Context: an optimization exercise on an open-source flow, tuned for small area, a short achievable clock period and few clock cycles per item. The choices shown serve that exercise and are no tape-out recipe.
At most, simulation tests tie the RTL to the original design; equivalence was not proved.
The series may have gaps, and a smaller design here may also do less where the tests do not look.
The RTL of runs 3 and 4 was laid out without a check of its function.

## design/flow/design.v

```verilog
`timescale 1ns/10ps
module IOTDF( clk, rst, in_en, iot_in, fn_sel, busy, valid, iot_out);
    input          clk;
    input          rst;
    input          in_en;
    input  [7:0]   iot_in;
    input  [2:0]   fn_sel;
    output         busy;
    output         valid;
    output [127:0] iot_out;
    reg  [3:0]   cnt;       
    reg  [7:0]   d0;        
    reg  [7:0]   d1;        
    reg  [7:0]   d2;        
    reg          first;     
    reg          g_sel;     
    reg          f_sel;     
    reg          last;      
    reg          o_valid;
    reg  [127:0] o_data;
    assign busy    = 1'b0;
    assign valid   = o_valid;
    assign iot_out = o_data;
    wire start = (cnt == 4'd0);
    wire [11:0] t   = {4'd0, d0} * 12'd5 + {4'd0, d1} * 12'd9 + {4'd0, d2} * 12'd2 + 12'd8;
    wire [7:0]  fir = t[11:4];
    wire        p = o_data[0] & ~first;
    reg  [7:0]  gray;
    integer i;
    always @(*) begin
        gray[7] = p ^ d0[7];
        for (i = 6; i >= 0; i = i - 1) gray[i] = gray[i+1] ^ d0[i];
    end
    wire [7:0] res = ({8{g_sel}} & gray) | ({8{f_sel}} & fir);
    always @(posedge clk) begin
        d0    <= iot_in;
        d1    <= start ? 8'd0 : d0;
        d2    <= start ? 8'd0 : d1;
        first <= start;
        g_sel <= (fn_sel == 3'b001);
        f_sel <= (fn_sel == 3'b010);
        o_data <= {o_data[119:0], res};
        if (rst) begin
            cnt     <= 4'd0;
            last    <= 1'b0;
            o_valid <= 1'b0;
        end else begin
            if (in_en) cnt <= cnt + 4'd1;
            last    <= in_en & (cnt == 4'd15);
            o_valid <= last;
        end
    end
endmodule
```

## design/flow/config.mk

```make
export PLATFORM = sky130hd
export DESIGN_NAME = IOTDF
export DESIGN_NICKNAME = IOTDF
export VERILOG_FILES = /design/flow/design.v
export SDC_FILE = /design/flow/constraint.sdc
export NUM_CORES = 4
export LEC_CHECK = 0
export CAP_MARGIN = 20
export CORE_MARGIN = 2
export CORE_UTILIZATION = 40
export SLEW_MARGIN = 20
```

## design/flow/constraint.sdc

```tcl
create_clock -name core_clock -period 5.5 [get_ports {clk}]
set_input_delay 1.1000 -clock core_clock [delete_from_list [all_inputs] [get_ports {clk}]]
set_output_delay 1.1000 -clock core_clock [all_outputs]
set_load 0.01 [all_outputs]
```

## design/flow/run.sh

```bash
#!/bin/bash
# synth_recipe.tcl (not shown) runs the flow's synth.tcl, then flattens the netlist and writes it again
# the make line also repeats each setting of config.mk as NAME=value (left out here)
make -C /OpenROAD-flow-scripts/flow DESIGN_CONFIG=/design/flow/config.mk WORK_HOME=/design/flow/orfs CLKGATE_MAP_FILE= SYNTH_SCRIPT=/design/flow/synth_recipe.tcl finish
```

Fig. 1: run 1, met2 routing
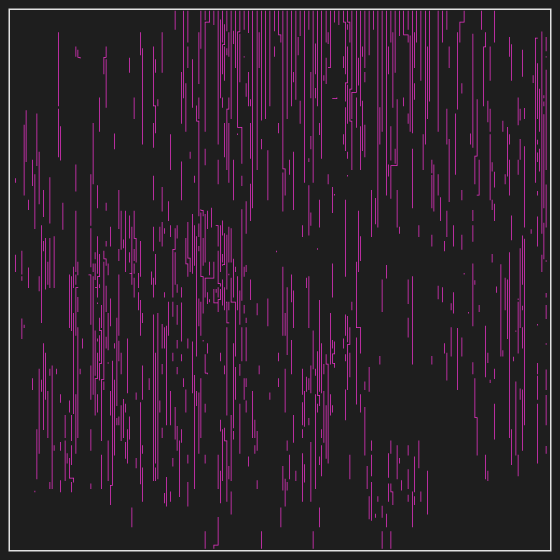
The layer carries 5050 um of wire. The wires run mostly vertical. The layer holds 51% of the routed length. 531 nets have wire on it. The longest straight run is 46.0 um.

Fig. 2: run 1, metal layers overlaid
Bar = 20 um.
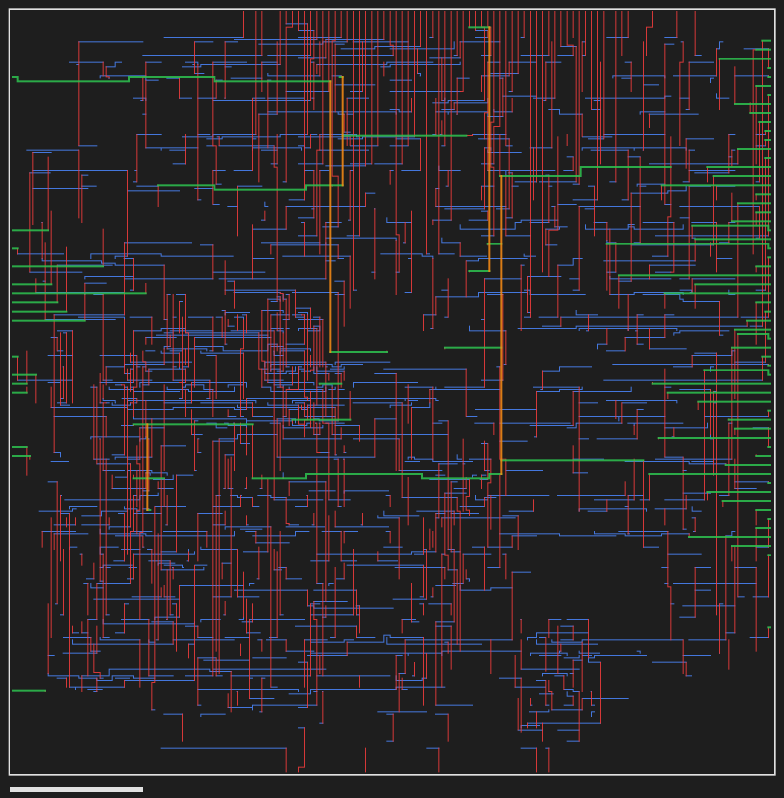
Key: met2 = red [wire length 5050 um]; met1 = blue [wire length 4030 um]; met3 = green [wire length 689 um]; met4 = orange [wire length 152 um]
post-detailed-route wirelength per cell: 14.5 um
routed wire length: 9.91 mm

Fig. 3: run 1, sequential cells grouped by signal name
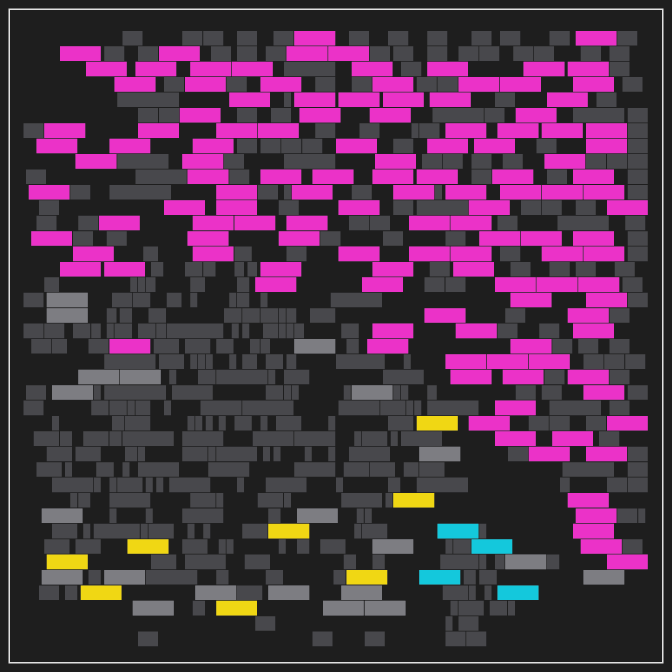
Key: d2 = yellow [flops 8]; cnt = cyan [flops 4]; o_data = magenta [flops 128]
Util after Layout: 0.592

==> impl_results.md, run 1 <==
- Result of the run: finished clean
- Register-to-Register Path Depth: 12
- Minimum setup slack after placement: 1.50 ns
- Max cap viols: 0
- R2R Path End: o_data[6]
- Die height: 115 um
- Initial antenna violation count: 0
- Via Count: 3006
- Number of failing setup endpoints in the final timing report: 0
- Period utilisation layout: 0.734
- Worst skew pair latency: 0.41 ns
- Area of the multi-input gates: approximately 1500 sq um
- Number of post-CTS setup repair buffers: 0
- Ys async rst share: 0
- Starting utilization of the core area: 0.411
- Number of detailed-route iterations in the first pass: 4
- Hold_ws: 0.342 ns
- Pins Over Slew Limit: 0
- Commonest non-fill, non-tap cells in the layout: 161 x sky130_fd_sc_hd__dfxtp_1, 142 x sky130_fd_sc_hd__clkdlybuf4s50_1, 55 x sky130_fd_sc_hd__inv_1, 35 x sky130_fd_sc_hd__ha_1, 20 x sky130_fd_sc_hd__fa_1
- Area fraction of the dominant cell type after synthesis: 0.652
- DR DRC count: 0
- Dominant cells by area after synthesis: sky130_fd_sc_hd__dfxtp_1 65%, sky130_fd_sc_hd__ha_1 8.9%, sky130_fd_sc_hd__fa_1 8.1%
- Worst Clk Skew: 0.00573 ns
- Worst Hold Launch: o_data[20]
- Cell at the slowest stage of the critical path: sky130_fd_sc_hd__fa_1
- Worst path cell trace: ha_1 -> fa_1 -> inv_1 -> fa_1 -> fa_1 -> inv_1 -> ha_1 -> inv_1 -> o21bai_1 -> a2111oi_4 -> or2_2 -> o311ai_0
- Register cell area after layout: 3220 sq um
- Cell total after placement: 652
- Post-DR vias/cell: about 4.4
- Gates resized, CTS repair: 0
- Hold Violations, Final: 0
- Endpoint, Worst Hold: o_data[28]
- Launch instance of the worst register-to-register path: d0[2]
- CTS tree: built
- Number of flip-flops and latches in the synthesized netlist: between 150 and 200
- Port buffer count: 142
- Overall fraction of global-route tracks in use: 0.158
- Kind of end point of the critical path: flip-flop
- Floorplan die area: 13300 sq um
- Post-synth cell types: 40
- Ys Warns: 1
- Clock Tree Buf Depth: 2
- Number of design-rule violations left by the first detailed-router iteration: 128
- Clock tree sinks: 161
- Least-Margin Pin Slew: 0.742 ns
- Buf/Inv on CP: 3
- Number of CTS-inserted buffers: 17
- Cell depth of the worst hold path: 0
- Arrival time at the worst endpoint: 4.33 ns
- Path class of the lowest-slack min-delay path: flip-flop to flip-flop
- Maximum number of pins on one net before global-route repair: 18
- Cell type contributing the most total cell area after synthesis: sky130_fd_sc_hd__dfxtp_1
- Fraction of the yosys area taken by sequential cells: 0.652
- Number of H-tree levels: 4
- Most used flip-flop cell after synthesis: sky130_fd_sc_hd__dfxtp_1
- Post-synthesis area per instance: 13.5 sq um
- Startpoint class of the critical path: flip-flop
- Category of cells accounting for the largest share of critical-path delay: adder cells
- Number of fill cells in the layout: 1000
- First-pass GRT wire length: 15.6 mm
- Final non-filler cell total: 682
- Worst path max stage delay: 0.55 ns
- Post-synth EDFFs: 0
- Critical Setup Path Class: flip-flop to flip-flop
- Highest Clock Rate: 248 MHz
- CTS clk-pin slew, worst paths: 0.06 ns
- Vias in the first global route: about 3000
- Post-Route Setup TNS: 0 ns
- Fraction of final layout cells sized beyond drive strength 1: 0.0636
- Routability Congestion: 0.802
- CTS hold repair buffers: 0
- Required time worst endpoint: 5.79 ns
- Chip width: around 120 um
- I/O pins: 144
- Root buf cell: sky130_fd_sc_hd__clkbuf_16
- DRT antenna net count: 0
- Area Growth Syn to Fin: 44.0%
- Leading cell type in the layout, fill and taps excluded: sky130_fd_sc_hd__dfxtp_1
- HPWL after detailed placement: 7.86 mm
- Congestion Overflow GR: 0
- Count of mapped cells out of synthesis: 367
Testbench counts for the RTL of run 1, summed over its fixed seeds: cycles 38,424, blocks 2,400.
run 1: Yosys cell counts, types with 2 or more instances:
library cell               number
sky130_fd_sc_hd__a21oi_1        4
sky130_fd_sc_hd__clkbuf_1       3
sky130_fd_sc_hd__nand2_1       10
sky130_fd_sc_hd__xor2_1         5
sky130_fd_sc_hd__xnor2_1        7
sky130_fd_sc_hd__dfxtp_1      161
sky130_fd_sc_hd__ha_1          35
sky130_fd_sc_hd__nor2b_1       16
sky130_fd_sc_hd__o21ai_0        6
sky130_fd_sc_hd__inv_1         55
sky130_fd_sc_hd__o311ai_0       4
sky130_fd_sc_hd__or2_2          2
sky130_fd_sc_hd__fa_1          20
sky130_fd_sc_hd__nand4_1        2
sky130_fd_sc_hd__nor3b_1        4
sky130_fd_sc_hd__nor2_1         9
run 1: stage by stage:
stage           util  cell area, sq um
2_1_floorplan      -              4940
3_3_place_gp   0.544              6530
3_5_place_dp   0.544              6530
4_1_cts        0.592              7110
5_1_grt        0.592              7110
6_report       0.592              7110
run 1: area by class of cell:
| class | count | area share |
|---|---|---|
| timing repair buffer | 142 | 0.200 |
| multi-input combinational | 146 | 0.211 |
| sequential | 161 | 0.453 |
| inverter | 56 | 0.0296 |
| tap | 147 | 0.0259 |
| clock inverter | 9 | 0.0188 |
| clock buffer | 21 | 0.0619 |
run 1: worst reg2reg max path: cells and delay by family (launching register included):
kind | cells | cell delay (ns)
fa+ha+maj | 5 | 2.12
compound gates | 3 | 0.88
flops | 1 | 0.43
simple gates | 1 | 0.34
buf+inv | 3 | 0.15
run 1: cell families after synthesis:
group           after synthesis  synth area share
flops                       161             0.652
buf+inv                      60            0.0463
fa+ha+maj                    55             0.170
simple gates                 51            0.0575
compound gates               23            0.0357
xor+xnor                     15            0.0357
other cells                   1          0.000759
mux                           1           0.00203
run 1: worst max-delay path by stage:
| stage | startpoint | to | slack [ns] | cells after the start |
|---|---|---|---|---|
| 6_report | d0[2] | o_data[6] | 1.46 | 12 |
| 3_3_place_gp | d0[3] | o_data[3] | 1.59 | 15 |
| 5_1_grt | d0[2] | o_data[7] | 1.25 | 12 |
| 3_5_place_dp | d0[2] | o_data[7] | 1.50 | 12 |
| 2_1_floorplan | d0[3] | o_data[3] | 1.74 | 15 |
| 4_1_cts | d0[2] | o_data[7] | 1.46 | 12 |
run 1: registers in the layout, summed over array words and instances (netlist names):
signal and flops:
g_sel 1, cnt 4, f_sel 1, first 1, d2 8, d0 8
o_valid 1, o_data 128, last 1, d1 8
run 1: routing by layer:
layer | global-route usage | vias to the layer above | wire length (um)
met5 | 0 | - | 0
met4 | 0.0594 | 0 | 151
met3 | 0.0685 | 14 | 688
met2 | 0.275 | 98 | 5050
met1 | 0.172 | 1416 | 4030
li1 | - | 1478 | -
Fig. 4: run 1, the whole layout, all layers
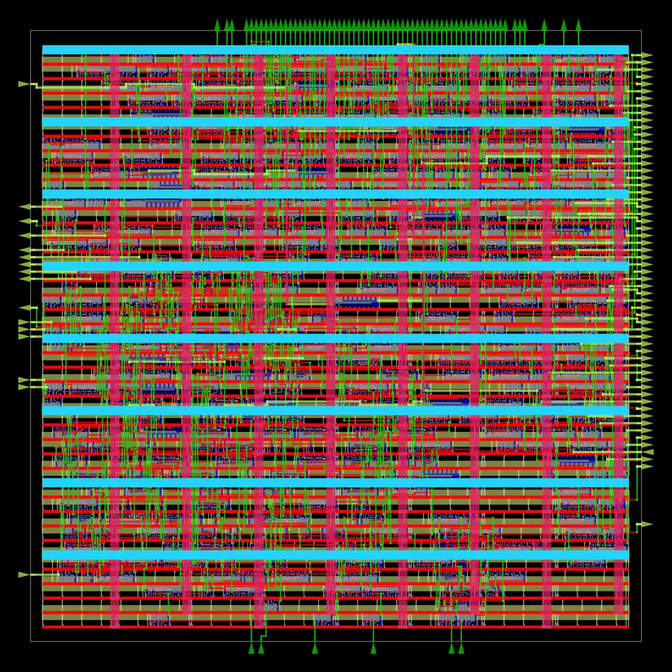

==> inputs of run 2 (changes only) <==
--- a/design/flow/config.mk
+++ b/design/flow/config.mk
@@ -5,7 +5,9 @@
 export SDC_FILE = /design/flow/constraint.sdc
 export NUM_CORES = 4
 export LEC_CHECK = 0
+export ABC_CLOCK_PERIOD_IN_PS = 2000
 export CAP_MARGIN = 20
 export CORE_MARGIN = 2
 export CORE_UTILIZATION = 40
+export SETUP_SLACK_MARGIN = 3.3
 export SLEW_MARGIN = 20
Fig. 5: run 2, the whole layout, all layers
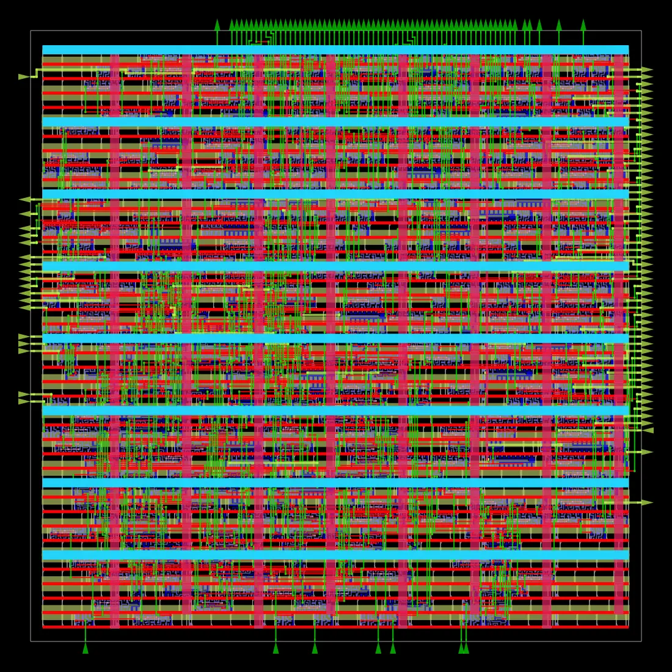
chip width: 115 um
I/O pins: 144
final non-filler cell total: 706

==> impl_results.md, run 2 <==
- Result of the run: finished clean (unchanged)
- Floorplan die area: 13300 sq um (unchanged)
- Synth Cell Area: 4940 sq um (unchanged)
- Hold Violations, Final: 0 (unchanged)
- Pins Over Slew Limit: 0 (unchanged)
- First-pass GRT wire length: 16.1 mm (was 15.6 mm)
- Arrival time at the worst endpoint: 3.89 ns (was 4.33 ns)
- CTS tree: built (unchanged)
- Via Count: 3116 (was 3006)
- Post-detailed-route wirelength per cell: 14.9 um (was 14.5 um)
- Post-synth EDFFs: 0 (unchanged)
- DRT antenna net count: 0 (unchanged)
- Maximum number of pins on one net before global-route repair: 18 (unchanged)
- Starting utilization of the core area: 0.411 (unchanged)
- CTS hold repair buffers: 0 (unchanged)
- Port buffer count: 142 (unchanged)
- Number of design-rule violations left by the first detailed-router iteration: 92 (was 128)
- Top post-synthesis cells by count: 161 x sky130_fd_sc_hd__dfxtp_1, 55 x sky130_fd_sc_hd__inv_1, 35 x sky130_fd_sc_hd__ha_1 (unchanged)
- Least-Margin Pin Slew: 0.748 ns (was 0.742 ns)
- Most used flip-flop cell after synthesis: sky130_fd_sc_hd__dfxtp_1 (unchanged)
- Post-Route Setup TNS: 0 ns (unchanged)
- Fraction of the yosys area taken by sequential cells: 0.652 (unchanged)
- Overall fraction of global-route tracks in use: 0.163 (was 0.158)
- Post-DR vias/cell: 4.41 (about the same)
- Max cap viols: 0 (unchanged)
- Congestion Overflow GR: 0 (unchanged)
- Minimum setup slack after placement: 1.92 ns (was 1.50 ns)
- Clock Tree Buf Depth: 2 (unchanged)
- Ys async rst share: 0 (unchanged)
- Period utilisation layout: 0.650 (was 0.734)
- Worst Clk Skew: 0.0108 ns (was 0.00573 ns)
- Highest Clock Rate: 280 MHz (was 248 MHz)
- Kind of end point of the critical path: flip-flop (unchanged)
- Number of detailed-route iterations in the first pass: 4 (unchanged)
- Fraction of final layout cells sized beyond drive strength 1: 0.197 (was 0.0636)
- Critical Setup Path Class: flip-flop to flip-flop (unchanged)
- Register-to-Register Path Depth: 13 (was 12)
- DR DRC count: 0 (unchanged)
- Root buf cell: sky130_fd_sc_hd__clkbuf_16 (unchanged)
- Largest reg by FF count: o_data (unchanged)
- Finished Cell Area: 7460 sq um (was 7110 sq um)
- Number of failing setup endpoints in the final timing report: 0 (unchanged)
- Vias in the first global route: 3181 (was 3038)
- Initial antenna violation count: 0 (unchanged)
- Post-synth cell types: 40 (unchanged)
- Startpoint class of the critical path: flip-flop (unchanged)
- CTS clk-pin slew, worst paths: 0.07 ns (was 0.06 ns)
- Commonest non-fill, non-tap cells in the layout: 148 x sky130_fd_sc_hd__dfxtp_1, 127 x sky130_fd_sc_hd__dlygate4sd2_1, 43 x sky130_fd_sc_hd__inv_1, 24 x sky130_fd_sc_hd__ha_1, 20 x sky130_fd_sc_hd__fa_1 (was 161 x sky130_fd_sc_hd__dfxtp_1, 142 x sky130_fd_sc_hd__clkdlybuf4s50_1, 55 x sky130_fd_sc_hd__inv_1, 35 x sky130_fd_sc_hd__ha_1, 20 x sky130_fd_sc_hd__fa_1)
- Number of flip-flops and latches in the synthesized netlist: 161 (unchanged)
- Count of mapped cells out of synthesis: 367 (unchanged)
- Ys Warns: 1 (unchanged)
- Area fraction of the dominant cell type after synthesis: 0.652 (unchanged)
- Routed wire length: 10.5 mm (was 9.91 mm)
- Clock tree sinks: 161 (unchanged)
- Placed standard-cell area: 6650 sq um (was 6530 sq um)
- Number of fill cells in the layout: 999 (was 1000)
- Worst skew pair latency: 0.41 ns (about the same)
- Most used standard cell by instance count after synthesis: sky130_fd_sc_hd__dfxtp_1 (unchanged)
- Area Growth Syn to Fin: 51.0% (was 44.0%)
- Cell depth of the worst hold path: 0 (unchanged)
- Post-synthesis area per instance: 13.5 sq um (unchanged)
- Path class of the lowest-slack min-delay path: flip-flop to flip-flop (unchanged)
- Number of H-tree levels: 4 (unchanged)
- Number of CTS-inserted buffers: 17 (unchanged)
- HPWL after detailed placement: 7.94 mm (was 7.86 mm)
- Leading cell type in the layout, fill and taps excluded: sky130_fd_sc_hd__dfxtp_1 (unchanged)
- Dominant cells by area after synthesis: sky130_fd_sc_hd__dfxtp_1 65%, sky130_fd_sc_hd__ha_1 8.9%, sky130_fd_sc_hd__fa_1 8.1% (unchanged)
- Routability Congestion: 0.867 (was 0.802)
- Required time worst endpoint: 5.82 ns (was 5.79 ns)
Fig. 6: run 2, met2 routing
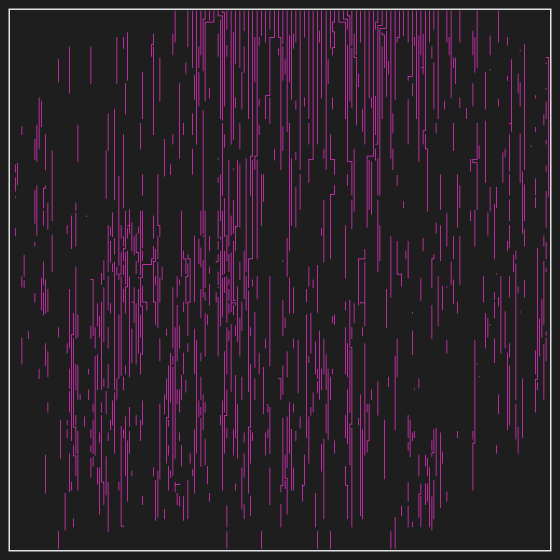
The wires run mostly vertical. 575 nets have wire on it. The layer holds 53% of the routed length. The longest straight run is 35.5 um. The layer carries 5560 um of wire.

run 2: timing repair:
action	in CTS	in global routing
hold endpoints to repair	0	0
pin swaps	8	14
setup buffers	8	14
resized for setup	157	29
endpoints found under the setup margin	137	10
run 2: worst paths after layout:
path,startpoint,end,slack (ns)
worst min register to register,o_data[79],o_data[87],0.34
worst max-delay path,d0[2],o_data[7],1.92
worst min-delay path,o_data[79],o_data[87],0.34
worst max register to register,d0[2],o_data[7],1.92
run 2: area by class of cell:
class / instances / area, sq um / area share
sequential: 161 / 3260 / 0.437
tap: 147 / 184 / 0.0247
timing repair buffer: 164 / 1450 / 0.194
clock inverter: 12 / 146 / 0.0196
clock buffer: 20 / 457 / 0.0612
multi-input combinational: 146 / 1760 / 0.235
inverter: 56 / 213 / 0.0285
run 2: per-layer routing:
metal | vias to the layer above | part of all wire | GRT usage
met5 | - | 0 | 0
met4 | 0 | 0.012 | 0.0667
met3 | 10 | 0.057 | 0.0590
met2 | 99 | 0.53 | 0.289
met1 | 1489 | 0.40 | 0.177
li1 | 1518 | - | -
run 2: worst max-delay path: stages (launching register included):
cell	delay (ns)
sky130_fd_sc_hd__dfxtp_4	0.39
sky130_fd_sc_hd__ha_4	0.20
sky130_fd_sc_hd__fa_1	0.49
sky130_fd_sc_hd__inv_2	0.04
sky130_fd_sc_hd__fa_1	0.49
sky130_fd_sc_hd__fa_1	0.55
sky130_fd_sc_hd__inv_2	0.06
sky130_fd_sc_hd__ha_4	0.27
sky130_fd_sc_hd__inv_4	0.03
sky130_fd_sc_hd__o21bai_4	0.17
sky130_fd_sc_hd__a2111oi_4	0.09
sky130_fd_sc_hd__buf_4	0.17
sky130_fd_sc_hd__or2_4	0.29
sky130_fd_sc_hd__o311ai_4	0.23
run 2: kinds of logic after synthesis:
logic type | count (synthesis) | share of synthesized area
AOI/OAI and AO/OA | 23 | 0.0357
and+or+nand+nor | 51 | 0.0575
DFF | 161 | 0.652
xor gates and xnor gates | 15 | 0.0357
other | 1 | 0.000759
adders and majority gates | 55 | 0.170
muxes | 1 | 0.00203
buffers and inverters | 60 | 0.0463
run 2: per-stage QoR:
stage	hold slack, ns	instances	util
floorplan	0.382	367	-
global route	0.349	706	0.621
detailed placement	0.335	652	0.553
finish	0.342	706	0.621
CTS	0.345	692	0.605
global placement	0.332	652	0.553
Fig. 7: run 2, sequential cells grouped by signal name
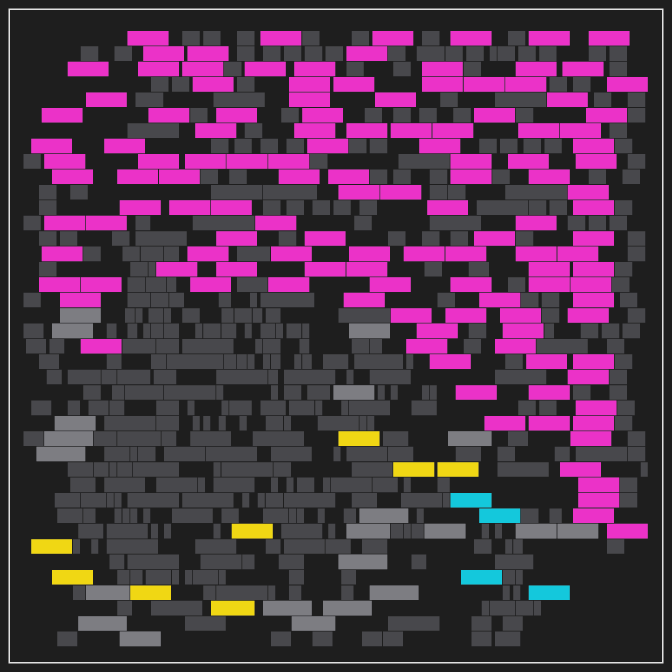

==> inputs of run 3 (changes only) <==
--- a/design/flow/design.v
+++ b/design/flow/design.v
@@ -11,7 +11,7 @@
     reg  [3:0]   cnt;       
     reg  [7:0]   d0;        
     reg  [7:0]   d1;        
-    reg  [7:0]   d2;        
+    reg  [11:0]  s;         
     reg          first;     
     reg          g_sel;     
     reg          f_sel;     
@@ -22,8 +22,9 @@
     assign valid   = o_valid;
     assign iot_out = o_data;
     wire start = (cnt == 4'd0);
-    wire [11:0] t   = {4'd0, d0} * 12'd5 + {4'd0, d1} * 12'd9 + {4'd0, d2} * 12'd2 + 12'd8;
+    wire [11:0] t   = {4'd0, d0} * 12'd5 + s;
     wire [7:0]  fir = t[11:4];
+    wire [11:0] s_nxt = {4'd0, d0} * 12'd9 + {4'd0, d1} * 12'd2 + 12'd8;
     wire        p = o_data[0] & ~first;
     reg  [7:0]  gray;
     integer i;
@@ -35,7 +36,7 @@
     always @(posedge clk) begin
         d0    <= iot_in;
         d1    <= start ? 8'd0 : d0;
-        d2    <= start ? 8'd0 : d1;
+        s     <= start ? 12'd8 : s_nxt;
         first <= start;
         g_sel <= (fn_sel == 3'b001);
         f_sel <= (fn_sel == 3'b010);
Fig. 8: run 3, sequential cells grouped by signal name
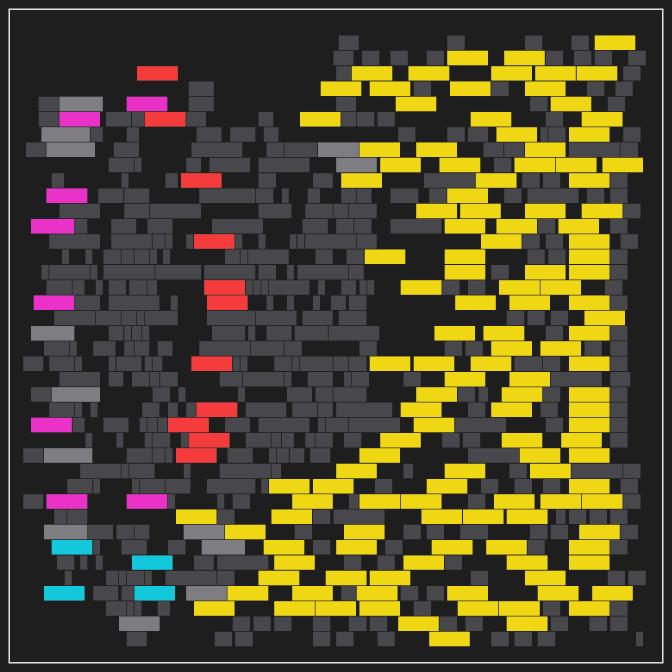
Key: o_data = yellow [flops 128]; d1 = magenta [flops 8]; cnt = cyan [flops 4, where south-west]; s = red [flops 11]
Another 13 sequential cells are not coloured.

Fig. 9: run 3, the whole layout, all layers
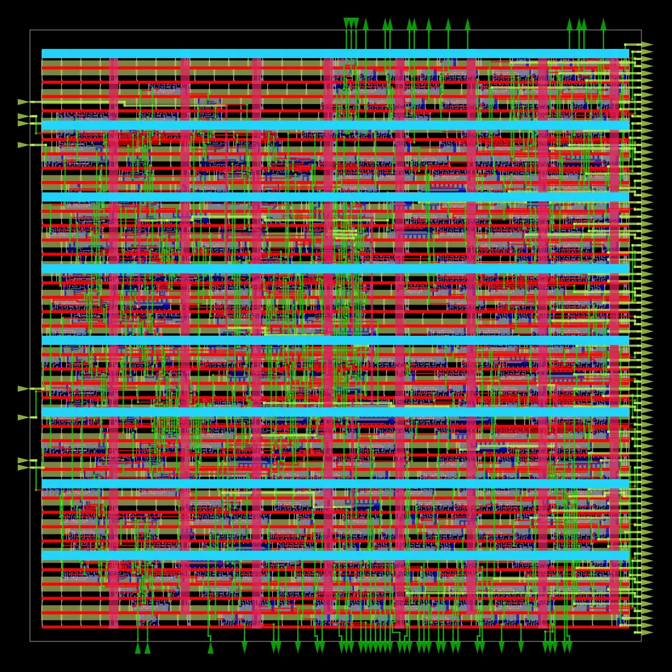
Util after Layout: 0.616
final non-filler cell total: 734
chip width: 116 um
number of cell rows: 40
routed wire length: 10.2 mm

==> impl_results.md, run 3 <==
- Result of the run: finished clean (unchanged)
- Worst path max stage delay: 0.53 ns (was 0.55 ns)
- Floorplan die area: 13500 sq um (was 13300 sq um)
- Leading cell type in the layout, fill and taps excluded: sky130_fd_sc_hd__dfxtp_1 (unchanged)
- Ys Warns: 1 (unchanged)
- Number of flip-flops and latches in the synthesized netlist: 164 (was 161)
- I/O pins: 144 (unchanged)
- Worst Clk Skew: 0.00720 ns (was 0.0108 ns)
- Core Footprint: 12100 sq um (was 12000 sq um)
- Largest reg by FF count: o_data (unchanged)
- Via Count: 3159 (was 3116)
- Number of detailed-route iterations in the first pass: 4 (unchanged)
- Vias in the first global route: 3122 (was 3181)
- Commonest non-fill, non-tap cells in the layout: 155 x sky130_fd_sc_hd__dfxtp_1, 123 x sky130_fd_sc_hd__dlygate4sd2_1, 42 x sky130_fd_sc_hd__inv_1, 34 x sky130_fd_sc_hd__ha_1, 17 x sky130_fd_sc_hd__clkbuf_16 (was 148 x sky130_fd_sc_hd__dfxtp_1, 127 x sky130_fd_sc_hd__dlygate4sd2_1, 43 x sky130_fd_sc_hd__inv_1, 24 x sky130_fd_sc_hd__ha_1, 20 x sky130_fd_sc_hd__fa_1)
- Area fraction of the dominant cell type after synthesis: 0.654 (was 0.652)
- Worst skew pair latency: 0.41 ns (about the same)
- Post-synth cell types: 37 (was 40)
- Post-synth EDFFs: 0 (unchanged)
- Area Growth Syn to Fin: 48.6% (was 51.0%)
- Post-detailed-route wirelength per cell: 13.8 um (was 14.9 um)
- Number of fill cells in the layout: 1021 (was 999)
- Post-Route Setup TNS: 0 ns (unchanged)
- Most used flip-flop cell after synthesis: sky130_fd_sc_hd__dfxtp_1 (unchanged)
- Hold Violations, Final: 0 (unchanged)
- Worst Hold Launch: o_data[60] (was o_data[79])
- CTS clk-pin slew, worst paths: 0.06 ns (was 0.07 ns)
- Period utilisation layout: 0.531 (was 0.650)
- Crit path top cell by count: sky130_fd_sc_hd__o21ai_1 (was sky130_fd_sc_hd__fa_1)
- Count of mapped cells out of synthesis: 380 (was 367)
- Mapped Nets: 450 (was 436)
- Area of the multi-input gates: 1800 sq um (was 1760 sq um)
- Highest Clock Rate: 342 MHz (was 280 MHz)
- Synth Cell Area: 5020 sq um (was 4940 sq um)
- Kind of end point of the critical path: flip-flop (unchanged)
- Number of CTS-inserted buffers: 17 (unchanged)
- DR DRC count: 0 (unchanged)
- Minimum setup slack after placement: 2.50 ns (was 1.92 ns)
- Cell depth of the worst hold path: 0 (unchanged)
- Path class of the lowest-slack min-delay path: flip-flop to flip-flop (unchanged)
- Number of design-rule violations left by the first detailed-router iteration: 100 (was 92)
- Required time worst endpoint: 5.85 ns (was 5.82 ns)
- Most used standard cell by instance count after synthesis: sky130_fd_sc_hd__dfxtp_1 (unchanged)
- Launch instance of the worst register-to-register path: d0[4] (was d0[2])
- Fraction of final layout cells sized beyond drive strength 1: 0.184 (was 0.197)
- Critical Setup Path Class: flip-flop to flip-flop (unchanged)
- HPWL after detailed placement: 7.57 mm (was 7.94 mm)
- First-pass GRT wire length: 15.2 mm (was 16.1 mm)
- Congestion Overflow GR: 0 (unchanged)
- Fraction of the yosys area taken by sequential cells: 0.654 (was 0.652)
- Registers with the most flip-flops: o_data x128, s x11
- Hold_ws: 0.340 ns (was 0.342 ns)
- Number of failing setup endpoints in the final timing report: 0 (unchanged)
- Ys async rst share: 0 (unchanged)
- Endpoint, Worst Hold: o_data[68] (was o_data[87])
- Cell type contributing the most total cell area after synthesis: sky130_fd_sc_hd__dfxtp_1 (unchanged)
- Arrival time at the worst endpoint: 3.27 ns (was 3.89 ns)
- Max cap viols: 0 (unchanged)
- CTS tree: built (unchanged)
- Clock Tree Buf Depth: 2 (unchanged)
- Register cell area after layout: 3300 sq um (was 3260 sq um)
- Cell total after placement: 686 (was 652)
- DRT antenna net count: 0 (unchanged)
- Port buffer count: 142 (unchanged)
- Pins Over Slew Limit: 0 (unchanged)
- Starting utilization of the core area: 0.414 (was 0.411)
- Root buf cell: sky130_fd_sc_hd__clkbuf_16 (unchanged)
- Number of flip-flops in the largest register: 128 (unchanged)
- Post-synthesis area per instance: 13.2 sq um (was 13.5 sq um)
- Clock tree sinks: 164 (was 161)
- Overall fraction of global-route tracks in use: 0.153 (was 0.163)
- Worst path cell trace: ha_4 -> fa_1 -> fa_1 -> inv_2 -> fa_2 -> nor2b_2 -> o21ai_1 -> a21boi_1 -> o21ai_1 -> a21oi_2 -> o21ai_1 -> a21oi_1 (was ha_4 -> fa_1 -> inv_2 -> fa_1 -> fa_1 -> inv_2 -> ha_4 -> inv_4 -> o21bai_4 -> a2111oi_4 -> buf_4 -> or2_4 -> o311ai_4)
- Number of H-tree levels: 4 (unchanged)
- Initial antenna violation count: 0 (unchanged)
- Startpoint class of the critical path: flip-flop (unchanged)
- Register-to-Register Path Depth: 12 (was 13)
- R2R Path End: s[11] (was o_data[7])
- Top post-synthesis cells by count: 164 x sky130_fd_sc_hd__dfxtp_1, 47 x sky130_fd_sc_hd__inv_1, 43 x sky130_fd_sc_hd__ha_1 (was 161 x sky130_fd_sc_hd__dfxtp_1, 55 x sky130_fd_sc_hd__inv_1, 35 x sky130_fd_sc_hd__ha_1)
- Cell at the slowest stage of the critical path: sky130_fd_sc_hd__fa_1 (unchanged)
- Dominant cells by area after synthesis: sky130_fd_sc_hd__dfxtp_1 65%, sky130_fd_sc_hd__ha_1 11%, sky130_fd_sc_hd__fa_1 5.2% (was sky130_fd_sc_hd__dfxtp_1 65%, sky130_fd_sc_hd__ha_1 8.9%, sky130_fd_sc_hd__fa_1 8.1%)
## run 3: changes by cell type in the layout (fill, tap and decap cells not counted), sizes merged, moves of 6 or more
cell,change
ha,+8
inv,-9
nor2,+6
fa,-7
## run 3: critical path, delay by kind of cell (launching register included)
| kind | cells | cell delay [ns] |
|---|---|---|
| adders and majority gates | 4 | 1.55 |
| AOI/OAI and AO/OA | 6 | 0.77 |
| DFF | 1 | 0.35 |
| and+or+nand+nor | 1 | 0.13 |
| buffers and inverters | 1 | 0.05 |
## run 3: cells by family (layout without fill, tap and decap cells)
family                   after synthesis  after routing  share of synthesized area
buffers and inverters                 53            239                     0.0404
adder cells (fa/ha/maj)               56             56                      0.159
AO/OA/AOI/OAI                         33             33                     0.0441
flip-flops                           164            164                      0.654
AND/OR/NAND/NOR                       51             51                     0.0536
XOR/XNOR                              21             21                     0.0456
other                                  1              1                   0.000747
multiplexers                           1              1                    0.00200
## run 3: layout make-up
cell class                 instances  area share
timing repair buffer             159       0.187
inverter                          48      0.0242
clock inverter                    11      0.0128
sequential                       164       0.443
multi-input combinational        163       0.242
clock buffer                      21      0.0631
tap                              168      0.0282
## run 3: through the flow
| stage | cell area [sq um] |
|---|---|
| after global placement | 6780 |
| after detailed placement | 6780 |
| after global routing | 7460 |
| final | 7460 |
| after floorplan | 5150 |
| after CTS | 7260 |
## run 3: per-layer routing
layer | vias up | routed length, um | track usage
li1 | 1569 | - | -
met1 | 1461 | 4210 | 0.163
met2 | 115 | 4900 | 0.263
met3 | 14 | 907 | 0.0711
met4 | 0 | 146 | 0.0619
met5 | - | 0 | 0
## run 3: timing repair
action                                  in CTS  in global routing
resized for setup                          137                 28
cloned                                       0                  0
hold buffers                                 0                  0
endpoints found under the setup margin     145                 22
pin swaps                                   14                 14
setup buffers                                6                 10
## run 3: worst max path at each step
stage               endpoint  depth (start not counted)   from
finish                 s[11]                         12  d0[4]
global route           s[11]                         13  d0[5]
CTS                    s[11]                         12  d0[4]
detailed placement     s[11]                         12  d0[4]
global placement       s[11]                         12  d0[4]
floorplan              s[11]                         12  d0[4]
Fig. 10: run 3, met2 routing
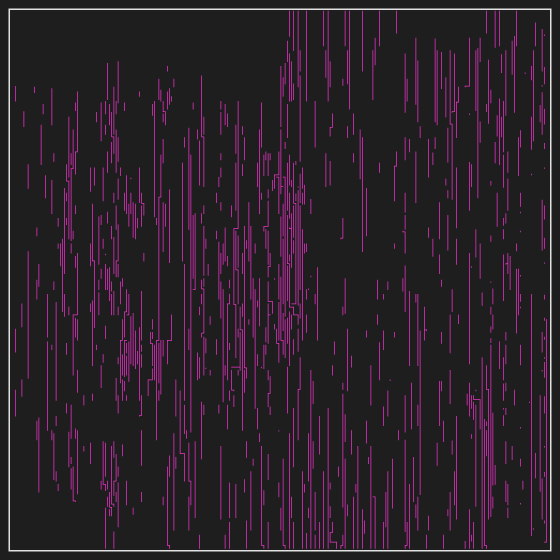

==> inputs of run 4 (changes only) <==
==> design/flow/flow/run.sh (new file) <==
#!/bin/bash
# Standard ORFS layout, except that the port buffers the standard flow's flow inserts
# (one per input and output port) are the smallest buffer, buf_1.
set -euo pipefail
bash standard.sh BUFFER_PORTS_ARGS="-buffer_cell sky130_fd_sc_hd__buf_1" finish > standard.log 2>&1
==> design/flow/standard.sh (new file) <==
#!/bin/bash
# synth_recipe.tcl (not shown) runs the flow's synth.tcl, then flattens the netlist and writes it again
# the make line also repeats each setting of config.mk as NAME=value (left out here)
make -C /OpenROAD-flow-scripts/flow DESIGN_CONFIG=/design/flow/config.mk WORK_HOME=/design/flow/orfs CLKGATE_MAP_FILE= SYNTH_SCRIPT=/design/flow/synth_recipe.tcl "${@:-finish}"
removed: design/flow/run.sh
Fig. 11: run 4, met2 routing
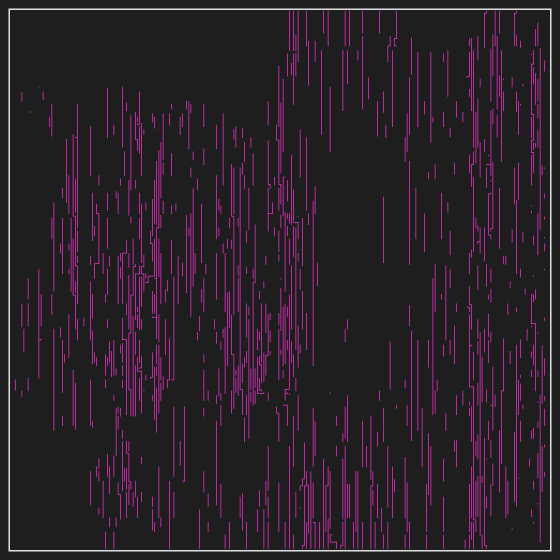
The layer holds 49% of the routed length. The longest straight run is 47.6 um. The wires run mostly vertical. 551 nets have wire on it. The layer carries 4680 um of wire.

Fig. 12: run 4, cell sizes after repair
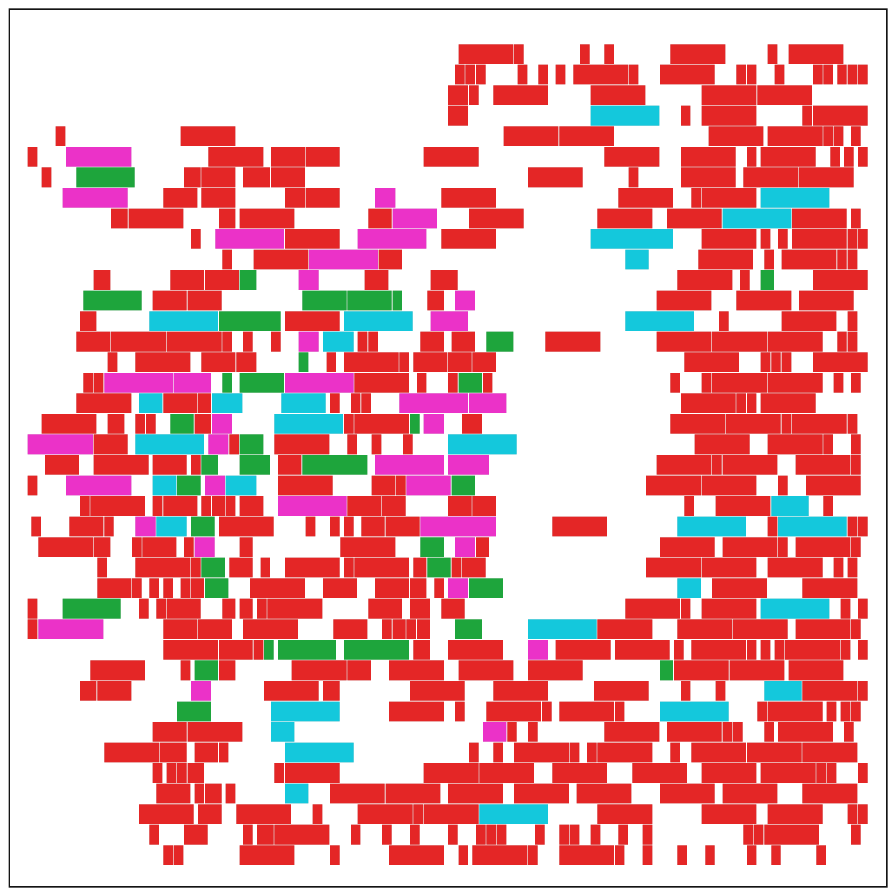
Key: drive 6 and up = cyan [cells 31, share 5.5%]; drive 1 or less = red [cells 464, share 82%]; drive 3 to 4 = magenta [cells 35, share 6.2%]; drive 2 = green [cells 35, share 6.2%]
final worst setup slack: 2.58 ns
Area Growth Syn to Fin: 33.9%
non-clock buffer instance count of the final layout: 158
Finished Cell Area: 6720 sq um

==> impl_results.md, run 4 <==
- Result of the run: finished clean (unchanged)
- Commonest non-fill, non-tap cells in the layout: 155 x sky130_fd_sc_hd__dfxtp_1, 142 x sky130_fd_sc_hd__buf_1, 43 x sky130_fd_sc_hd__inv_1, 35 x sky130_fd_sc_hd__ha_1, 17 x sky130_fd_sc_hd__clkbuf_16 (was 155 x sky130_fd_sc_hd__dfxtp_1, 123 x sky130_fd_sc_hd__dlygate4sd2_1, 42 x sky130_fd_sc_hd__inv_1, 34 x sky130_fd_sc_hd__ha_1, 17 x sky130_fd_sc_hd__clkbuf_16)
- Maximum fanout along the worst path: 3 (was 2)
- Maximum number of pins on one net before global-route repair: 21 (unchanged)
- Ys Warns: 1 (unchanged)
- Ys async rst share: 0 (unchanged)
- Vias in the first global route: 3116 (was 3122)
- Clock Tree Buf Depth: 2 (unchanged)
- Startpoint class of the critical path: flip-flop (unchanged)
- Initial antenna violation count: 0 (unchanged)
- Util after Layout: 0.555 (was 0.616)
- Min cycle time layout: 2.92 ns (about the same)
- Cell type contributing the most total cell area after synthesis: sky130_fd_sc_hd__dfxtp_1 (unchanged)
- Fraction of the yosys area taken by sequential cells: 0.654 (unchanged)
- Routed wire length: 9.54 mm (was 10.2 mm)
- Path class of the lowest-slack min-delay path: flip-flop to flip-flop (unchanged)
- I/O pins: 144 (unchanged)
- Clock tree sinks: 164 (unchanged)
- Top post-synthesis cells by count: 164 x sky130_fd_sc_hd__dfxtp_1, 47 x sky130_fd_sc_hd__inv_1, 43 x sky130_fd_sc_hd__ha_1 (unchanged)
- Floorplan die area: 13500 sq um (unchanged)
- Largest reg by FF count: o_data (unchanged)
- Unrepaired setup endpoints after global routing: yes (unchanged)
- Total Nets Final: 622 (was 623)
- Worst skew pair latency: 0.42 ns (was 0.41 ns)
- Synth Cell Area: 5020 sq um (unchanged)
- Post-Route Setup TNS: 0 ns (unchanged)
- Number of cell rows: 40 (unchanged)
- Post-synth EDFFs: 0 (unchanged)
- Highest Clock Rate: 342 MHz (about the same)
- Hold Violations, Final: 0 (unchanged)
- Via Count: 3181 (was 3159)
- Placed standard-cell area: 5890 sq um (was 6780 sq um)
- Arrival time at the worst endpoint: 3.27 ns (about the same)
- Period utilisation layout: 0.531 (about the same)
- DR DRC count: 0 (unchanged)
- CTS tree: built (unchanged)
- Number of failing setup endpoints in the final timing report: 0 (unchanged)
- N_diodes: 0 (unchanged)
- Number of flip-flops in the largest register: 128 (unchanged)
- Congestion Overflow GR: 0 (unchanged)
- Starting utilization of the core area: 0.414 (unchanged)
- Overall fraction of global-route tracks in use: 0.145 (was 0.153)
- Pins Over Slew Limit: 0 (unchanged)
- Post-synth cell types: 37 (unchanged)
- Most used standard cell by instance count after synthesis: sky130_fd_sc_hd__dfxtp_1 (unchanged)
- Number of design-rule violations left by the first detailed-router iteration: 124 (was 100)
- Number of H-tree levels: 4 (unchanged)
- Registers with the most flip-flops: o_data x128, s x11 (unchanged)
- Worst Clk Skew: 0.00841 ns (was 0.00720 ns)
- Area fraction of the dominant cell type after synthesis: 0.654 (unchanged)
- Number of detailed-route iterations in the first pass: 4 (unchanged)
- Routability Congestion: 0.800 (was 0.748)
- Leading cell type in the layout, fill and taps excluded: sky130_fd_sc_hd__dfxtp_1 (unchanged)
- Critical Setup Path Class: flip-flop to flip-flop (unchanged)
- Fraction of final layout cells sized beyond drive strength 1: 0.179 (was 0.184)
- Most used flip-flop cell after synthesis: sky130_fd_sc_hd__dfxtp_1 (unchanged)
- Count of mapped cells out of synthesis: 380 (unchanged)
- Post-DR vias/cell: 4.34 (was 4.30)
- Root buf cell: sky130_fd_sc_hd__clkbuf_16 (unchanged)
- CTS clk-pin slew, worst paths: 0.07 ns (was 0.06 ns)
- Post-synthesis area per instance: 13.2 sq um (unchanged)
- Post-detailed-route wirelength per cell: 13.0 um (was 13.8 um)
- Chip width: 116 um (unchanged)
- Max cap viols: 0 (unchanged)
- DRT antenna net count: 0 (unchanged)
- Die height: 116 um (unchanged)
- Dominant cells by area after synthesis: sky130_fd_sc_hd__dfxtp_1 65%, sky130_fd_sc_hd__ha_1 11%, sky130_fd_sc_hd__fa_1 5.2% (unchanged)
- HPWL after detailed placement: 6.87 mm (was 7.57 mm)
- First-pass GRT wire length: 14.6 mm (was 15.2 mm)
- Mapped Nets: 450 (unchanged)
- Required time worst endpoint: 5.85 ns (about the same)
- Port buffer count: 142 (unchanged)
- CTS hold repair buffers: 0 (unchanged)
- Core Footprint: 12100 sq um (unchanged)
- Kind of end point of the critical path: flip-flop (unchanged)
- Number of CTS-inserted buffers: 17 (unchanged)
- Number of flip-flops and latches in the synthesized netlist: 164 (unchanged)
==> run 4: cell count changes in the layout (fill, tap and decap cells not counted), moves of 4 or more <==
| cell | delta |
|---|---|
| sky130_fd_sc_hd__buf_1 | +142 |
| sky130_fd_sc_hd__dlygate4sd2_1 | -123 |
| sky130_fd_sc_hd__inv_6 | +4 |
| sky130_fd_sc_hd__clkdlybuf4s50_1 | -13 |
| sky130_fd_sc_hd__clkdlybuf4s15_1 | -4 |
==> run 4: timing repair <==
action                                  in CTS  in global routing
endpoints found under the setup margin      16                 16
resized for setup                           13                 14
setup buffers                               10                  5
pin swaps                                   24                 12
==> run 4: cell families (layout without fill, tap and decap cells) <==
logic type / Yosys count / in the layout / share of synthesized area
other: 1 / 1 / 0.000747
AOI/OAI and AO/OA: 33 / 33 / 0.0441
buffers and inverters: 53 / 238 / 0.0404
muxes: 1 / 1 / 0.00200
DFF: 164 / 164 / 0.654
adders and majority gates: 56 / 56 / 0.159
and+or+nand+nor: 51 / 51 / 0.0536
xor gates and xnor gates: 21 / 21 / 0.0456
==> run 4: path summary, 6_finish.rpt <==
path / slack [ns] / cells past startpoint / to / from
max reg2reg: 2.58 / 12 / s[11] / d0[4]
max: 2.58 / 12 / s[11] / d0[4]
min reg2reg: 0.34 / 0 / o_data[29] / o_data[21]
min: 0.34 / 0 / o_data[29] / o_data[21]
==> run 4: worst max-delay path, stage by stage, from the launching register on <==
cell,delay [ns]
sky130_fd_sc_hd__dfxtp_4,0.36
sky130_fd_sc_hd__ha_4,0.26
sky130_fd_sc_hd__fa_1,0.42
sky130_fd_sc_hd__fa_1,0.53
sky130_fd_sc_hd__inv_2,0.05
sky130_fd_sc_hd__fa_2,0.36
sky130_fd_sc_hd__nor2b_4,0.14
sky130_fd_sc_hd__o21ai_2,0.08
sky130_fd_sc_hd__a21boi_2,0.20
sky130_fd_sc_hd__o21ai_2,0.09
sky130_fd_sc_hd__a21oi_2,0.16
sky130_fd_sc_hd__o21ai_1,0.08
sky130_fd_sc_hd__a21oi_1,0.12
==> run 4: cell type report <==
type                       count  area, sq um
sequential                   164         3310
clock buffer                  19          453
multi-input combinational    163         1770
inverter                      48          180
timing repair buffer         158          664
clock inverter                13          136
tap                          168          210
fill                        1039         5390
==> run 4: through the flow <==
stage                     hold slack (ns)  std cells  worst slack [ns]
after floorplan                     0.382        380              2.70
after global placement              0.331        686              2.55
after detailed placement            0.333        686              2.49
after CTS                           0.346        728              2.55
after global routing                0.343        733              2.48
final                               0.341        733              2.58
==> run 4: layer usage <==
layer | up-vias | share of wire | global-route usage | wire length, um
met2 | 113 | 0.49 | 0.246 | 4680
met5 | - | 0 | 0 | 0
li1 | 1561 | - | - | -
met4 | 0 | 0.015 | 0.0690 | 142
met3 | 13 | 0.082 | 0.0675 | 785
met1 | 1494 | 0.41 | 0.152 | 3940
Fig. 13: run 4, metal layers overlaid
Bar = 20 um.
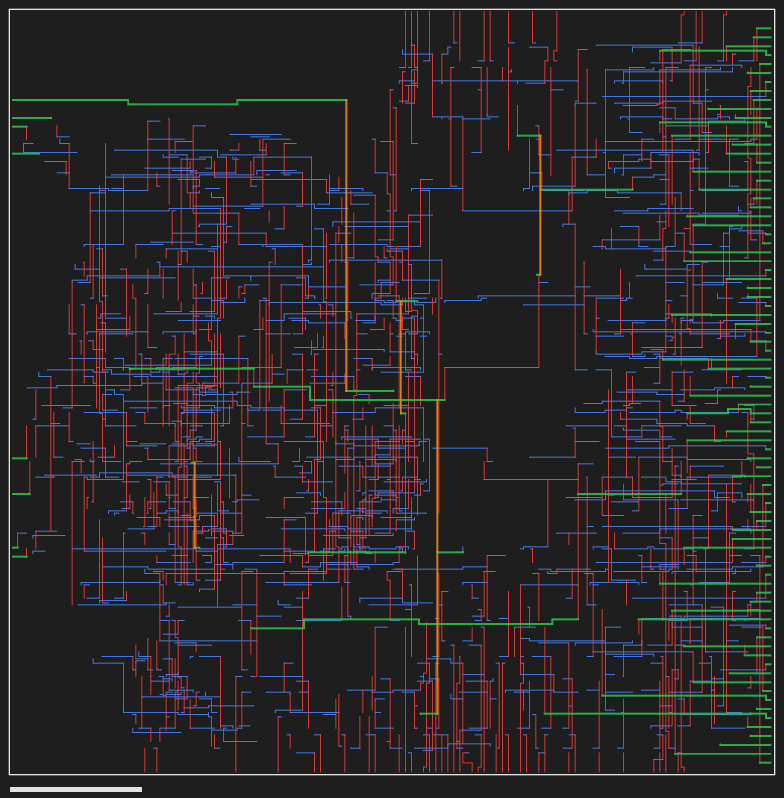

==> inputs of run 5 (changes only) <==
--- a/design/flow/design.v
+++ b/design/flow/design.v
@@ -22,9 +22,21 @@
     assign valid   = o_valid;
     assign iot_out = o_data;
     wire start = (cnt == 4'd0);
-    wire [11:0] t   = {4'd0, d0} * 12'd5 + s;
+    wire [5:0] fs = d0[7:2] ^ d0[5:0] ^ s[7:2];
+    wire [5:0] fc = (d0[7:2] & d0[5:0]) | (d0[7:2] & s[7:2]) | (d0[5:0] & s[7:2]);
+    wire [1:0] hs = d0[7:6] ^ s[9:8];
+    wire [1:0] hc = d0[7:6] & s[9:8];
+    wire [11:0] tp = {s[11:10], hs, fs, d0[1:0]};
+    wire [11:0] tq = {1'b0, hc, fc, 1'b0, s[1:0]};
+    wire [11:0] t   = tp + tq;
     wire [7:0]  fir = t[11:4];
-    wire [11:0] s_nxt = {4'd0, d0} * 12'd9 + {4'd0, d1} * 12'd2 + 12'd8;
+    wire [4:0] us = d0[7:3] ^ d0[4:0] ^ d1[6:2];
+    wire [4:0] uc = (d0[7:3] & d0[4:0]) | (d0[7:3] & d1[6:2]) | (d0[4:0] & d1[6:2]);
+    wire       hus = d0[5] ^ d1[7];
+    wire       huc = d0[5] & d1[7];
+    wire [11:0] up = {1'b0, d0[7:6], hus, us, d0[2:0]};
+    wire [11:0] uq = {2'b00, huc, uc, 1'b1, d1[1:0], 1'b0};
+    wire [11:0] s_nxt = up + uq;
     wire        p = o_data[0] & ~first;
     reg  [7:0]  gray;
     integer i;
--- a/design/flow/config.mk
+++ b/design/flow/config.mk
@@ -9,5 +9,5 @@
 export CAP_MARGIN = 20
 export CORE_MARGIN = 2
 export CORE_UTILIZATION = 40
-export SETUP_SLACK_MARGIN = 3.3
+export SETUP_SLACK_MARGIN = 3.5
 export SLEW_MARGIN = 20
Fig. 14: run 5, metal layers overlaid
Bar = 20 um.
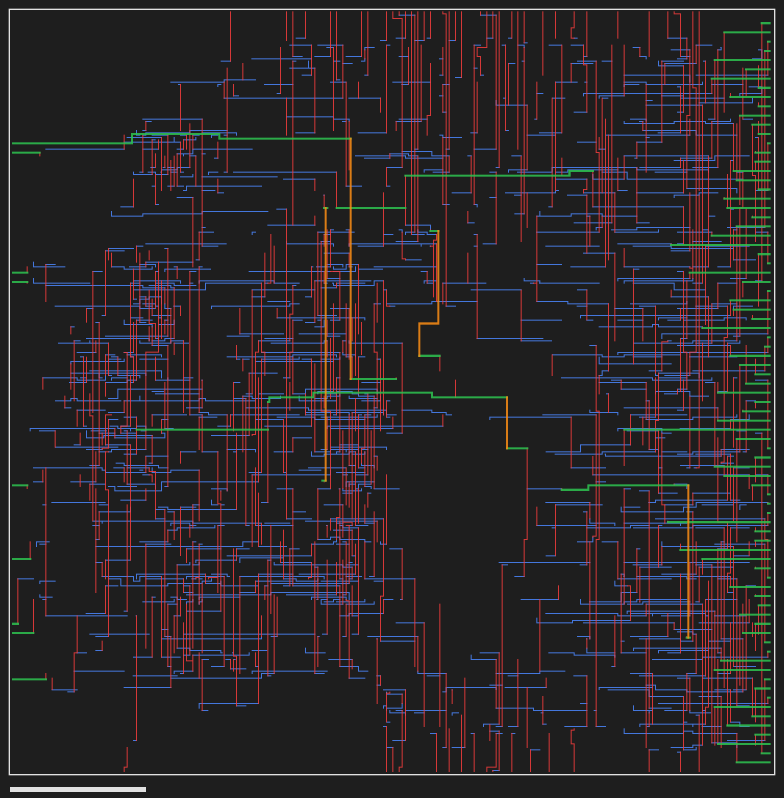
Key: met2 = red [wire length 5110 um]; met1 = blue [wire length 4150 um]; met3 = green [wire length 548 um]; met4 = orange [wire length 127 um]
routed wire length: 9.93 mm
post-detailed-route wirelength per cell: 14.9 um
Via Count: 3000
overall fraction of global-route tracks in use: 0.151

==> impl_results.md, run 5 <==
- Maximum fanout along the worst path: 3 (unchanged)
- Dominant cells by area after synthesis: sky130_fd_sc_hd__dfxtp_1 70%, sky130_fd_sc_hd__ha_1 5.9%, sky130_fd_sc_hd__fa_1 5.1% (was sky130_fd_sc_hd__dfxtp_1 65%, sky130_fd_sc_hd__ha_1 11%, sky130_fd_sc_hd__fa_1 5.2%)
- N_diodes: 0 (unchanged)
- Number of flip-flops in the largest register: 128 (unchanged)
- Ys async rst share: 0 (unchanged)
- Most used standard cell by instance count after synthesis: sky130_fd_sc_hd__dfxtp_1 (unchanged)
- Number of detailed-route iterations in the first pass: 4 (unchanged)
- Util after Layout: 0.594 (was 0.555)
- Post-synth cell types: 49 (was 37)
- Area Growth Syn to Fin: 44.7% (was 33.9%)
- Fraction of final layout cells sized beyond drive strength 1: 0.612 (was 0.179)
- Period utilisation layout: 0.447 (was 0.531)
- Pins Over Slew Limit: 0 (unchanged)
- Max cap viols: 0 (unchanged)
- Buf/Inv on CP: 0 (was 1)
- I/O pins: 144 (unchanged)
- Starting utilization of the core area: 0.410 (was 0.414)
- Worst path max stage delay: 0.50 ns (was 0.53 ns)
- Final worst setup slack: 3.04 ns (was 2.58 ns)
- HPWL after detailed placement: 6.70 mm (was 6.87 mm)
- Worst path cell trace: fa_1 -> a211o_1 -> a21o_1 -> a21oi_2 -> o21bai_1 -> o21ba_2 -> or4_1 -> and4_1 (was ha_4 -> fa_1 -> fa_1 -> inv_2 -> fa_2 -> nor2b_4 -> o21ai_2 -> a21boi_2 -> o21ai_2 -> a21oi_2 -> o21ai_1 -> a21oi_1)
- Post-synthesis area per instance: 14.1 sq um (was 13.2 sq um)
- Arrival time at the worst endpoint: 2.76 ns (was 3.27 ns)
- Maximum number of pins on one net before global-route repair: 17 (was 21)
- Registers with the most flip-flops: o_data x128, s x11 (unchanged)
- Root buf cell: sky130_fd_sc_hd__clkbuf_16 (unchanged)
- Top post-synthesis cells by count: 164 x sky130_fd_sc_hd__dfxtp_1, 22 x sky130_fd_sc_hd__ha_1, 16 x sky130_fd_sc_hd__nor2_1 (was 164 x sky130_fd_sc_hd__dfxtp_1, 47 x sky130_fd_sc_hd__inv_1, 43 x sky130_fd_sc_hd__ha_1)
- Unrepaired setup endpoints after global routing: yes (unchanged)
- Total Nets Final: 558 (was 622)
- Routed met1 length: 4.15 mm (was 3.94 mm)
- Category of cells accounting for the largest share of critical-path delay: compound AO/OA/AOI/OAI gates (was adder cells)
- Mapped Nets: 381 (was 450)
- Commonest non-fill, non-tap cells in the layout: 99 x sky130_fd_sc_hd__dfxtp_2, 67 x sky130_fd_sc_hd__buf_2, 58 x sky130_fd_sc_hd__dfxtp_1, 44 x sky130_fd_sc_hd__buf_6, 21 x sky130_fd_sc_hd__buf_4 (was 155 x sky130_fd_sc_hd__dfxtp_1, 142 x sky130_fd_sc_hd__buf_1, 43 x sky130_fd_sc_hd__inv_1, 35 x sky130_fd_sc_hd__ha_1, 17 x sky130_fd_sc_hd__clkbuf_16)
- Kind of end point of the critical path: flip-flop (unchanged)
- Number of H-tree levels: 4 (unchanged)
- Total length of routed met3 wires: 548 um (was 785 um)
- Die height: 112 um (was 116 um)
- Ys Warns: 1 (unchanged)
- Critical Setup Path Class: flip-flop to flip-flop (unchanged)
- Area fraction of the dominant cell type after synthesis: 0.698 (was 0.654)
- Number of flip-flops and latches in the synthesized netlist: 164 (unchanged)
- CTS tree: built (unchanged)
- Hold Violations, Final: 0 (unchanged)
- Number of failing setup endpoints in the final timing report: 0 (unchanged)
- Routability Congestion: 0.779 (was 0.800)
- Leading cell type in the layout, fill and taps excluded: sky130_fd_sc_hd__dfxtp_2 (was sky130_fd_sc_hd__dfxtp_1)
- DR DRC count: 0 (unchanged)
- Core Footprint: 11500 sq um (was 12100 sq um)
- CTS hold repair buffers: 0 (unchanged)
- Vias in the first global route: 2896 (was 3116)
- Minimum setup slack after placement: 2.98 ns (was 2.49 ns)
- DRT antenna net count: 0 (unchanged)
- Worst skew pair latency: 0.41 ns (was 0.42 ns)
- Post-Route Setup TNS: 0 ns (unchanged)
- Floorplan die area: 12600 sq um (was 13500 sq um)
- Port buffer count: 142 (unchanged)
- CTS clk-pin slew, worst paths: 0.07 ns (about the same)
- First-pass GRT wire length: 14.5 mm (was 14.6 mm)
- Result of the run: finished clean (unchanged)
- Chip width: 112 um (was 116 um)
- Cell at the slowest stage of the critical path: sky130_fd_sc_hd__fa_1 (unchanged)
- Post-DR vias/cell: 4.50 (was 4.34)
- Metal2 WL: 5.11 mm (was 4.68 mm)
- Highest Clock Rate: 407 MHz (was 342 MHz)
- Fraction of the yosys area taken by sequential cells: 0.698 (was 0.654)
- Required time worst endpoint: 5.80 ns (was 5.85 ns)
- Cell type contributing the most total cell area after synthesis: sky130_fd_sc_hd__dfxtp_1 (unchanged)
- Startpoint class of the critical path: flip-flop (unchanged)
- Clock tree sinks: 164 (unchanged)
- Congestion Overflow GR: 0 (unchanged)
- Min cycle time layout: 2.46 ns (was 2.92 ns)
- Number of design-rule violations left by the first detailed-router iteration: 246 (was 124)
- Synth Cell Area: 4700 sq um (was 5020 sq um)
- Clock Tree Buf Depth: 2 (unchanged)
- Top layer reached by signal wires: met4 (unchanged)
- Number of cell rows: 39 (was 40)
- Count of mapped cells out of synthesis: 333 (was 380)
- Worst Clk Skew: 0.00824 ns (was 0.00841 ns)
- Most used flip-flop cell after synthesis: sky130_fd_sc_hd__dfxtp_1 (unchanged)
- Path class of the lowest-slack min-delay path: flip-flop to flip-flop (unchanged)
- Number of CTS-inserted buffers: 17 (unchanged)
- Largest reg by FF count: o_data (unchanged)
- Post-synth EDFFs: 0 (unchanged)
- Initial antenna violation count: 0 (unchanged)
Testbench counts for the RTL of run 5, summed over its fixed seeds: cycles 38,424, blocks 2,400.
Fig. 15: run 5, met2 routing
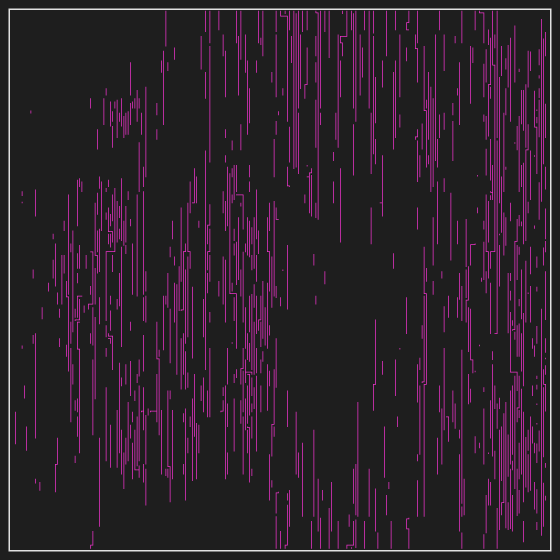
The layer holds 51% of the routed length. The layer carries 5110 um of wire.

run 5: cell types whose count changed after synthesis, sizes merged, moves of 5 or more:
cell,before,now
nor2b,15,2
inv,48,15
ha,43,22
o21ai,8,3
and2,0,6
run 5: layer usage:
layer  GRT usage  vias up
met5           0        -
li1            -     1467
met1       0.167     1416
met3      0.0610       10
met4      0.0634        0
met2       0.257      107
run 5: path summary, 6_finish.rpt:
check	endpoint	depth (start not counted)	from	slack, ns
hold reg to reg	o_data[36]	0	o_data[28]	0.34
setup reg to reg	s[10]	8	d0[0]	3.04
setup / recovery	s[10]	8	d0[0]	3.04
hold / removal	o_data[36]	0	o_data[28]	0.34
run 5: cell families after synthesis:
kind of cell	synth area share
and+or+nand+nor	0.0625
muxes	0.00426
DFF	0.698
other	0.000797
adders and majority gates	0.110
buffers and inverters	0.0189
xor gates and xnor gates	0.0487
AOI/OAI and AO/OA	0.0572
run 5: layout make-up:
cell class,count,area (sq um)
Clock buffer,20,437
Clock inverter,12,95.1
Fill cell,898,4660
Inverter,15,56.3
Multi-Input combinational cell,150,1490
Sequential cell,164,3430
Tap cell,143,179
Timing Repair Buffer,162,1120
run 5: per-stage QoR:
stage               cell area [sq um]  instances  hold WS [ns]
floorplan                        4790        333         0.382
global placement                 5470        614         0.332
detailed placement               5470        614         0.333
CTS                              6310        658         0.344
global route                     6810        666         0.343
finish                           6810        666         0.337
run 5: repair_timing:
| item | in CTS | in global routing |
|---|---|---|
| resized for setup | 144 | 155 |
| buffers inserted | 12 | 8 |
| pin swaps | 10 | 18 |
| endpoints found under the setup margin | 122 | 124 |
Fig. 16: run 5, sequential cells grouped by signal name
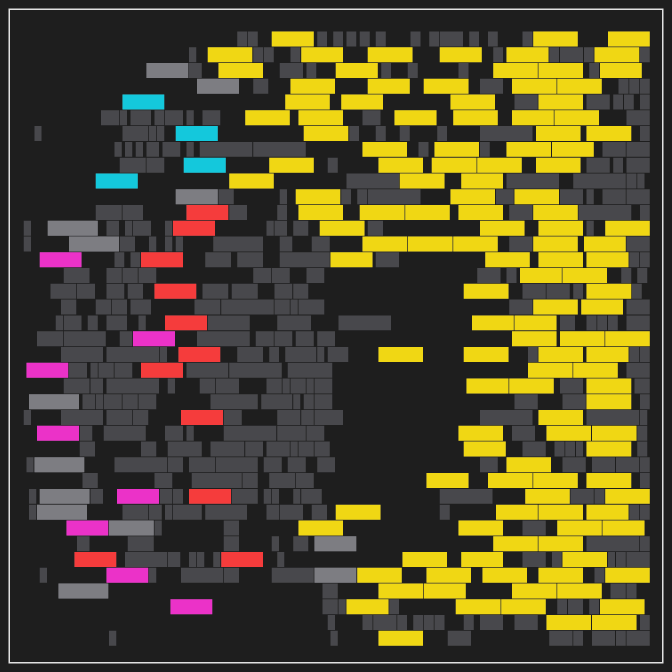

==> inputs of run 6 (changes only) <==
--- a/design/flow/config.mk
+++ b/design/flow/config.mk
@@ -9,5 +9,6 @@
 export CAP_MARGIN = 20
 export CORE_MARGIN = 2
 export CORE_UTILIZATION = 40
+export CTS_BUF_LIST = sky130_fd_sc_hd__clkbuf_4 sky130_fd_sc_hd__clkbuf_8
 export SETUP_SLACK_MARGIN = 3.5
 export SLEW_MARGIN = 20
Fig. 17: run 6, sequential cells grouped by signal name
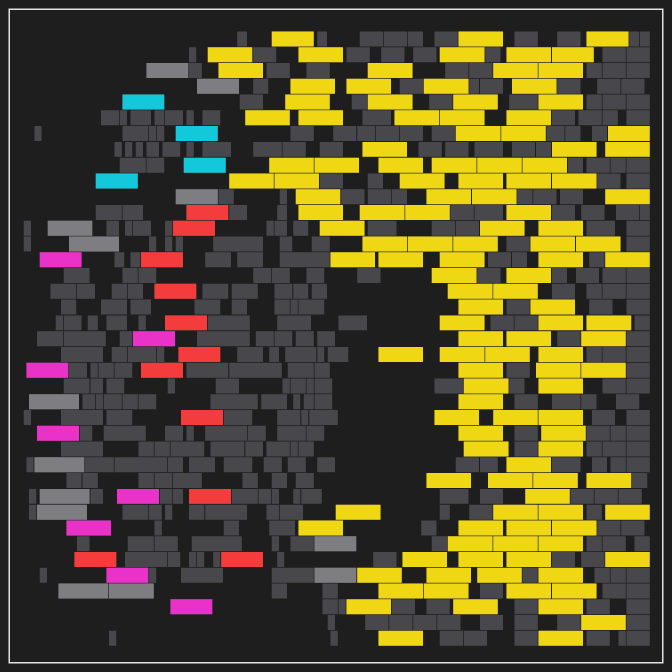
Key: cnt = cyan [flops 4, where north-west]; s = red [flops 11]; d1 = magenta [flops 8]; o_data = yellow [flops 128]
Another 13 sequential cells are not coloured.
register cell area after layout: 3460 sq um
Util after Layout: 0.645

==> impl_results.md, run 6 <==
- Post-Synth XOR/XNOR Area: 0.0487 (unchanged)
- Overall fraction of global-route tracks in use: 0.169 (was 0.151)
- Worst Hold Launch: o_data[32] (was o_data[28])
- Core Footprint: 11500 sq um (unchanged)
- Number of H-tree levels: 4 (unchanged)
- N_diodes: 0 (unchanged)
- Category of cells accounting for the largest share of critical-path delay: adder cells (was compound AO/OA/AOI/OAI gates)
- Number of flip-flops in the largest register: 128 (unchanged)
- Fraction of the yosys area taken by sequential cells: 0.698 (unchanged)
- Clock Tree Buf Depth: 2 (unchanged)
- CTS tree: built (unchanged)
- Post-synth cell types: 49 (unchanged)
- CTS clk-pin slew, worst paths: 0.08 ns (was 0.07 ns)
- Number of failing setup endpoints in the final timing report: 0 (unchanged)
- Max cap viols: 0 (unchanged)
- First-pass GRT wire length: 16.3 mm (was 14.5 mm)
- Register-to-Register Path Depth: 8 (unchanged)
- Placed standard-cell area: 5470 sq um (unchanged)
- Worst path max stage delay: 0.54 ns (was 0.50 ns)
- Top post-synthesis cells by count: 164 x sky130_fd_sc_hd__dfxtp_1, 22 x sky130_fd_sc_hd__ha_1, 16 x sky130_fd_sc_hd__nor2_1 (unchanged)
- Area Growth Syn to Fin: 57.3% (was 44.7%)
- Via Count: 3130 (was 3000)
- Pins Over Slew Limit: 0 (unchanged)
- Endpoint, Worst Hold: o_data[40] (was o_data[36])
- Arrival time at the worst endpoint: 2.79 ns (was 2.76 ns)
- Dominant cells by area after synthesis: sky130_fd_sc_hd__dfxtp_1 70%, sky130_fd_sc_hd__ha_1 5.9%, sky130_fd_sc_hd__fa_1 5.1% (unchanged)
- Worst path cell trace: fa_1 -> ha_4 -> a21o_1 -> a21oi_2 -> o21bai_1 -> o21ba_2 -> or4_1 -> and4_1 (was fa_1 -> a211o_1 -> a21o_1 -> a21oi_2 -> o21bai_1 -> o21ba_2 -> or4_1 -> and4_1)
- Cell type contributing the most total cell area after synthesis: sky130_fd_sc_hd__dfxtp_1 (unchanged)
- Congestion Overflow GR: 0 (unchanged)
- Highest Clock Rate: 407 MHz (about the same)
- Clock tree sinks: 164 (unchanged)
- Synth Cell Area: 4700 sq um (unchanged)
- Cell depth of the worst hold path: 0 (unchanged)
- Result of the run: finished clean (unchanged)
- Post-DR vias/cell: 4.50 (about the same)
- I/O pins: 144 (unchanged)
- Count of mapped cells out of synthesis: 333 (unchanged)
- Synthesized-area fraction occupied by ao, oa, aoi and oai cells: 0.0572 (unchanged)
- Period utilisation layout: 0.447 (about the same)
- Cell at the slowest stage of the critical path: sky130_fd_sc_hd__fa_1 (unchanged)
- Number of design-rule violations left by the first detailed-router iteration: 182 (was 246)
- Post-detailed-route wirelength per cell: 16.5 um (was 14.9 um)
- Most used flip-flop cell after synthesis: sky130_fd_sc_hd__dfxtp_1 (unchanged)
- Post-synthesis area per instance: 14.1 sq um (unchanged)
- Largest reg by FF count: o_data (unchanged)
- Hold Violations, Final: 0 (unchanged)
- Maximum number of pins on one net before global-route repair: 17 (unchanged)
- Ys async rst share: 0 (unchanged)
- HPWL after detailed placement: 6.70 mm (unchanged)
- Simple logic cell fraction of the synthesized area: 0.0625 (unchanged)
- Post-Synth Adder-Cell Area: 0.110 (unchanged)
- Kind of end point of the critical path: flip-flop (unchanged)
- Ys Warns: 1 (unchanged)
- Largest family of logic cells by synthesized area: adder cells (unchanged)
- Initial antenna violation count: 0 (unchanged)
- Root buf cell: sky130_fd_sc_hd__clkbuf_8 (was sky130_fd_sc_hd__clkbuf_16)
- Worst Clk Skew: 0.0218 ns (was 0.00824 ns)
- Number of cell rows: 39 (unchanged)
- Most used standard cell by instance count after synthesis: sky130_fd_sc_hd__dfxtp_1 (unchanged)
- Launch instance of the worst register-to-register path: d0[4] (was d0[0])
- R2R Path End: s[10] (unchanged)
- Fraction of final layout cells sized beyond drive strength 1: 0.689 (was 0.612)
- Mapped Nets: 381 (unchanged)
- Critical Setup Path Class: flip-flop to flip-flop (unchanged)
- Number of fill cells in the layout: 804 (was 898)
- Maximum fanout along the worst path: 3 (unchanged)
- DR DRC count: 0 (unchanged)
- Vias in the first global route: 3073 (was 2896)
- Mux contribution to synthesized area: 0.00426 (unchanged)
- Cell total after placement: 614 (unchanged)
- Floorplan die area: 12600 sq um (unchanged)
- Port buffer count: 142 (unchanged)
- Number of detailed-route iterations in the first pass: 4 (unchanged)
- Required time worst endpoint: 5.83 ns (was 5.80 ns)
- Post-Route Setup TNS: 0 ns (unchanged)
- Unrepaired setup endpoints after global routing: yes (unchanged)
- Total Nets Final: 588 (was 558)
- Path class of the lowest-slack min-delay path: flip-flop to flip-flop (unchanged)
- Routability Congestion: 0.779 (unchanged)
- CTS hold repair buffers: 0 (unchanged)
- Starting utilization of the core area: 0.410 (unchanged)
- Area fraction of the dominant cell type after synthesis: 0.698 (unchanged)
- Commonest non-fill, non-tap cells in the layout: 127 x sky130_fd_sc_hd__dfxtp_2, 126 x sky130_fd_sc_hd__buf_6, 47 x sky130_fd_sc_hd__buf_4, 31 x sky130_fd_sc_hd__dfxtp_1, 20 x sky130_fd_sc_hd__ha_1 (was 99 x sky130_fd_sc_hd__dfxtp_2, 67 x sky130_fd_sc_hd__buf_2, 58 x sky130_fd_sc_hd__dfxtp_1, 44 x sky130_fd_sc_hd__buf_6, 21 x sky130_fd_sc_hd__buf_4)
- Number of flip-flops and latches in the synthesized netlist: 164 (unchanged)
- Number of CTS-inserted buffers: 17 (unchanged)
- Startpoint class of the critical path: flip-flop (unchanged)
- Leading cell type in the layout, fill and taps excluded: sky130_fd_sc_hd__dfxtp_2 (unchanged)
- Worst skew pair latency: 0.45 ns (was 0.41 ns)
- Registers with the most flip-flops: o_data x128, s x11 (unchanged)
- DRT antenna net count: 0 (unchanged)
- Post-synth EDFFs: 0 (unchanged)
- Min cycle time layout: 2.46 ns (about the same)
- Buf/Inv on CP: 0 (unchanged)
Fig. 18: run 6, the whole layout, all layers
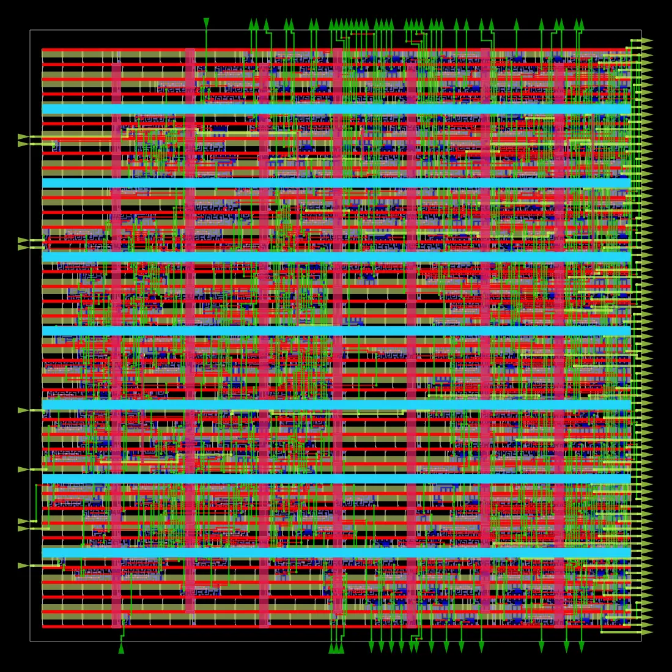
chip width: 112 um
Finished Cell Area: 7400 sq um
die height: 112 um
final non-filler cell total: 696
routed wire length: 11.5 mm

==> run 6: cell types whose count changed in the layout (fill, tap and decap cells not counted), sizes merged <==
cell,change
clkbuf,-15
buf,+45
==> run 6: how the worst max path moves through the flow <==
| stage | endpoint | slack, ns | start | cells after the start |
|---|---|---|---|---|
| after floorplan | s[10] | 3.12 | d0[1] | 8 |
| final | s[10] | 3.04 | d0[4] | 8 |
| after detailed placement | s[10] | 2.98 | d0[3] | 8 |
| after global placement | s[10] | 3.02 | d0[3] | 8 |
| after global routing | o_data[6] | 2.96 | d0[1] | 10 |
| after CTS | o_data[6] | 3.07 | d0[4] | 9 |
==> run 6: area by class of cell <==
cell class | instances | area (sq um) | area share
sequential | 164 | 3460 | 0.468
timing repair buffer | 192 | 1870 | 0.252
multi-input combinational | 150 | 1480 | 0.200
clock buffer | 20 | 256 | 0.0347
tap | 143 | 179 | 0.0242
clock inverter | 12 | 95.1 | 0.0129
inverter | 15 | 58.8 | 0.00795
==> run 6: per-layer routing <==
metal  share of wire  up-vias  wire length (um)  global-route usage
met1            0.40     1487              4610               0.194
met3           0.062       10               714              0.0653
met2            0.53      118              6030               0.292
met5               0        -                 0                   0
met4          0.0088        0               101              0.0537
li1                -     1515                 -                   -
==> run 6: stage by stage <==
| stage | hold WS, ns | setup slack [ns] |
|---|---|---|
| after floorplan | 0.382 | 3.12 |
| final | 0.342 | 3.04 |
| after global placement | 0.332 | 3.02 |
| after detailed placement | 0.333 | 2.98 |
| after CTS | 0.340 | 3.07 |
| after global routing | 0.345 | 2.96 |
==> run 6: cells by family after synthesis <==
| family | after synthesis |
|---|---|
| AOI/OAI and AO/OA | 37 |
| xor gates and xnor gates | 20 |
| adders and majority gates | 34 |
| buffers and inverters | 19 |
| DFF | 164 |
| muxes | 2 |
| other | 1 |
| and+or+nand+nor | 56 |
==> run 6: worst register-to-register path: stages (launching register included) <==
cell and delay [ns]:
sky130_fd_sc_hd__dfxtp_4 0.36, sky130_fd_sc_hd__fa_1 0.54, sky130_fd_sc_hd__ha_4 0.22, sky130_fd_sc_hd__a21o_1 0.17, sky130_fd_sc_hd__a21oi_2 0.14, sky130_fd_sc_hd__o21bai_1 0.11
sky130_fd_sc_hd__o21ba_2 0.23, sky130_fd_sc_hd__or4_1 0.38, sky130_fd_sc_hd__and4_1 0.20
==> run 6: what timing repair did <==
item                       CTS  global route
gates resized for setup    377            25
cloned                       0             0
pin swaps                    9            11
setup endpoints to repair  142           142
hold endpoints to repair     0             0
setup buffers               26            24
Fig. 19: run 6, cell sizes after repair
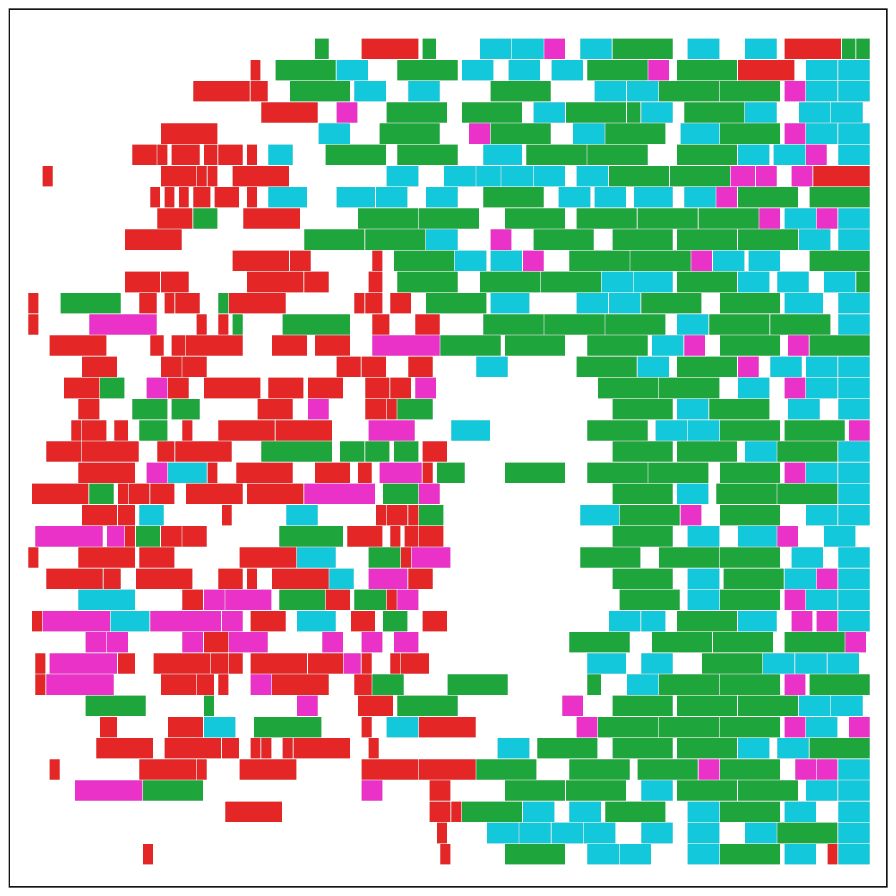

==> inputs of run 7 (changes only) <==
--- a/design/flow/config.mk
+++ b/design/flow/config.mk
@@ -9,6 +9,5 @@
 export CAP_MARGIN = 20
 export CORE_MARGIN = 2
 export CORE_UTILIZATION = 40
-export CTS_BUF_LIST = sky130_fd_sc_hd__clkbuf_4 sky130_fd_sc_hd__clkbuf_8
-export SETUP_SLACK_MARGIN = 3.5
+export SETUP_SLACK_MARGIN = 3.0
 export SLEW_MARGIN = 20
Fig. 20: run 7, cell sizes after repair
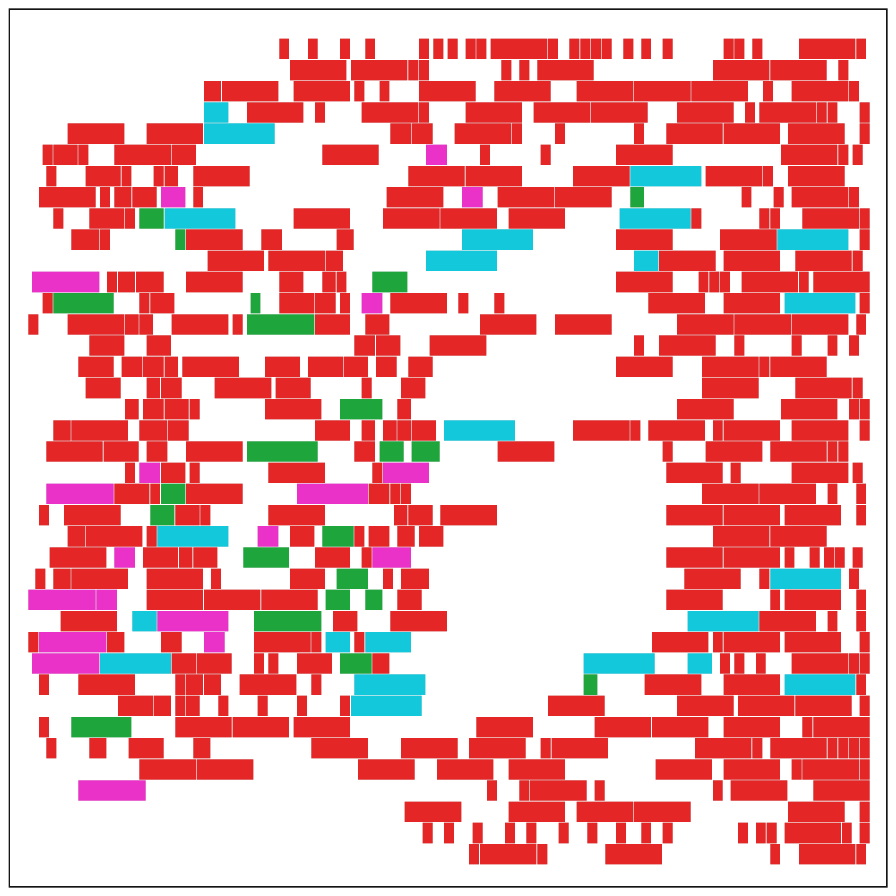
Key: drive 2 = green [cells 22, share 4.3%]; drive 3 to 4 = magenta [cells 19, share 3.7%]; drive 1 or less = red [cells 443, share 87%]; drive 6 and up = cyan [cells 23, share 4.5%]

==> impl_results.md, run 7 <==
- Largest reg by FF count: o_data (unchanged)
- Vias in the first global route: 2831 (was 3073)
- N_diodes: 0 (unchanged)
- Starting utilization of the core area: 0.410 (unchanged)
- Top post-synthesis cells by count: 164 x sky130_fd_sc_hd__dfxtp_1, 22 x sky130_fd_sc_hd__ha_1, 16 x sky130_fd_sc_hd__nor2_1 (unchanged)
- Worst Clk Skew: 0.0113 ns (was 0.0218 ns)
- CTS tree: built (unchanged)
- Number of H-tree levels: 4 (unchanged)
- DRT antenna net count: 0 (unchanged)
- Count of mapped cells out of synthesis: 333 (unchanged)
- Hold_ws: 0.343 ns (was 0.342 ns)
- Maximum fanout along the worst path: 6 (was 3)
- I/O pins: 144 (unchanged)
- Number of design-rule violations left by the first detailed-router iteration: 142 (was 182)
- Number of failing setup endpoints in the final timing report: 0 (unchanged)
- Launch instance of the worst register-to-register path: d0[1] (was d0[4])
- DR DRC count: 0 (unchanged)
- Post-Route Setup TNS: 0 ns (unchanged)
- Pins Over Slew Limit: 0 (unchanged)
- Post-DR vias/cell: 4.47 (was 4.50)
- Commonest non-fill, non-tap cells in the layout: 156 x sky130_fd_sc_hd__dfxtp_1, 142 x sky130_fd_sc_hd__buf_1, 20 x sky130_fd_sc_hd__ha_1, 17 x sky130_fd_sc_hd__clkbuf_16, 16 x sky130_fd_sc_hd__nor2_1 (was 127 x sky130_fd_sc_hd__dfxtp_2, 126 x sky130_fd_sc_hd__buf_6, 47 x sky130_fd_sc_hd__buf_4, 31 x sky130_fd_sc_hd__dfxtp_1, 20 x sky130_fd_sc_hd__ha_1)
- Overall fraction of global-route tracks in use: 0.142 (was 0.169)
- Period utilisation layout: 0.449 (was 0.447)
- Worst Hold Launch: o_data[37] (was o_data[32])
- Cell at the slowest stage of the critical path: sky130_fd_sc_hd__fa_1 (unchanged)
- Worst path max stage delay: 0.55 ns (was 0.54 ns)
- First-pass GRT wire length: 13.7 mm (was 16.3 mm)
- Worst skew pair latency: 0.42 ns (was 0.45 ns)
- Endpoint, Worst Hold: o_data[45] (was o_data[40])
- Unrepaired setup endpoints after global routing: yes (unchanged)
- Fraction of final layout cells sized beyond drive strength 1: 0.126 (was 0.689)
- Register-to-Register Path Depth: 8 (unchanged)
- Post-synthesis area per instance: 14.1 sq um (unchanged)
- Startpoint class of the critical path: flip-flop (unchanged)
- Dominant cells by area after synthesis: sky130_fd_sc_hd__dfxtp_1 70%, sky130_fd_sc_hd__ha_1 5.9%, sky130_fd_sc_hd__fa_1 5.1% (unchanged)
- Total Nets Final: 543 (was 588)
- Congestion Overflow GR: 0 (unchanged)
- Most used flip-flop cell after synthesis: sky130_fd_sc_hd__dfxtp_1 (unchanged)
- Root buf cell: sky130_fd_sc_hd__clkbuf_16 (was sky130_fd_sc_hd__clkbuf_8)
- Maximum number of pins on one net before global-route repair: 17 (unchanged)
- CTS hold repair buffers: 0 (unchanged)
- Post-synth EDFFs: 0 (unchanged)
- Min cycle time layout: 2.47 ns (was 2.46 ns)
- Post-synth cell types: 49 (unchanged)
- Result of the run: finished clean (unchanged)
- Path class of the lowest-slack min-delay path: flip-flop to flip-flop (unchanged)
- Required time worst endpoint: 5.81 ns (was 5.83 ns)
- Synth Cell Area: 4700 sq um (unchanged)
- Ys async rst share: 0 (unchanged)
- Area fraction of the dominant cell type after synthesis: 0.698 (unchanged)
- Arrival time at the worst endpoint: 2.77 ns (was 2.79 ns)
- Number of cell rows: 39 (unchanged)
- Post-detailed-route wirelength per cell: 13.4 um (was 16.5 um)
- Max cap viols: 0 (unchanged)
- Floorplan die area: 12600 sq um (unchanged)
- Routability Congestion: 0.844 (was 0.779)
- Port buffer count: 142 (unchanged)
- Number of CTS-inserted buffers: 17 (unchanged)
- Leading cell type in the layout, fill and taps excluded: sky130_fd_sc_hd__dfxtp_1 (was sky130_fd_sc_hd__dfxtp_2)
- Registers with the most flip-flops: o_data x128, s x11 (unchanged)
- Clock tree sinks: 164 (unchanged)
- Number of flip-flops in the largest register: 128 (unchanged)
- Cell type contributing the most total cell area after synthesis: sky130_fd_sc_hd__dfxtp_1 (unchanged)
- Initial antenna violation count: 0 (unchanged)
Fig. 21: run 7, met2 routing
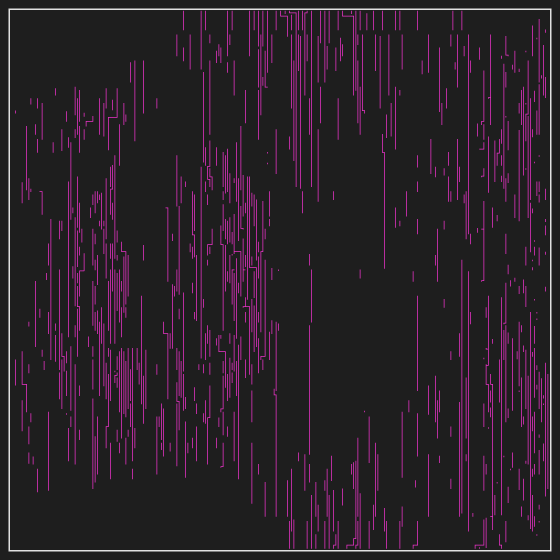
The layer carries 4380 um of wire. The layer holds 50% of the routed length. The wires run mostly vertical. The longest straight run is 54.1 um. 492 nets have wire on it.
routed wire length: 8.70 mm
met2 track demand over resource in global routing: 0.242
Via Count: 2907

-- run 7: cell counts after synthesis --
Identical to the previous run, type by type.
-- run 7: final cells by class --
class	instances	area, sq um
Clock buffer	19	433
Inverter	15	56.3
Fill cell	1027	5420
Clock inverter	12	101
Tap cell	143	179
Sequential cell	164	3310
Multi-Input combinational cell	150	1400
Timing Repair Buffer	147	571
-- run 7: worst max-delay path: cells and delay by family (launching register included) --
kind / cells / cell delay, ns
AO/OA/AOI/OAI: 4 / 0.62
adder cells (fa/ha/maj): 2 / 0.77
flip-flops: 1 / 0.38
AND/OR/NAND/NOR: 2 / 0.58
-- run 7: layer usage --
| layer | global-route usage | vias up | wire [um] |
|---|---|---|---|
| li1 | - | 1429 | - |
| met3 | 0.0632 | 11 | 627 |
| met5 | 0 | - | 0 |
| met2 | 0.242 | 110 | 4380 |
| met4 | 0.0561 | 0 | 118 |
| met1 | 0.156 | 1357 | 3580 |
-- run 7: metrics by stage --
| step | instance area [sq um] | std cells | setup WS (ns) | util |
|---|---|---|---|---|
| after CTS | 5980 | 648 | 2.95 | 0.521 |
| after floorplan | 4710 | 333 | 3.00 | - |
| after detailed placement | 5390 | 614 | 2.80 | 0.470 |
| final | 6050 | 650 | 3.03 | 0.528 |
| after global placement | 5390 | 614 | 2.88 | 0.470 |
| after global routing | 6050 | 650 | 2.94 | 0.528 |
-- run 7: timing repair --
item / in CTS / in global routing
endpoints found under the setup margin: 8 / 8
buffers inserted: 3 / 2
gates resized for setup: 11 / 13
pin swaps: 3 / 7
endpoints found under the hold margin: 0 / 0
-- run 7: worst max-delay path by stage --
stage	startpoint	endpoint	cells past startpoint
6_report	d0[1]	s[10]	8
5_1_grt	d0[0]	s[10]	8
4_1_cts	d0[2]	o_data[6]	11
3_5_place_dp	d0[2]	o_data[6]	11
3_3_place_gp	d0[6]	o_data[6]	8
2_1_floorplan	d0[3]	s[10]	8
-- run 7: cell families (layout without fill, tap and decap cells) --
logic type / Yosys count / count (layout) / synth area share
DFF: 164 / 164 / 0.698
and+or+nand+nor: 56 / 56 / 0.0625
AOI/OAI and AO/OA: 37 / 37 / 0.0572
adders and majority gates: 34 / 34 / 0.110
xor gates and xnor gates: 20 / 20 / 0.0487
buffers and inverters: 19 / 193 / 0.0189
muxes: 2 / 2 / 0.00426
other: 1 / 1 / 0.000797
==> inputs of run 8 (changes only) <==
--- a/design/flow/config.mk
+++ b/design/flow/config.mk
@@ -9,5 +9,7 @@
 export CAP_MARGIN = 20
 export CORE_MARGIN = 2
 export CORE_UTILIZATION = 40
+export CTS_CLUSTER_DIAMETER = 100
+export CTS_CLUSTER_SIZE = 50
 export SETUP_SLACK_MARGIN = 3.0
 export SLEW_MARGIN = 20
Fig. 22: run 8, metal layers overlaid
Bar = 20 um.
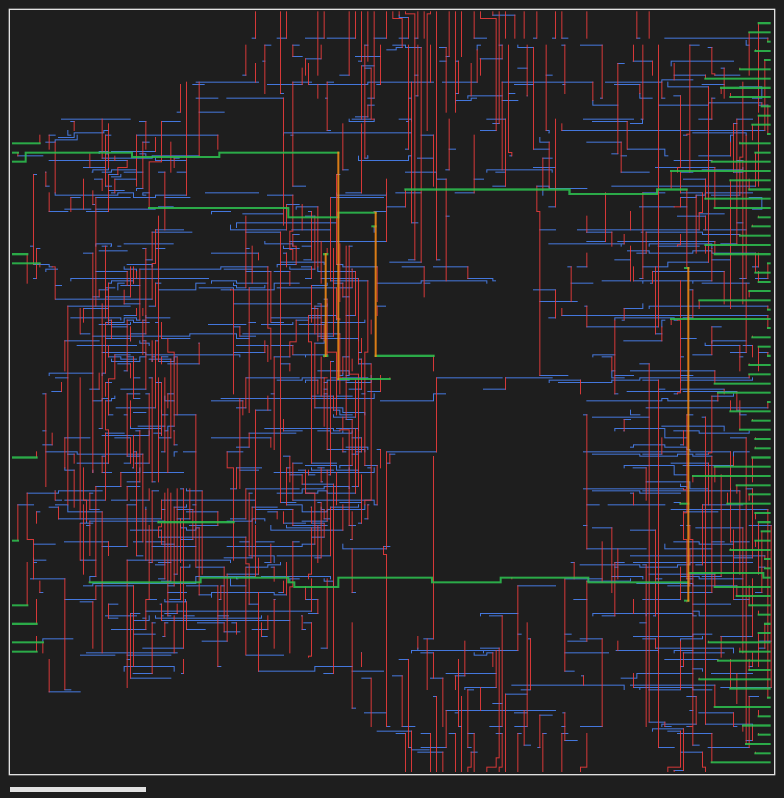
Key: met4 = orange [wire length 118 um]; met2 = red [wire length 4380 um]; met1 = blue [wire length 3580 um]; met3 = green [wire length 628 um]
overall fraction of global-route tracks in use: 0.142
post-detailed-route wirelength per cell: 13.4 um

==> impl_results.md, run 8 <==
- Arrival time at the worst endpoint: 2.77 ns (about the same)
- Hold Violations, Final: 0 (unchanged)
- Result of the run: finished clean (unchanged)
- Worst Clk Skew: 0.0113 ns (unchanged)
- Via Count: 2907 (unchanged)
- Post-DR vias/cell: 4.47 (unchanged)
- Post-synth cell types: 49 (unchanged)
- Congestion Overflow GR: 0 (unchanged)
- Fraction of the yosys area taken by sequential cells: 0.698 (unchanged)
- Count of mapped cells out of synthesis: 333 (unchanged)
- Cell at the slowest stage of the critical path: sky130_fd_sc_hd__fa_1 (unchanged)
- Most used standard cell by instance count after synthesis: sky130_fd_sc_hd__dfxtp_1 (unchanged)
- I/O pins: 144 (unchanged)
- Highest Clock Rate: 405 MHz (unchanged)
- Kind of end point of the critical path: flip-flop (unchanged)
- Total Nets Final: 543 (unchanged)
- Min cycle time layout: 2.47 ns (unchanged)
- Minimum setup slack after placement: 2.80 ns (unchanged)
- Critical Setup Path Class: flip-flop to flip-flop (unchanged)
- Register cell area after layout: 3310 sq um (unchanged)
- Post-synth EDFFs: 0 (unchanged)
- Buf/Inv on CP: 0 (unchanged)
- Area of the multi-input gates: 1400 sq um (unchanged)
- Synth Cell Area: 4700 sq um (unchanged)
- Area fraction of the dominant cell type after synthesis: 0.698 (unchanged)
- Root buf cell: sky130_fd_sc_hd__clkbuf_16 (unchanged)
- Top post-synthesis cells by count: 164 x sky130_fd_sc_hd__dfxtp_1, 22 x sky130_fd_sc_hd__ha_1, 16 x sky130_fd_sc_hd__nor2_1 (unchanged)
- Pins Over Slew Limit: 0 (unchanged)
- Cell type contributing the most total cell area after synthesis: sky130_fd_sc_hd__dfxtp_1 (unchanged)
- Number of flip-flops in the largest register: 128 (unchanged)
- First-pass GRT wire length: 13.7 mm (unchanged)
- Launch instance of the worst register-to-register path: d0[1] (unchanged)
- Period utilisation layout: 0.449 (unchanged)
- Routed wire length: 8.70 mm (unchanged)
- CTS hold repair buffers: 0 (unchanged)
- Number of CTS-inserted buffers: 17 (unchanged)
- Ys Warns: 1 (unchanged)
- Worst path cell trace: fa_1 -> ha_4 -> a21o_1 -> a21oi_2 -> o21bai_1 -> o21ba_1 -> or4_1 -> and4_1 (unchanged)
- Starting utilization of the core area: 0.410 (unchanged)
- Leading cell type in the layout, fill and taps excluded: sky130_fd_sc_hd__dfxtp_1 (unchanged)
- Post-synthesis area per instance: 14.1 sq um (unchanged)
- Core Footprint: 11500 sq um (unchanged)
- Commonest non-fill, non-tap cells in the layout: 156 x sky130_fd_sc_hd__dfxtp_1, 142 x sky130_fd_sc_hd__buf_1, 20 x sky130_fd_sc_hd__ha_1, 17 x sky130_fd_sc_hd__clkbuf_16, 16 x sky130_fd_sc_hd__nor2_1 (unchanged)
- Critical Path Source: d0[1] (unchanged)
- Number of fill cells in the layout: 1027 (unchanged)
- Category of cells accounting for the largest share of critical-path delay: adder cells (unchanged)
- Maximum number of pins on one net before global-route repair: 17 (unchanged)
- Clock Tree Buf Depth: 2 (unchanged)
- Fraction of final layout cells sized beyond drive strength 1: 0.126 (unchanged)
- Worst Hold Launch: o_data[37] (unchanged)
- Util after Layout: 0.528 (unchanged)
- DR DRC count: 0 (unchanged)
- Initial antenna violation count: 0 (unchanged)
- Number of H-tree levels: 4 (unchanged)
- Dominant cells by area after synthesis: sky130_fd_sc_hd__dfxtp_1 70%, sky130_fd_sc_hd__ha_1 5.9%, sky130_fd_sc_hd__fa_1 5.1% (unchanged)
- Registers with the most flip-flops: o_data x128, s x11 (unchanged)
- Routability Congestion: 0.844 (unchanged)
Fig. 23: run 8, the whole layout, all layers
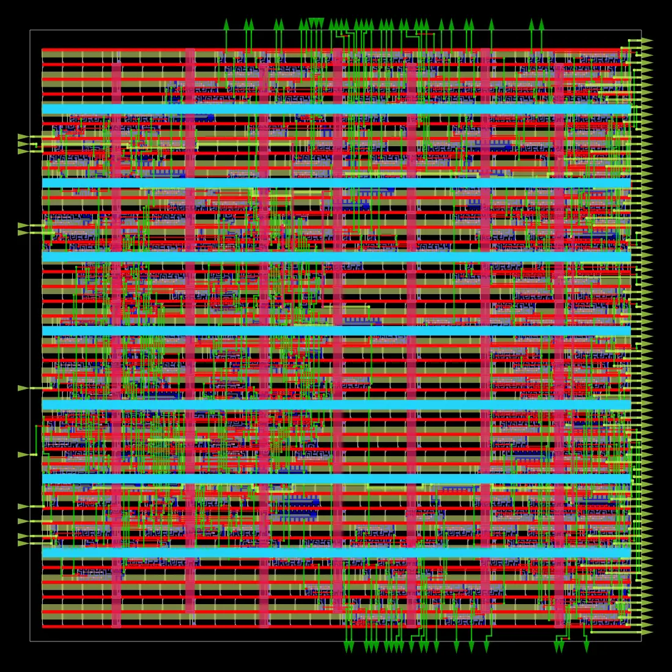
final non-filler cell total: 650
Finished Cell Area: 6050 sq um

run 8: cells by family (layout without fill, tap and decap cells):
kind of cell	count (synthesis)	in the layout	share of synthesized area
AOI/OAI and AO/OA	37	37	0.0572
xor gates and xnor gates	20	20	0.0487
adders and majority gates	34	34	0.110
buffers and inverters	19	193	0.0189
DFF	164	164	0.698
muxes	2	2	0.00426
other	1	1	0.000797
and+or+nand+nor	56	56	0.0625
run 8: layout make-up:
cell class | count | area share
clock inverters | 12 | 0.0168
inverters | 15 | 0.00931
well taps | 143 | 0.0296
multi-input cells | 150 | 0.232
clock buffers | 19 | 0.0716
repair buffers | 147 | 0.0943
flip-flops and latches | 164 | 0.547
run 8: worst register-to-register path, stage by stage, from the launching register on:
cell                       delay, ns
sky130_fd_sc_hd__dfxtp_4        0.38
sky130_fd_sc_hd__fa_1           0.56
sky130_fd_sc_hd__ha_4           0.22
sky130_fd_sc_hd__a21o_1         0.17
sky130_fd_sc_hd__a21oi_2        0.16
sky130_fd_sc_hd__o21bai_1       0.09
sky130_fd_sc_hd__o21ba_1        0.20
sky130_fd_sc_hd__or4_1          0.38
sky130_fd_sc_hd__and4_1         0.20
run 8: per-layer routing:
metal  wire length (um)  GRT usage  up-vias
met4                118     0.0561        0
met5                  0          0        -
met1               3580      0.156     1357
met2               4380      0.242      110
li1                   -          -     1429
met3                627     0.0632       11
run 8: path summary, 6_finish.rpt:
check | end | slack [ns] | cells past startpoint
hold / removal | o_data[45] | 0.34 | 0
setup reg to reg | s[10] | 3.03 | 8
hold reg to reg | o_data[45] | 0.34 | 0
setup / recovery | s[10] | 3.03 | 8
run 8: timing repair:
action / in CTS / in global routing
gates resized for setup: 11 / 13
pin swaps: 3 / 7
endpoints found under the setup margin: 8 / 8
setup buffers: 3 / 2
run 8: metrics by stage:
stage / cell area, sq um / std cells
global placement: 5390 / 614
finish: 6050 / 650
floorplan: 4710 / 333
CTS: 5980 / 648
detailed placement: 5390 / 614
global route: 6050 / 650
Fig. 24: run 8, sequential cells grouped by signal name
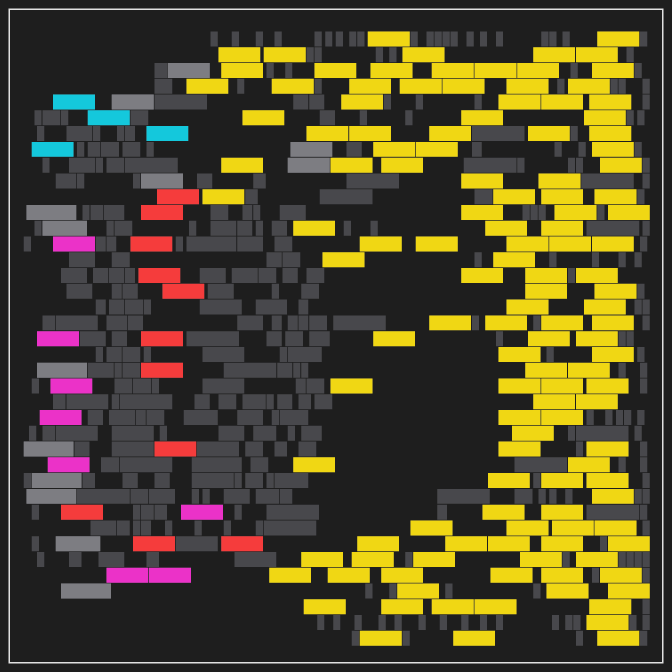

==> inputs of run 9 (changes only) <==
--- a/design/flow/config.mk
+++ b/design/flow/config.mk
@@ -8,8 +8,6 @@
 export ABC_CLOCK_PERIOD_IN_PS = 2000
 export CAP_MARGIN = 20
 export CORE_MARGIN = 2
-export CORE_UTILIZATION = 40
-export CTS_CLUSTER_DIAMETER = 100
-export CTS_CLUSTER_SIZE = 50
+export CORE_UTILIZATION = 65
 export SETUP_SLACK_MARGIN = 3.0
 export SLEW_MARGIN = 20
Fig. 25: run 9, sequential cells grouped by signal name
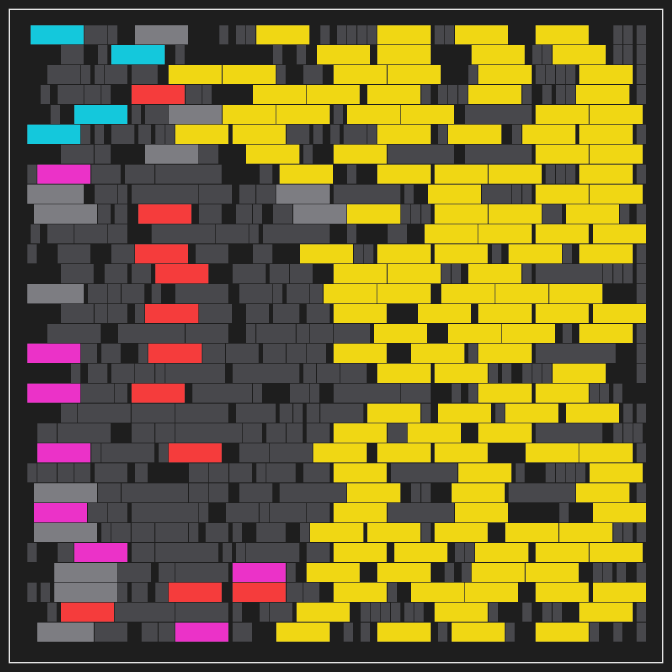
Key: cnt = cyan [flops 4, where north-west]; d1 = magenta [flops 8]; s = red [flops 11]; o_data = yellow [flops 128]
Another 13 sequential cells are not coloured.
register share of the cell area: 0.540
register cell area after layout: 3310 sq um
Util after Layout: 0.858

==> impl_results.md, run 9 <==
- Congestion Overflow GR: 0 (unchanged)
- Routability Congestion: 0.809 (was 0.844)
- Category of cells accounting for the largest share of critical-path delay: compound AO/OA/AOI/OAI gates (was adder cells)
- Number of design-rule violations left by the first detailed-router iteration: 102 (was 142)
- Period utilisation layout: 0.461 (was 0.449)
- Post-Route Setup TNS: 0 ns (unchanged)
- Clock tree sinks: 164 (unchanged)
- CTS clk-pin slew, worst paths: 0.07 ns (was 0.06 ns)
- Commonest non-fill, non-tap cells in the layout: 156 x sky130_fd_sc_hd__dfxtp_1, 142 x sky130_fd_sc_hd__buf_1, 19 x sky130_fd_sc_hd__ha_1, 16 x sky130_fd_sc_hd__nor2_1, 16 x sky130_fd_sc_hd__clkbuf_16 (was 156 x sky130_fd_sc_hd__dfxtp_1, 142 x sky130_fd_sc_hd__buf_1, 20 x sky130_fd_sc_hd__ha_1, 17 x sky130_fd_sc_hd__clkbuf_16, 16 x sky130_fd_sc_hd__nor2_1)
- Top post-synthesis cells by count: 164 x sky130_fd_sc_hd__dfxtp_1, 22 x sky130_fd_sc_hd__ha_1, 16 x sky130_fd_sc_hd__nor2_1 (unchanged)
- Post-synthesis area per instance: 14.1 sq um (unchanged)
- Registers with the most flip-flops: o_data x128, s x11 (unchanged)
- Path class of the lowest-slack min-delay path: flip-flop to flip-flop (unchanged)
- Vias in the first global route: 2924 (was 2831)
- Number of failing setup endpoints in the final timing report: 0 (unchanged)
- Core Footprint: 7140 sq um (was 11500 sq um)
- Most used flip-flop cell after synthesis: sky130_fd_sc_hd__dfxtp_1 (unchanged)
- Fraction of final layout cells sized beyond drive strength 1: 0.157 (was 0.126)
- Root buf cell: sky130_fd_sc_hd__clkbuf_8 (was sky130_fd_sc_hd__clkbuf_16)
- Floorplan die area: 7930 sq um (was 12600 sq um)
- Number of cell rows: 31 (was 39)
- Area of the multi-input gates: 1410 sq um (was 1400 sq um)
- Port buffer count: 142 (unchanged)
- Cell total after placement: 570 (was 614)
- Die height: 89.1 um (was 112 um)
- Worst path cell trace: fa_2 -> a211o_1 -> a21o_1 -> a21oi_2 -> o21bai_1 -> o21ba_2 -> or4_4 -> and4_1 (was fa_1 -> ha_4 -> a21o_1 -> a21oi_2 -> o21bai_1 -> o21ba_1 -> or4_1 -> and4_1)
- Highest Clock Rate: 395 MHz (was 405 MHz)
- Worst skew pair latency: 0.51 ns (was 0.42 ns)
- DR DRC count: 0 (unchanged)
- Dominant cells by area after synthesis: sky130_fd_sc_hd__dfxtp_1 70%, sky130_fd_sc_hd__ha_1 5.9%, sky130_fd_sc_hd__fa_1 5.1% (unchanged)
- Pins Over Slew Limit: 0 (unchanged)
- I/O pins: 144 (unchanged)
- Required time worst endpoint: 5.90 ns (was 5.81 ns)
- N_diodes: 0 (unchanged)
- Number of detailed-route iterations in the first pass: 4 (unchanged)
- Number of flip-flops in the largest register: 128 (unchanged)
- Number of flip-flops and latches in the synthesized netlist: 164 (unchanged)
- Critical Setup Path Class: flip-flop to flip-flop (unchanged)
- Clock Tree Buf Depth: 2 (unchanged)
- Post-DR vias/cell: 4.95 (was 4.47)
- HPWL after detailed placement: 6.53 mm (was 6.35 mm)
- Area Growth Syn to Fin: 30.1% (was 28.6%)
- Final non-filler cell total: 616 (was 650)
- Most used standard cell by instance count after synthesis: sky130_fd_sc_hd__dfxtp_1 (unchanged)
- Initial antenna violation count: 0 (unchanged)
- Unrepaired setup endpoints after global routing: yes (unchanged)
- Number of CTS-inserted buffers: 17 (unchanged)
- Cell at the slowest stage of the critical path: sky130_fd_sc_hd__fa_2 (was sky130_fd_sc_hd__fa_1)
- Area fraction of the dominant cell type after synthesis: 0.698 (unchanged)
- Min cycle time layout: 2.53 ns (was 2.47 ns)
- Startpoint class of the critical path: flip-flop (unchanged)
- Starting utilization of the core area: 0.659 (was 0.410)
- Number of fill cells in the layout: 357 (was 1027)
- Max cap viols: 0 (unchanged)
- Post-synth cell types: 49 (unchanged)
- Post-synth EDFFs: 0 (unchanged)
- Worst path max stage delay: 0.46 ns (was 0.55 ns)
- Cell type contributing the most total cell area after synthesis: sky130_fd_sc_hd__dfxtp_1 (unchanged)
- Total Nets Final: 552 (was 543)
- Mapped Nets: 381 (unchanged)
- CTS tree: built (unchanged)
- DRT antenna net count: 0 (unchanged)
- Result of the run: finished clean (unchanged)
- Fraction of the yosys area taken by sequential cells: 0.698 (unchanged)
- Arrival time at the worst endpoint: 2.94 ns (was 2.77 ns)
- Buf/Inv on CP: 0 (unchanged)
- Ys async rst share: 0 (unchanged)
- Count of mapped cells out of synthesis: 333 (unchanged)
- Leading cell type in the layout, fill and taps excluded: sky130_fd_sc_hd__dfxtp_1 (unchanged)
- Ys Warns: 1 (unchanged)
- Worst Clk Skew: 0.00972 ns (was 0.0113 ns)
- First-pass GRT wire length: 14.5 mm (was 13.7 mm)
- Chip width: 89.1 um (was 112 um)
- Kind of end point of the critical path: flip-flop (unchanged)
- Number of H-tree levels: 4 (unchanged)
- Maximum fanout along the worst path: 6 (unchanged)
- Hold Violations, Final: 0 (unchanged)
- Largest reg by FF count: o_data (unchanged)
- Synth Cell Area: 4700 sq um (unchanged)
- Maximum number of pins on one net before global-route repair: 18 (was 17)
Fig. 26: run 9, metal layers overlaid
Bar = 20 um.
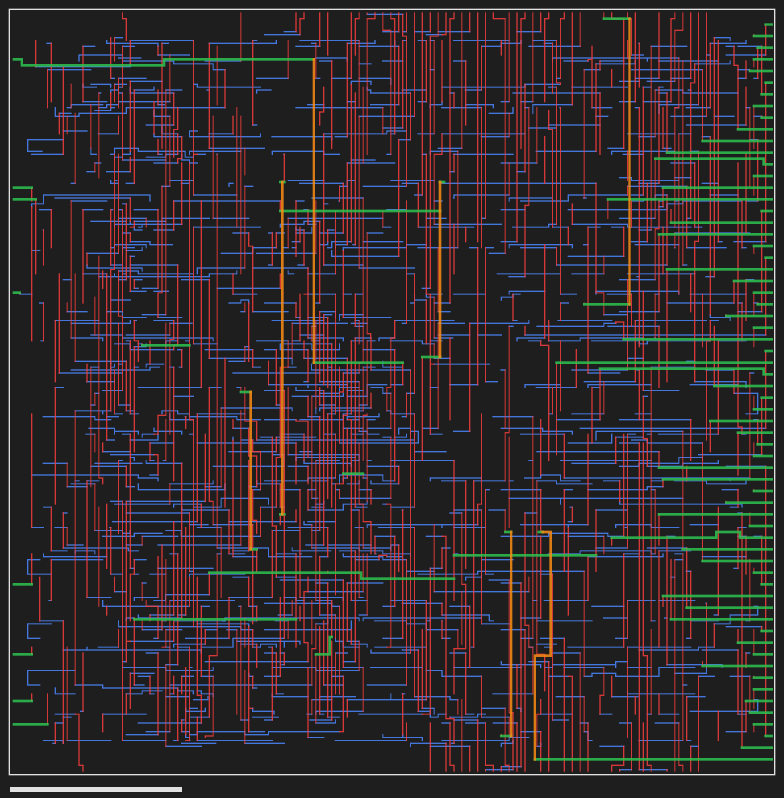
Key: met2 = red [wire length 5630 um]; met4 = orange [wire length 199 um]; met3 = green [wire length 586 um]; met1 = blue [wire length 3780 um]
Via Count: 3050
routed wire length: 10.2 mm
overall fraction of global-route tracks in use: 0.249
post-detailed-route wirelength per cell: 16.6 um

[run 9: cells by family after synthesis]
logic type	count (synthesis)	share of synthesized area
compound gates	37	0.0572
xor+xnor	20	0.0487
fa+ha+maj	34	0.110
buf+inv	19	0.0189
flops	164	0.698
mux	2	0.00426
other cells	1	0.000797
simple gates	56	0.0625
[run 9: timing repair]
action / in CTS / in global routing
pin swaps: 2 / 13
setup endpoints to repair: 10 / 9
hold buffers: 0 / 0
buffers inserted: 3 / 11
gates resized for setup: 15 / 15
[run 9: area by class of cell]
| cell class | instances | area share |
|---|---|---|
| multi-input cells | 150 | 0.230 |
| clock buffers | 18 | 0.0683 |
| clock inverters | 14 | 0.0278 |
| well taps | 99 | 0.0202 |
| repair buffers | 156 | 0.104 |
| inverters | 15 | 0.00920 |
| flip-flops and latches | 164 | 0.540 |
[run 9: layer usage]
| metal | wire [um] | global-route usage | vias to the layer above |
|---|---|---|---|
| met5 | 0 | 0 | - |
| met4 | 199 | 0.104 | 0 |
| met3 | 586 | 0.0757 | 15 |
| met2 | 5630 | 0.469 | 98 |
| met1 | 3780 | 0.255 | 1485 |
| li1 | - | - | 1452 |
[run 9: path summary, 6_finish.rpt]
| path | start | to | slack [ns] | cells past startpoint |
|---|---|---|---|---|
| hold / removal | o_data[18] | o_data[26] | 0.35 | 0 |
| hold reg to reg | o_data[18] | o_data[26] | 0.35 | 0 |
| setup / recovery | d0[3] | s[10] | 2.97 | 8 |
| setup reg to reg | d0[3] | s[10] | 2.97 | 8 |
[run 9: metrics by stage]
stage | hold WS [ns] | cell area (sq um) | util | worst slack, ns
floorplan | 0.382 | 4710 | - | 3.00
global placement | 0.333 | 5330 | 0.747 | 2.89
detailed placement | 0.335 | 5330 | 0.747 | 2.81
CTS | 0.347 | 5990 | 0.840 | 3.01
global route | 0.347 | 6120 | 0.858 | 2.86
finish | 0.345 | 6120 | 0.858 | 2.97
Fig. 27: run 9, met2 routing
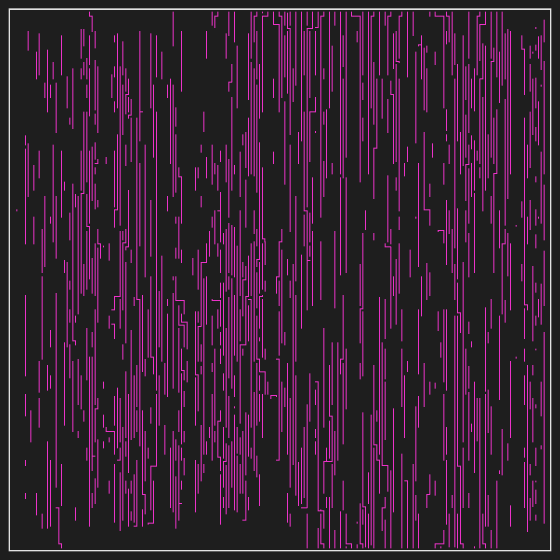

==> inputs of run 10 (changes only) <==
==> design/flow/flow/run.sh (replaced) <==
#!/bin/bash
# Standard ORFS layout, except that the port buffers the standard flow's flow inserts
# (one per input and output port) are the smallest buffer, buf_1.
set -euo pipefail
bash standard.sh ADDER_MAP_FILE= BUFFER_PORTS_ARGS="-buffer_cell sky130_fd_sc_hd__buf_1" finish > standard.log 2>&1
--- a/design/flow/config.mk
+++ b/design/flow/config.mk
@@ -8,6 +8,7 @@
 export ABC_CLOCK_PERIOD_IN_PS = 2000
 export CAP_MARGIN = 20
 export CORE_MARGIN = 2
-export CORE_UTILIZATION = 65
+export CORE_UTILIZATION = 40
+export CTS_BUF_LIST = sky130_fd_sc_hd__clkbuf_8
 export SETUP_SLACK_MARGIN = 3.0
 export SLEW_MARGIN = 20
Fig. 28: run 10, met2 routing
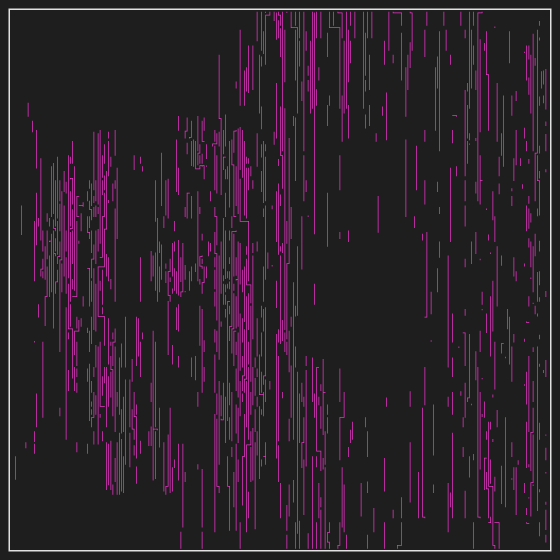
The layer holds 50% of the routed length. The layer carries 5630 um of wire.

==> impl_results.md, run 10 <==
- Result of the run: finished clean (unchanged)
- Post-detailed-route wirelength per cell: 14.0 um (was 16.6 um)
- Worst skew pair latency: 0.45 ns (was 0.51 ns)
- Congestion Overflow GR: 0 (unchanged)
- Required time worst endpoint: 5.83 ns (was 5.90 ns)
- Number of design-rule violations left by the first detailed-router iteration: 220 (was 102)
- Total Nets Final: 631 (was 552)
- Period utilisation layout: 0.533 (was 0.461)
- Util after Layout: 0.530 (was 0.858)
- Via Count: 3777 (was 3050)
- Max cap viols: 0 (unchanged)
- Starting utilization of the core area: 0.407 (was 0.659)
- Number of cell rows: 41 (was 31)
- Arrival time at the worst endpoint: 3.26 ns (was 2.94 ns)
- Worst Hold Launch: o_data[31] (was o_data[18])
- Routability Congestion: 0.869 (was 0.809)
- Post-DR vias/cell: 4.71 (was 4.95)
- Fraction of final layout cells sized beyond drive strength 1: 0.210 (was 0.157)
- Ys Warns: 1 (unchanged)
- Path class of the lowest-slack min-delay path: flip-flop to flip-flop (unchanged)
- DRT antenna net count: 0 (unchanged)
- First-pass GRT wire length: 16.6 mm (was 14.5 mm)
- Normalized max-slew margin: 0.444
- Cell type contributing the most total cell area after synthesis: sky130_fd_sc_hd__dfxtp_1 (unchanged)
- Endpoint, Worst Hold: o_data[39] (was o_data[26])
- Floorplan die area: 13700 sq um (was 7930 sq um)
- Root buf cell: sky130_fd_sc_hd__clkbuf_8 (unchanged)
- Critical Setup Path Class: flip-flop to flip-flop (unchanged)
- Highest Clock Rate: 341 MHz (was 395 MHz)
- Top post-synthesis cells by count: 164 x sky130_fd_sc_hd__dfxtp_1, 39 x sky130_fd_sc_hd__xnor2_1, 30 x sky130_fd_sc_hd__nor2_1 (was 164 x sky130_fd_sc_hd__dfxtp_1, 22 x sky130_fd_sc_hd__ha_1, 16 x sky130_fd_sc_hd__nor2_1)
- CTS hold repair buffers: 0 (unchanged)
- Die height: 117 um (was 89.1 um)
- Area fraction of the dominant cell type after synthesis: 0.642 (was 0.698)
- Number of detailed-route iterations in the first pass: 4 (unchanged)
- CTS tree: built (unchanged)
- Clock Tree Buf Depth: 2 (unchanged)
- Most used standard cell by instance count after synthesis: sky130_fd_sc_hd__dfxtp_1 (unchanged)
- Core Footprint: 12600 sq um (was 7140 sq um)
- HPWL after detailed placement: 7.33 mm (was 6.53 mm)
- Cell at the slowest stage of the critical path: sky130_fd_sc_hd__xnor3_2 (was sky130_fd_sc_hd__fa_2)
- Post-synth EDFFs: 0 (unchanged)
- Number of failing setup endpoints in the final timing report: 0 (unchanged)
- Post-synth cell types: 65 (was 49)
- Chip width: 117 um (was 89.1 um)
- Number of flip-flops in the largest register: 128 (unchanged)
- Number of CTS-inserted buffers: 17 (unchanged)
- Vias in the first global route: 3558 (was 2924)
- Min cycle time layout: 2.93 ns (was 2.53 ns)
- Startpoint class of the critical path: flip-flop (unchanged)
- Hold Violations, Final: 0 (unchanged)
- Clock tree sinks: 164 (unchanged)
- Category of cells accounting for the largest share of critical-path delay: compound AO/OA/AOI/OAI gates (unchanged)
- Largest reg by FF count: o_data (unchanged)
- Maximum fanout along the worst path: 6 (unchanged)
- Buf/Inv on CP: 2 (was 0)
- Area of the multi-input gates: 1900 sq um (was 1410 sq um)
- Area Growth Syn to Fin: 30.3% (was 30.1%)
- CTS clk-pin slew, worst paths: 0.09 ns (was 0.07 ns)
- Number of flip-flops and latches in the synthesized netlist: 164 (unchanged)
- Ys async rst share: 0 (unchanged)
- I/O pins: 144 (unchanged)
- Dominant cells by area after synthesis: sky130_fd_sc_hd__dfxtp_1 64%, sky130_fd_sc_hd__xnor2_1 6.7%, sky130_fd_sc_hd__nor2_1 2.2% (was sky130_fd_sc_hd__dfxtp_1 70%, sky130_fd_sc_hd__ha_1 5.9%, sky130_fd_sc_hd__fa_1 5.1%)
- R2R Path End: o_data[7] (was s[10])
- Cell depth of the worst hold path: 0 (unchanged)
- Overall fraction of global-route tracks in use: 0.160 (was 0.249)
- Post-synthesis area per instance: 11.6 sq um (was 14.1 sq um)
- Number of fill cells in the layout: 1128 (was 357)
- Least-Margin Pin Slew: 0.825 ns
- Leading cell type in the layout, fill and taps excluded: sky130_fd_sc_hd__dfxtp_1 (unchanged)
- Maximum number of pins on one net before global-route repair: 20 (was 18)
- Count of mapped cells out of synthesis: 439 (was 333)
- Register cell area after layout: 3310 sq um (about the same)
- Commonest non-fill, non-tap cells in the layout: 152 x sky130_fd_sc_hd__dfxtp_1, 142 x sky130_fd_sc_hd__buf_1, 36 x sky130_fd_sc_hd__xnor2_1, 28 x sky130_fd_sc_hd__nor2_1, 28 x sky130_fd_sc_hd__buf_4 (was 156 x sky130_fd_sc_hd__dfxtp_1, 142 x sky130_fd_sc_hd__buf_1, 19 x sky130_fd_sc_hd__ha_1, 16 x sky130_fd_sc_hd__nor2_1, 16 x sky130_fd_sc_hd__clkbuf_16)
- Registers with the most flip-flops: o_data x128, s x11 (unchanged)
- Number of H-tree levels: 4 (unchanged)
- Fraction of the yosys area taken by sequential cells: 0.642 (was 0.698)
- Pins Over Slew Limit: 0 (unchanged)
- Worst path cell trace: xnor3_2 -> buf_6 -> buf_6 -> o22a_1 -> o21ai_4 -> a32oi_4 -> a211oi_2 -> a211oi_2 -> a211oi_2 -> nor3_1 -> or4_1 (was fa_2 -> a211o_1 -> a21o_1 -> a21oi_2 -> o21bai_1 -> o21ba_2 -> or4_4 -> and4_1)
- Synth Cell Area: 5110 sq um (was 4700 sq um)
- Kind of end point of the critical path: flip-flop (unchanged)
- Worst Clk Skew: 0.00809 ns (was 0.00972 ns)
- Worst path max stage delay: 0.45 ns (was 0.46 ns)
- Unrepaired setup endpoints after global routing: yes (unchanged)
- Most used flip-flop cell after synthesis: sky130_fd_sc_hd__dfxtp_1 (unchanged)
- Initial antenna violation count: 0 (unchanged)
- Post-Route Setup TNS: 0 ns (unchanged)
- Crit path top cell by count: sky130_fd_sc_hd__a211oi_2
- N_diodes: 0 (unchanged)
- Register-to-Register Path Depth: 11 (was 8)
- Port buffer count: 142 (unchanged)
- Mapped Nets: 453 (was 381)
- Launch instance of the worst register-to-register path: d0[2] (was d0[3])
- Routed wire length: 11.2 mm (was 10.2 mm)
- DR DRC count: 0 (unchanged)
Fig. 29: run 10, cell sizes after repair
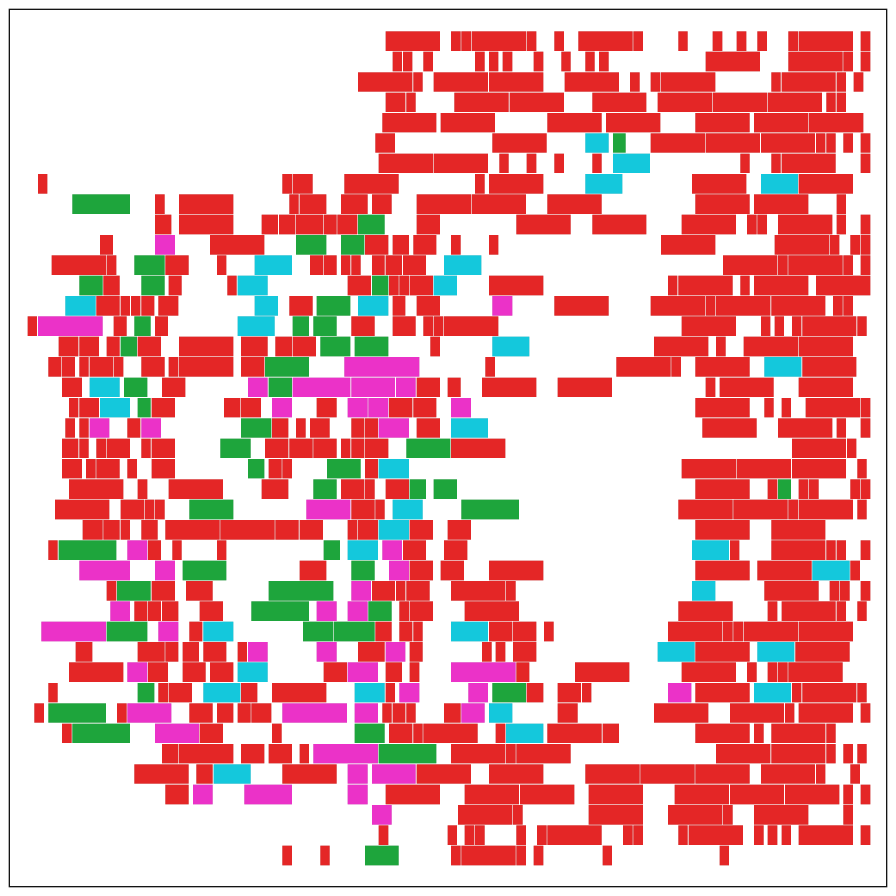
Key: drive 1 or less = red [cells 498, share 79%]; drive 2 = green [cells 49, share 7.8%]; drive 3 to 4 = magenta [cells 48, share 7.6%]; drive 6 and up = cyan [cells 35, share 5.6%]

## run 10: cell types whose count changed in the layout (fill, tap and decap cells not counted), sizes merged, moves of 5 or more
cell / change
xnor2: +31
buf: +23
ha: -22
nand2: +17
nor2: +14
fa: -12
o21ai: +12
maj3: +11
nand3: +7
a21oi: +6
nor2b: +6
nand2b: -5
## run 10: stage by stage
| step | hold slack [ns] | std cells | instance area (sq um) | setup slack [ns] |
|---|---|---|---|---|
| floorplan | 0.382 | 439 | 5160 | 2.82 |
| global placement | 0.330 | 734 | 5820 | 2.15 |
| detailed placement | 0.335 | 734 | 5820 | 2.08 |
| CTS | 0.351 | 789 | 6510 | 2.64 |
| global route | 0.350 | 802 | 6660 | 2.47 |
| finish | 0.348 | 802 | 6660 | 2.57 |
## run 10: repair_timing
| action | in CTS | in global routing |
|---|---|---|
| setup buffers | 23 | 13 |
| gates resized for setup | 45 | 13 |
| setup endpoints to repair | 11 | 11 |
| pin swaps | 33 | 28 |
## run 10: worst max path at each step
stage                from        end  slack [ns]  depth (start not counted)
floorplan           d1[0]  o_data[7]        2.82                         12
global placement    d0[1]  o_data[7]        2.15                         11
detailed placement  d0[1]  o_data[7]        2.08                         11
CTS                  s[4]  o_data[7]        2.64                         10
global route        d0[2]  o_data[7]        2.47                         11
finish              d0[2]  o_data[7]        2.57                         11
## run 10: logic make-up after synthesis
logic type	Yosys count	share of synthesized area
adder cells (fa/ha/maj)	11	0.0220
other	1	0.000734
AO/OA/AOI/OAI	80	0.118
flip-flops	164	0.642
XOR/XNOR	52	0.0935
AND/OR/NAND/NOR	104	0.100
buffers and inverters	27	0.0235
## run 10: cell type report
class,instances,area share
Sequential cell,164,0.497
Multi-Input combinational cell,248,0.285
Timing Repair Buffer,179,0.127
Clock buffer,18,0.0372
Tap cell,172,0.0323
Clock inverter,14,0.0175
Inverter,7,0.00413
## run 10: routing by layer
| metal | routed length [um] | share of wire | track usage | vias to the layer above |
|---|---|---|---|---|
| met5 | 0 | 0 | 0 | - |
| met4 | 166 | 0.015 | 0.0729 | 0 |
| met3 | 796 | 0.071 | 0.0613 | 15 |
| met2 | 5630 | 0.50 | 0.274 | 133 |
| met1 | 4620 | 0.41 | 0.175 | 1776 |
| li1 | - | - | - | 1853 |

==> re-timing with driven ports <==
The flow's constraints put no driver on any port. The routed layouts listed below were extracted and timed again, unchanged, in two steps. Step 1 assumes that a clkbuf_16 drives the clock port and a buf_2 every other input. Step 2, shift: input delay + t, output delay - t, t = (earliest + latest rising clock arrival at the registers) / 2. This alone moves slack from input paths to output paths. Slacks: ideal / step 1 / step 2; pairs: ideal / step 1.
| run | t (ns) | setup slack, ns | slew at the worst register clock pin (ns) | worst slew at a driven data input, ns |
|---|---|---|---|---|
| run 1 | 0.446 | 1.465 / 1.465 / 1.465 | 0.06 / 0.06 | 0.04 |
| run 2 | 0.447 | 1.923 / 1.923 / 1.923 | 0.07 / 0.07 | 0.04 |
| run 3 | 0.449 | 2.578 / 2.578 / 2.578 | 0.07 / 0.07 | 0.04 |
| run 4 | 0.450 | 2.579 / 2.579 / 2.579 | 0.07 / 0.07 | 0.03 |
| run 5 | 0.443 | 3.041 / 3.041 / 3.041 | 0.07 / 0.07 | 0.03 |
| run 6 | 0.469 | 3.043 / 3.043 / 3.043 | 0.10 / 0.10 | 0.03 |
| run 7 | 0.453 | 3.033 / 3.033 / 3.033 | 0.06 / 0.06 | 0.03 |
| run 8 | 0.453 | 3.033 / 3.033 / 3.033 | 0.06 / 0.06 | 0.03 |
| run 9 | 0.536 | 2.966 / 2.966 / 2.966 | 0.07 / 0.07 | 0.04 |
| run 10 | 0.474 | 2.566 / 2.566 / 2.566 | 0.09 / 0.09 | 0.03 |
After both steps setup and hold are still met in every run listed.
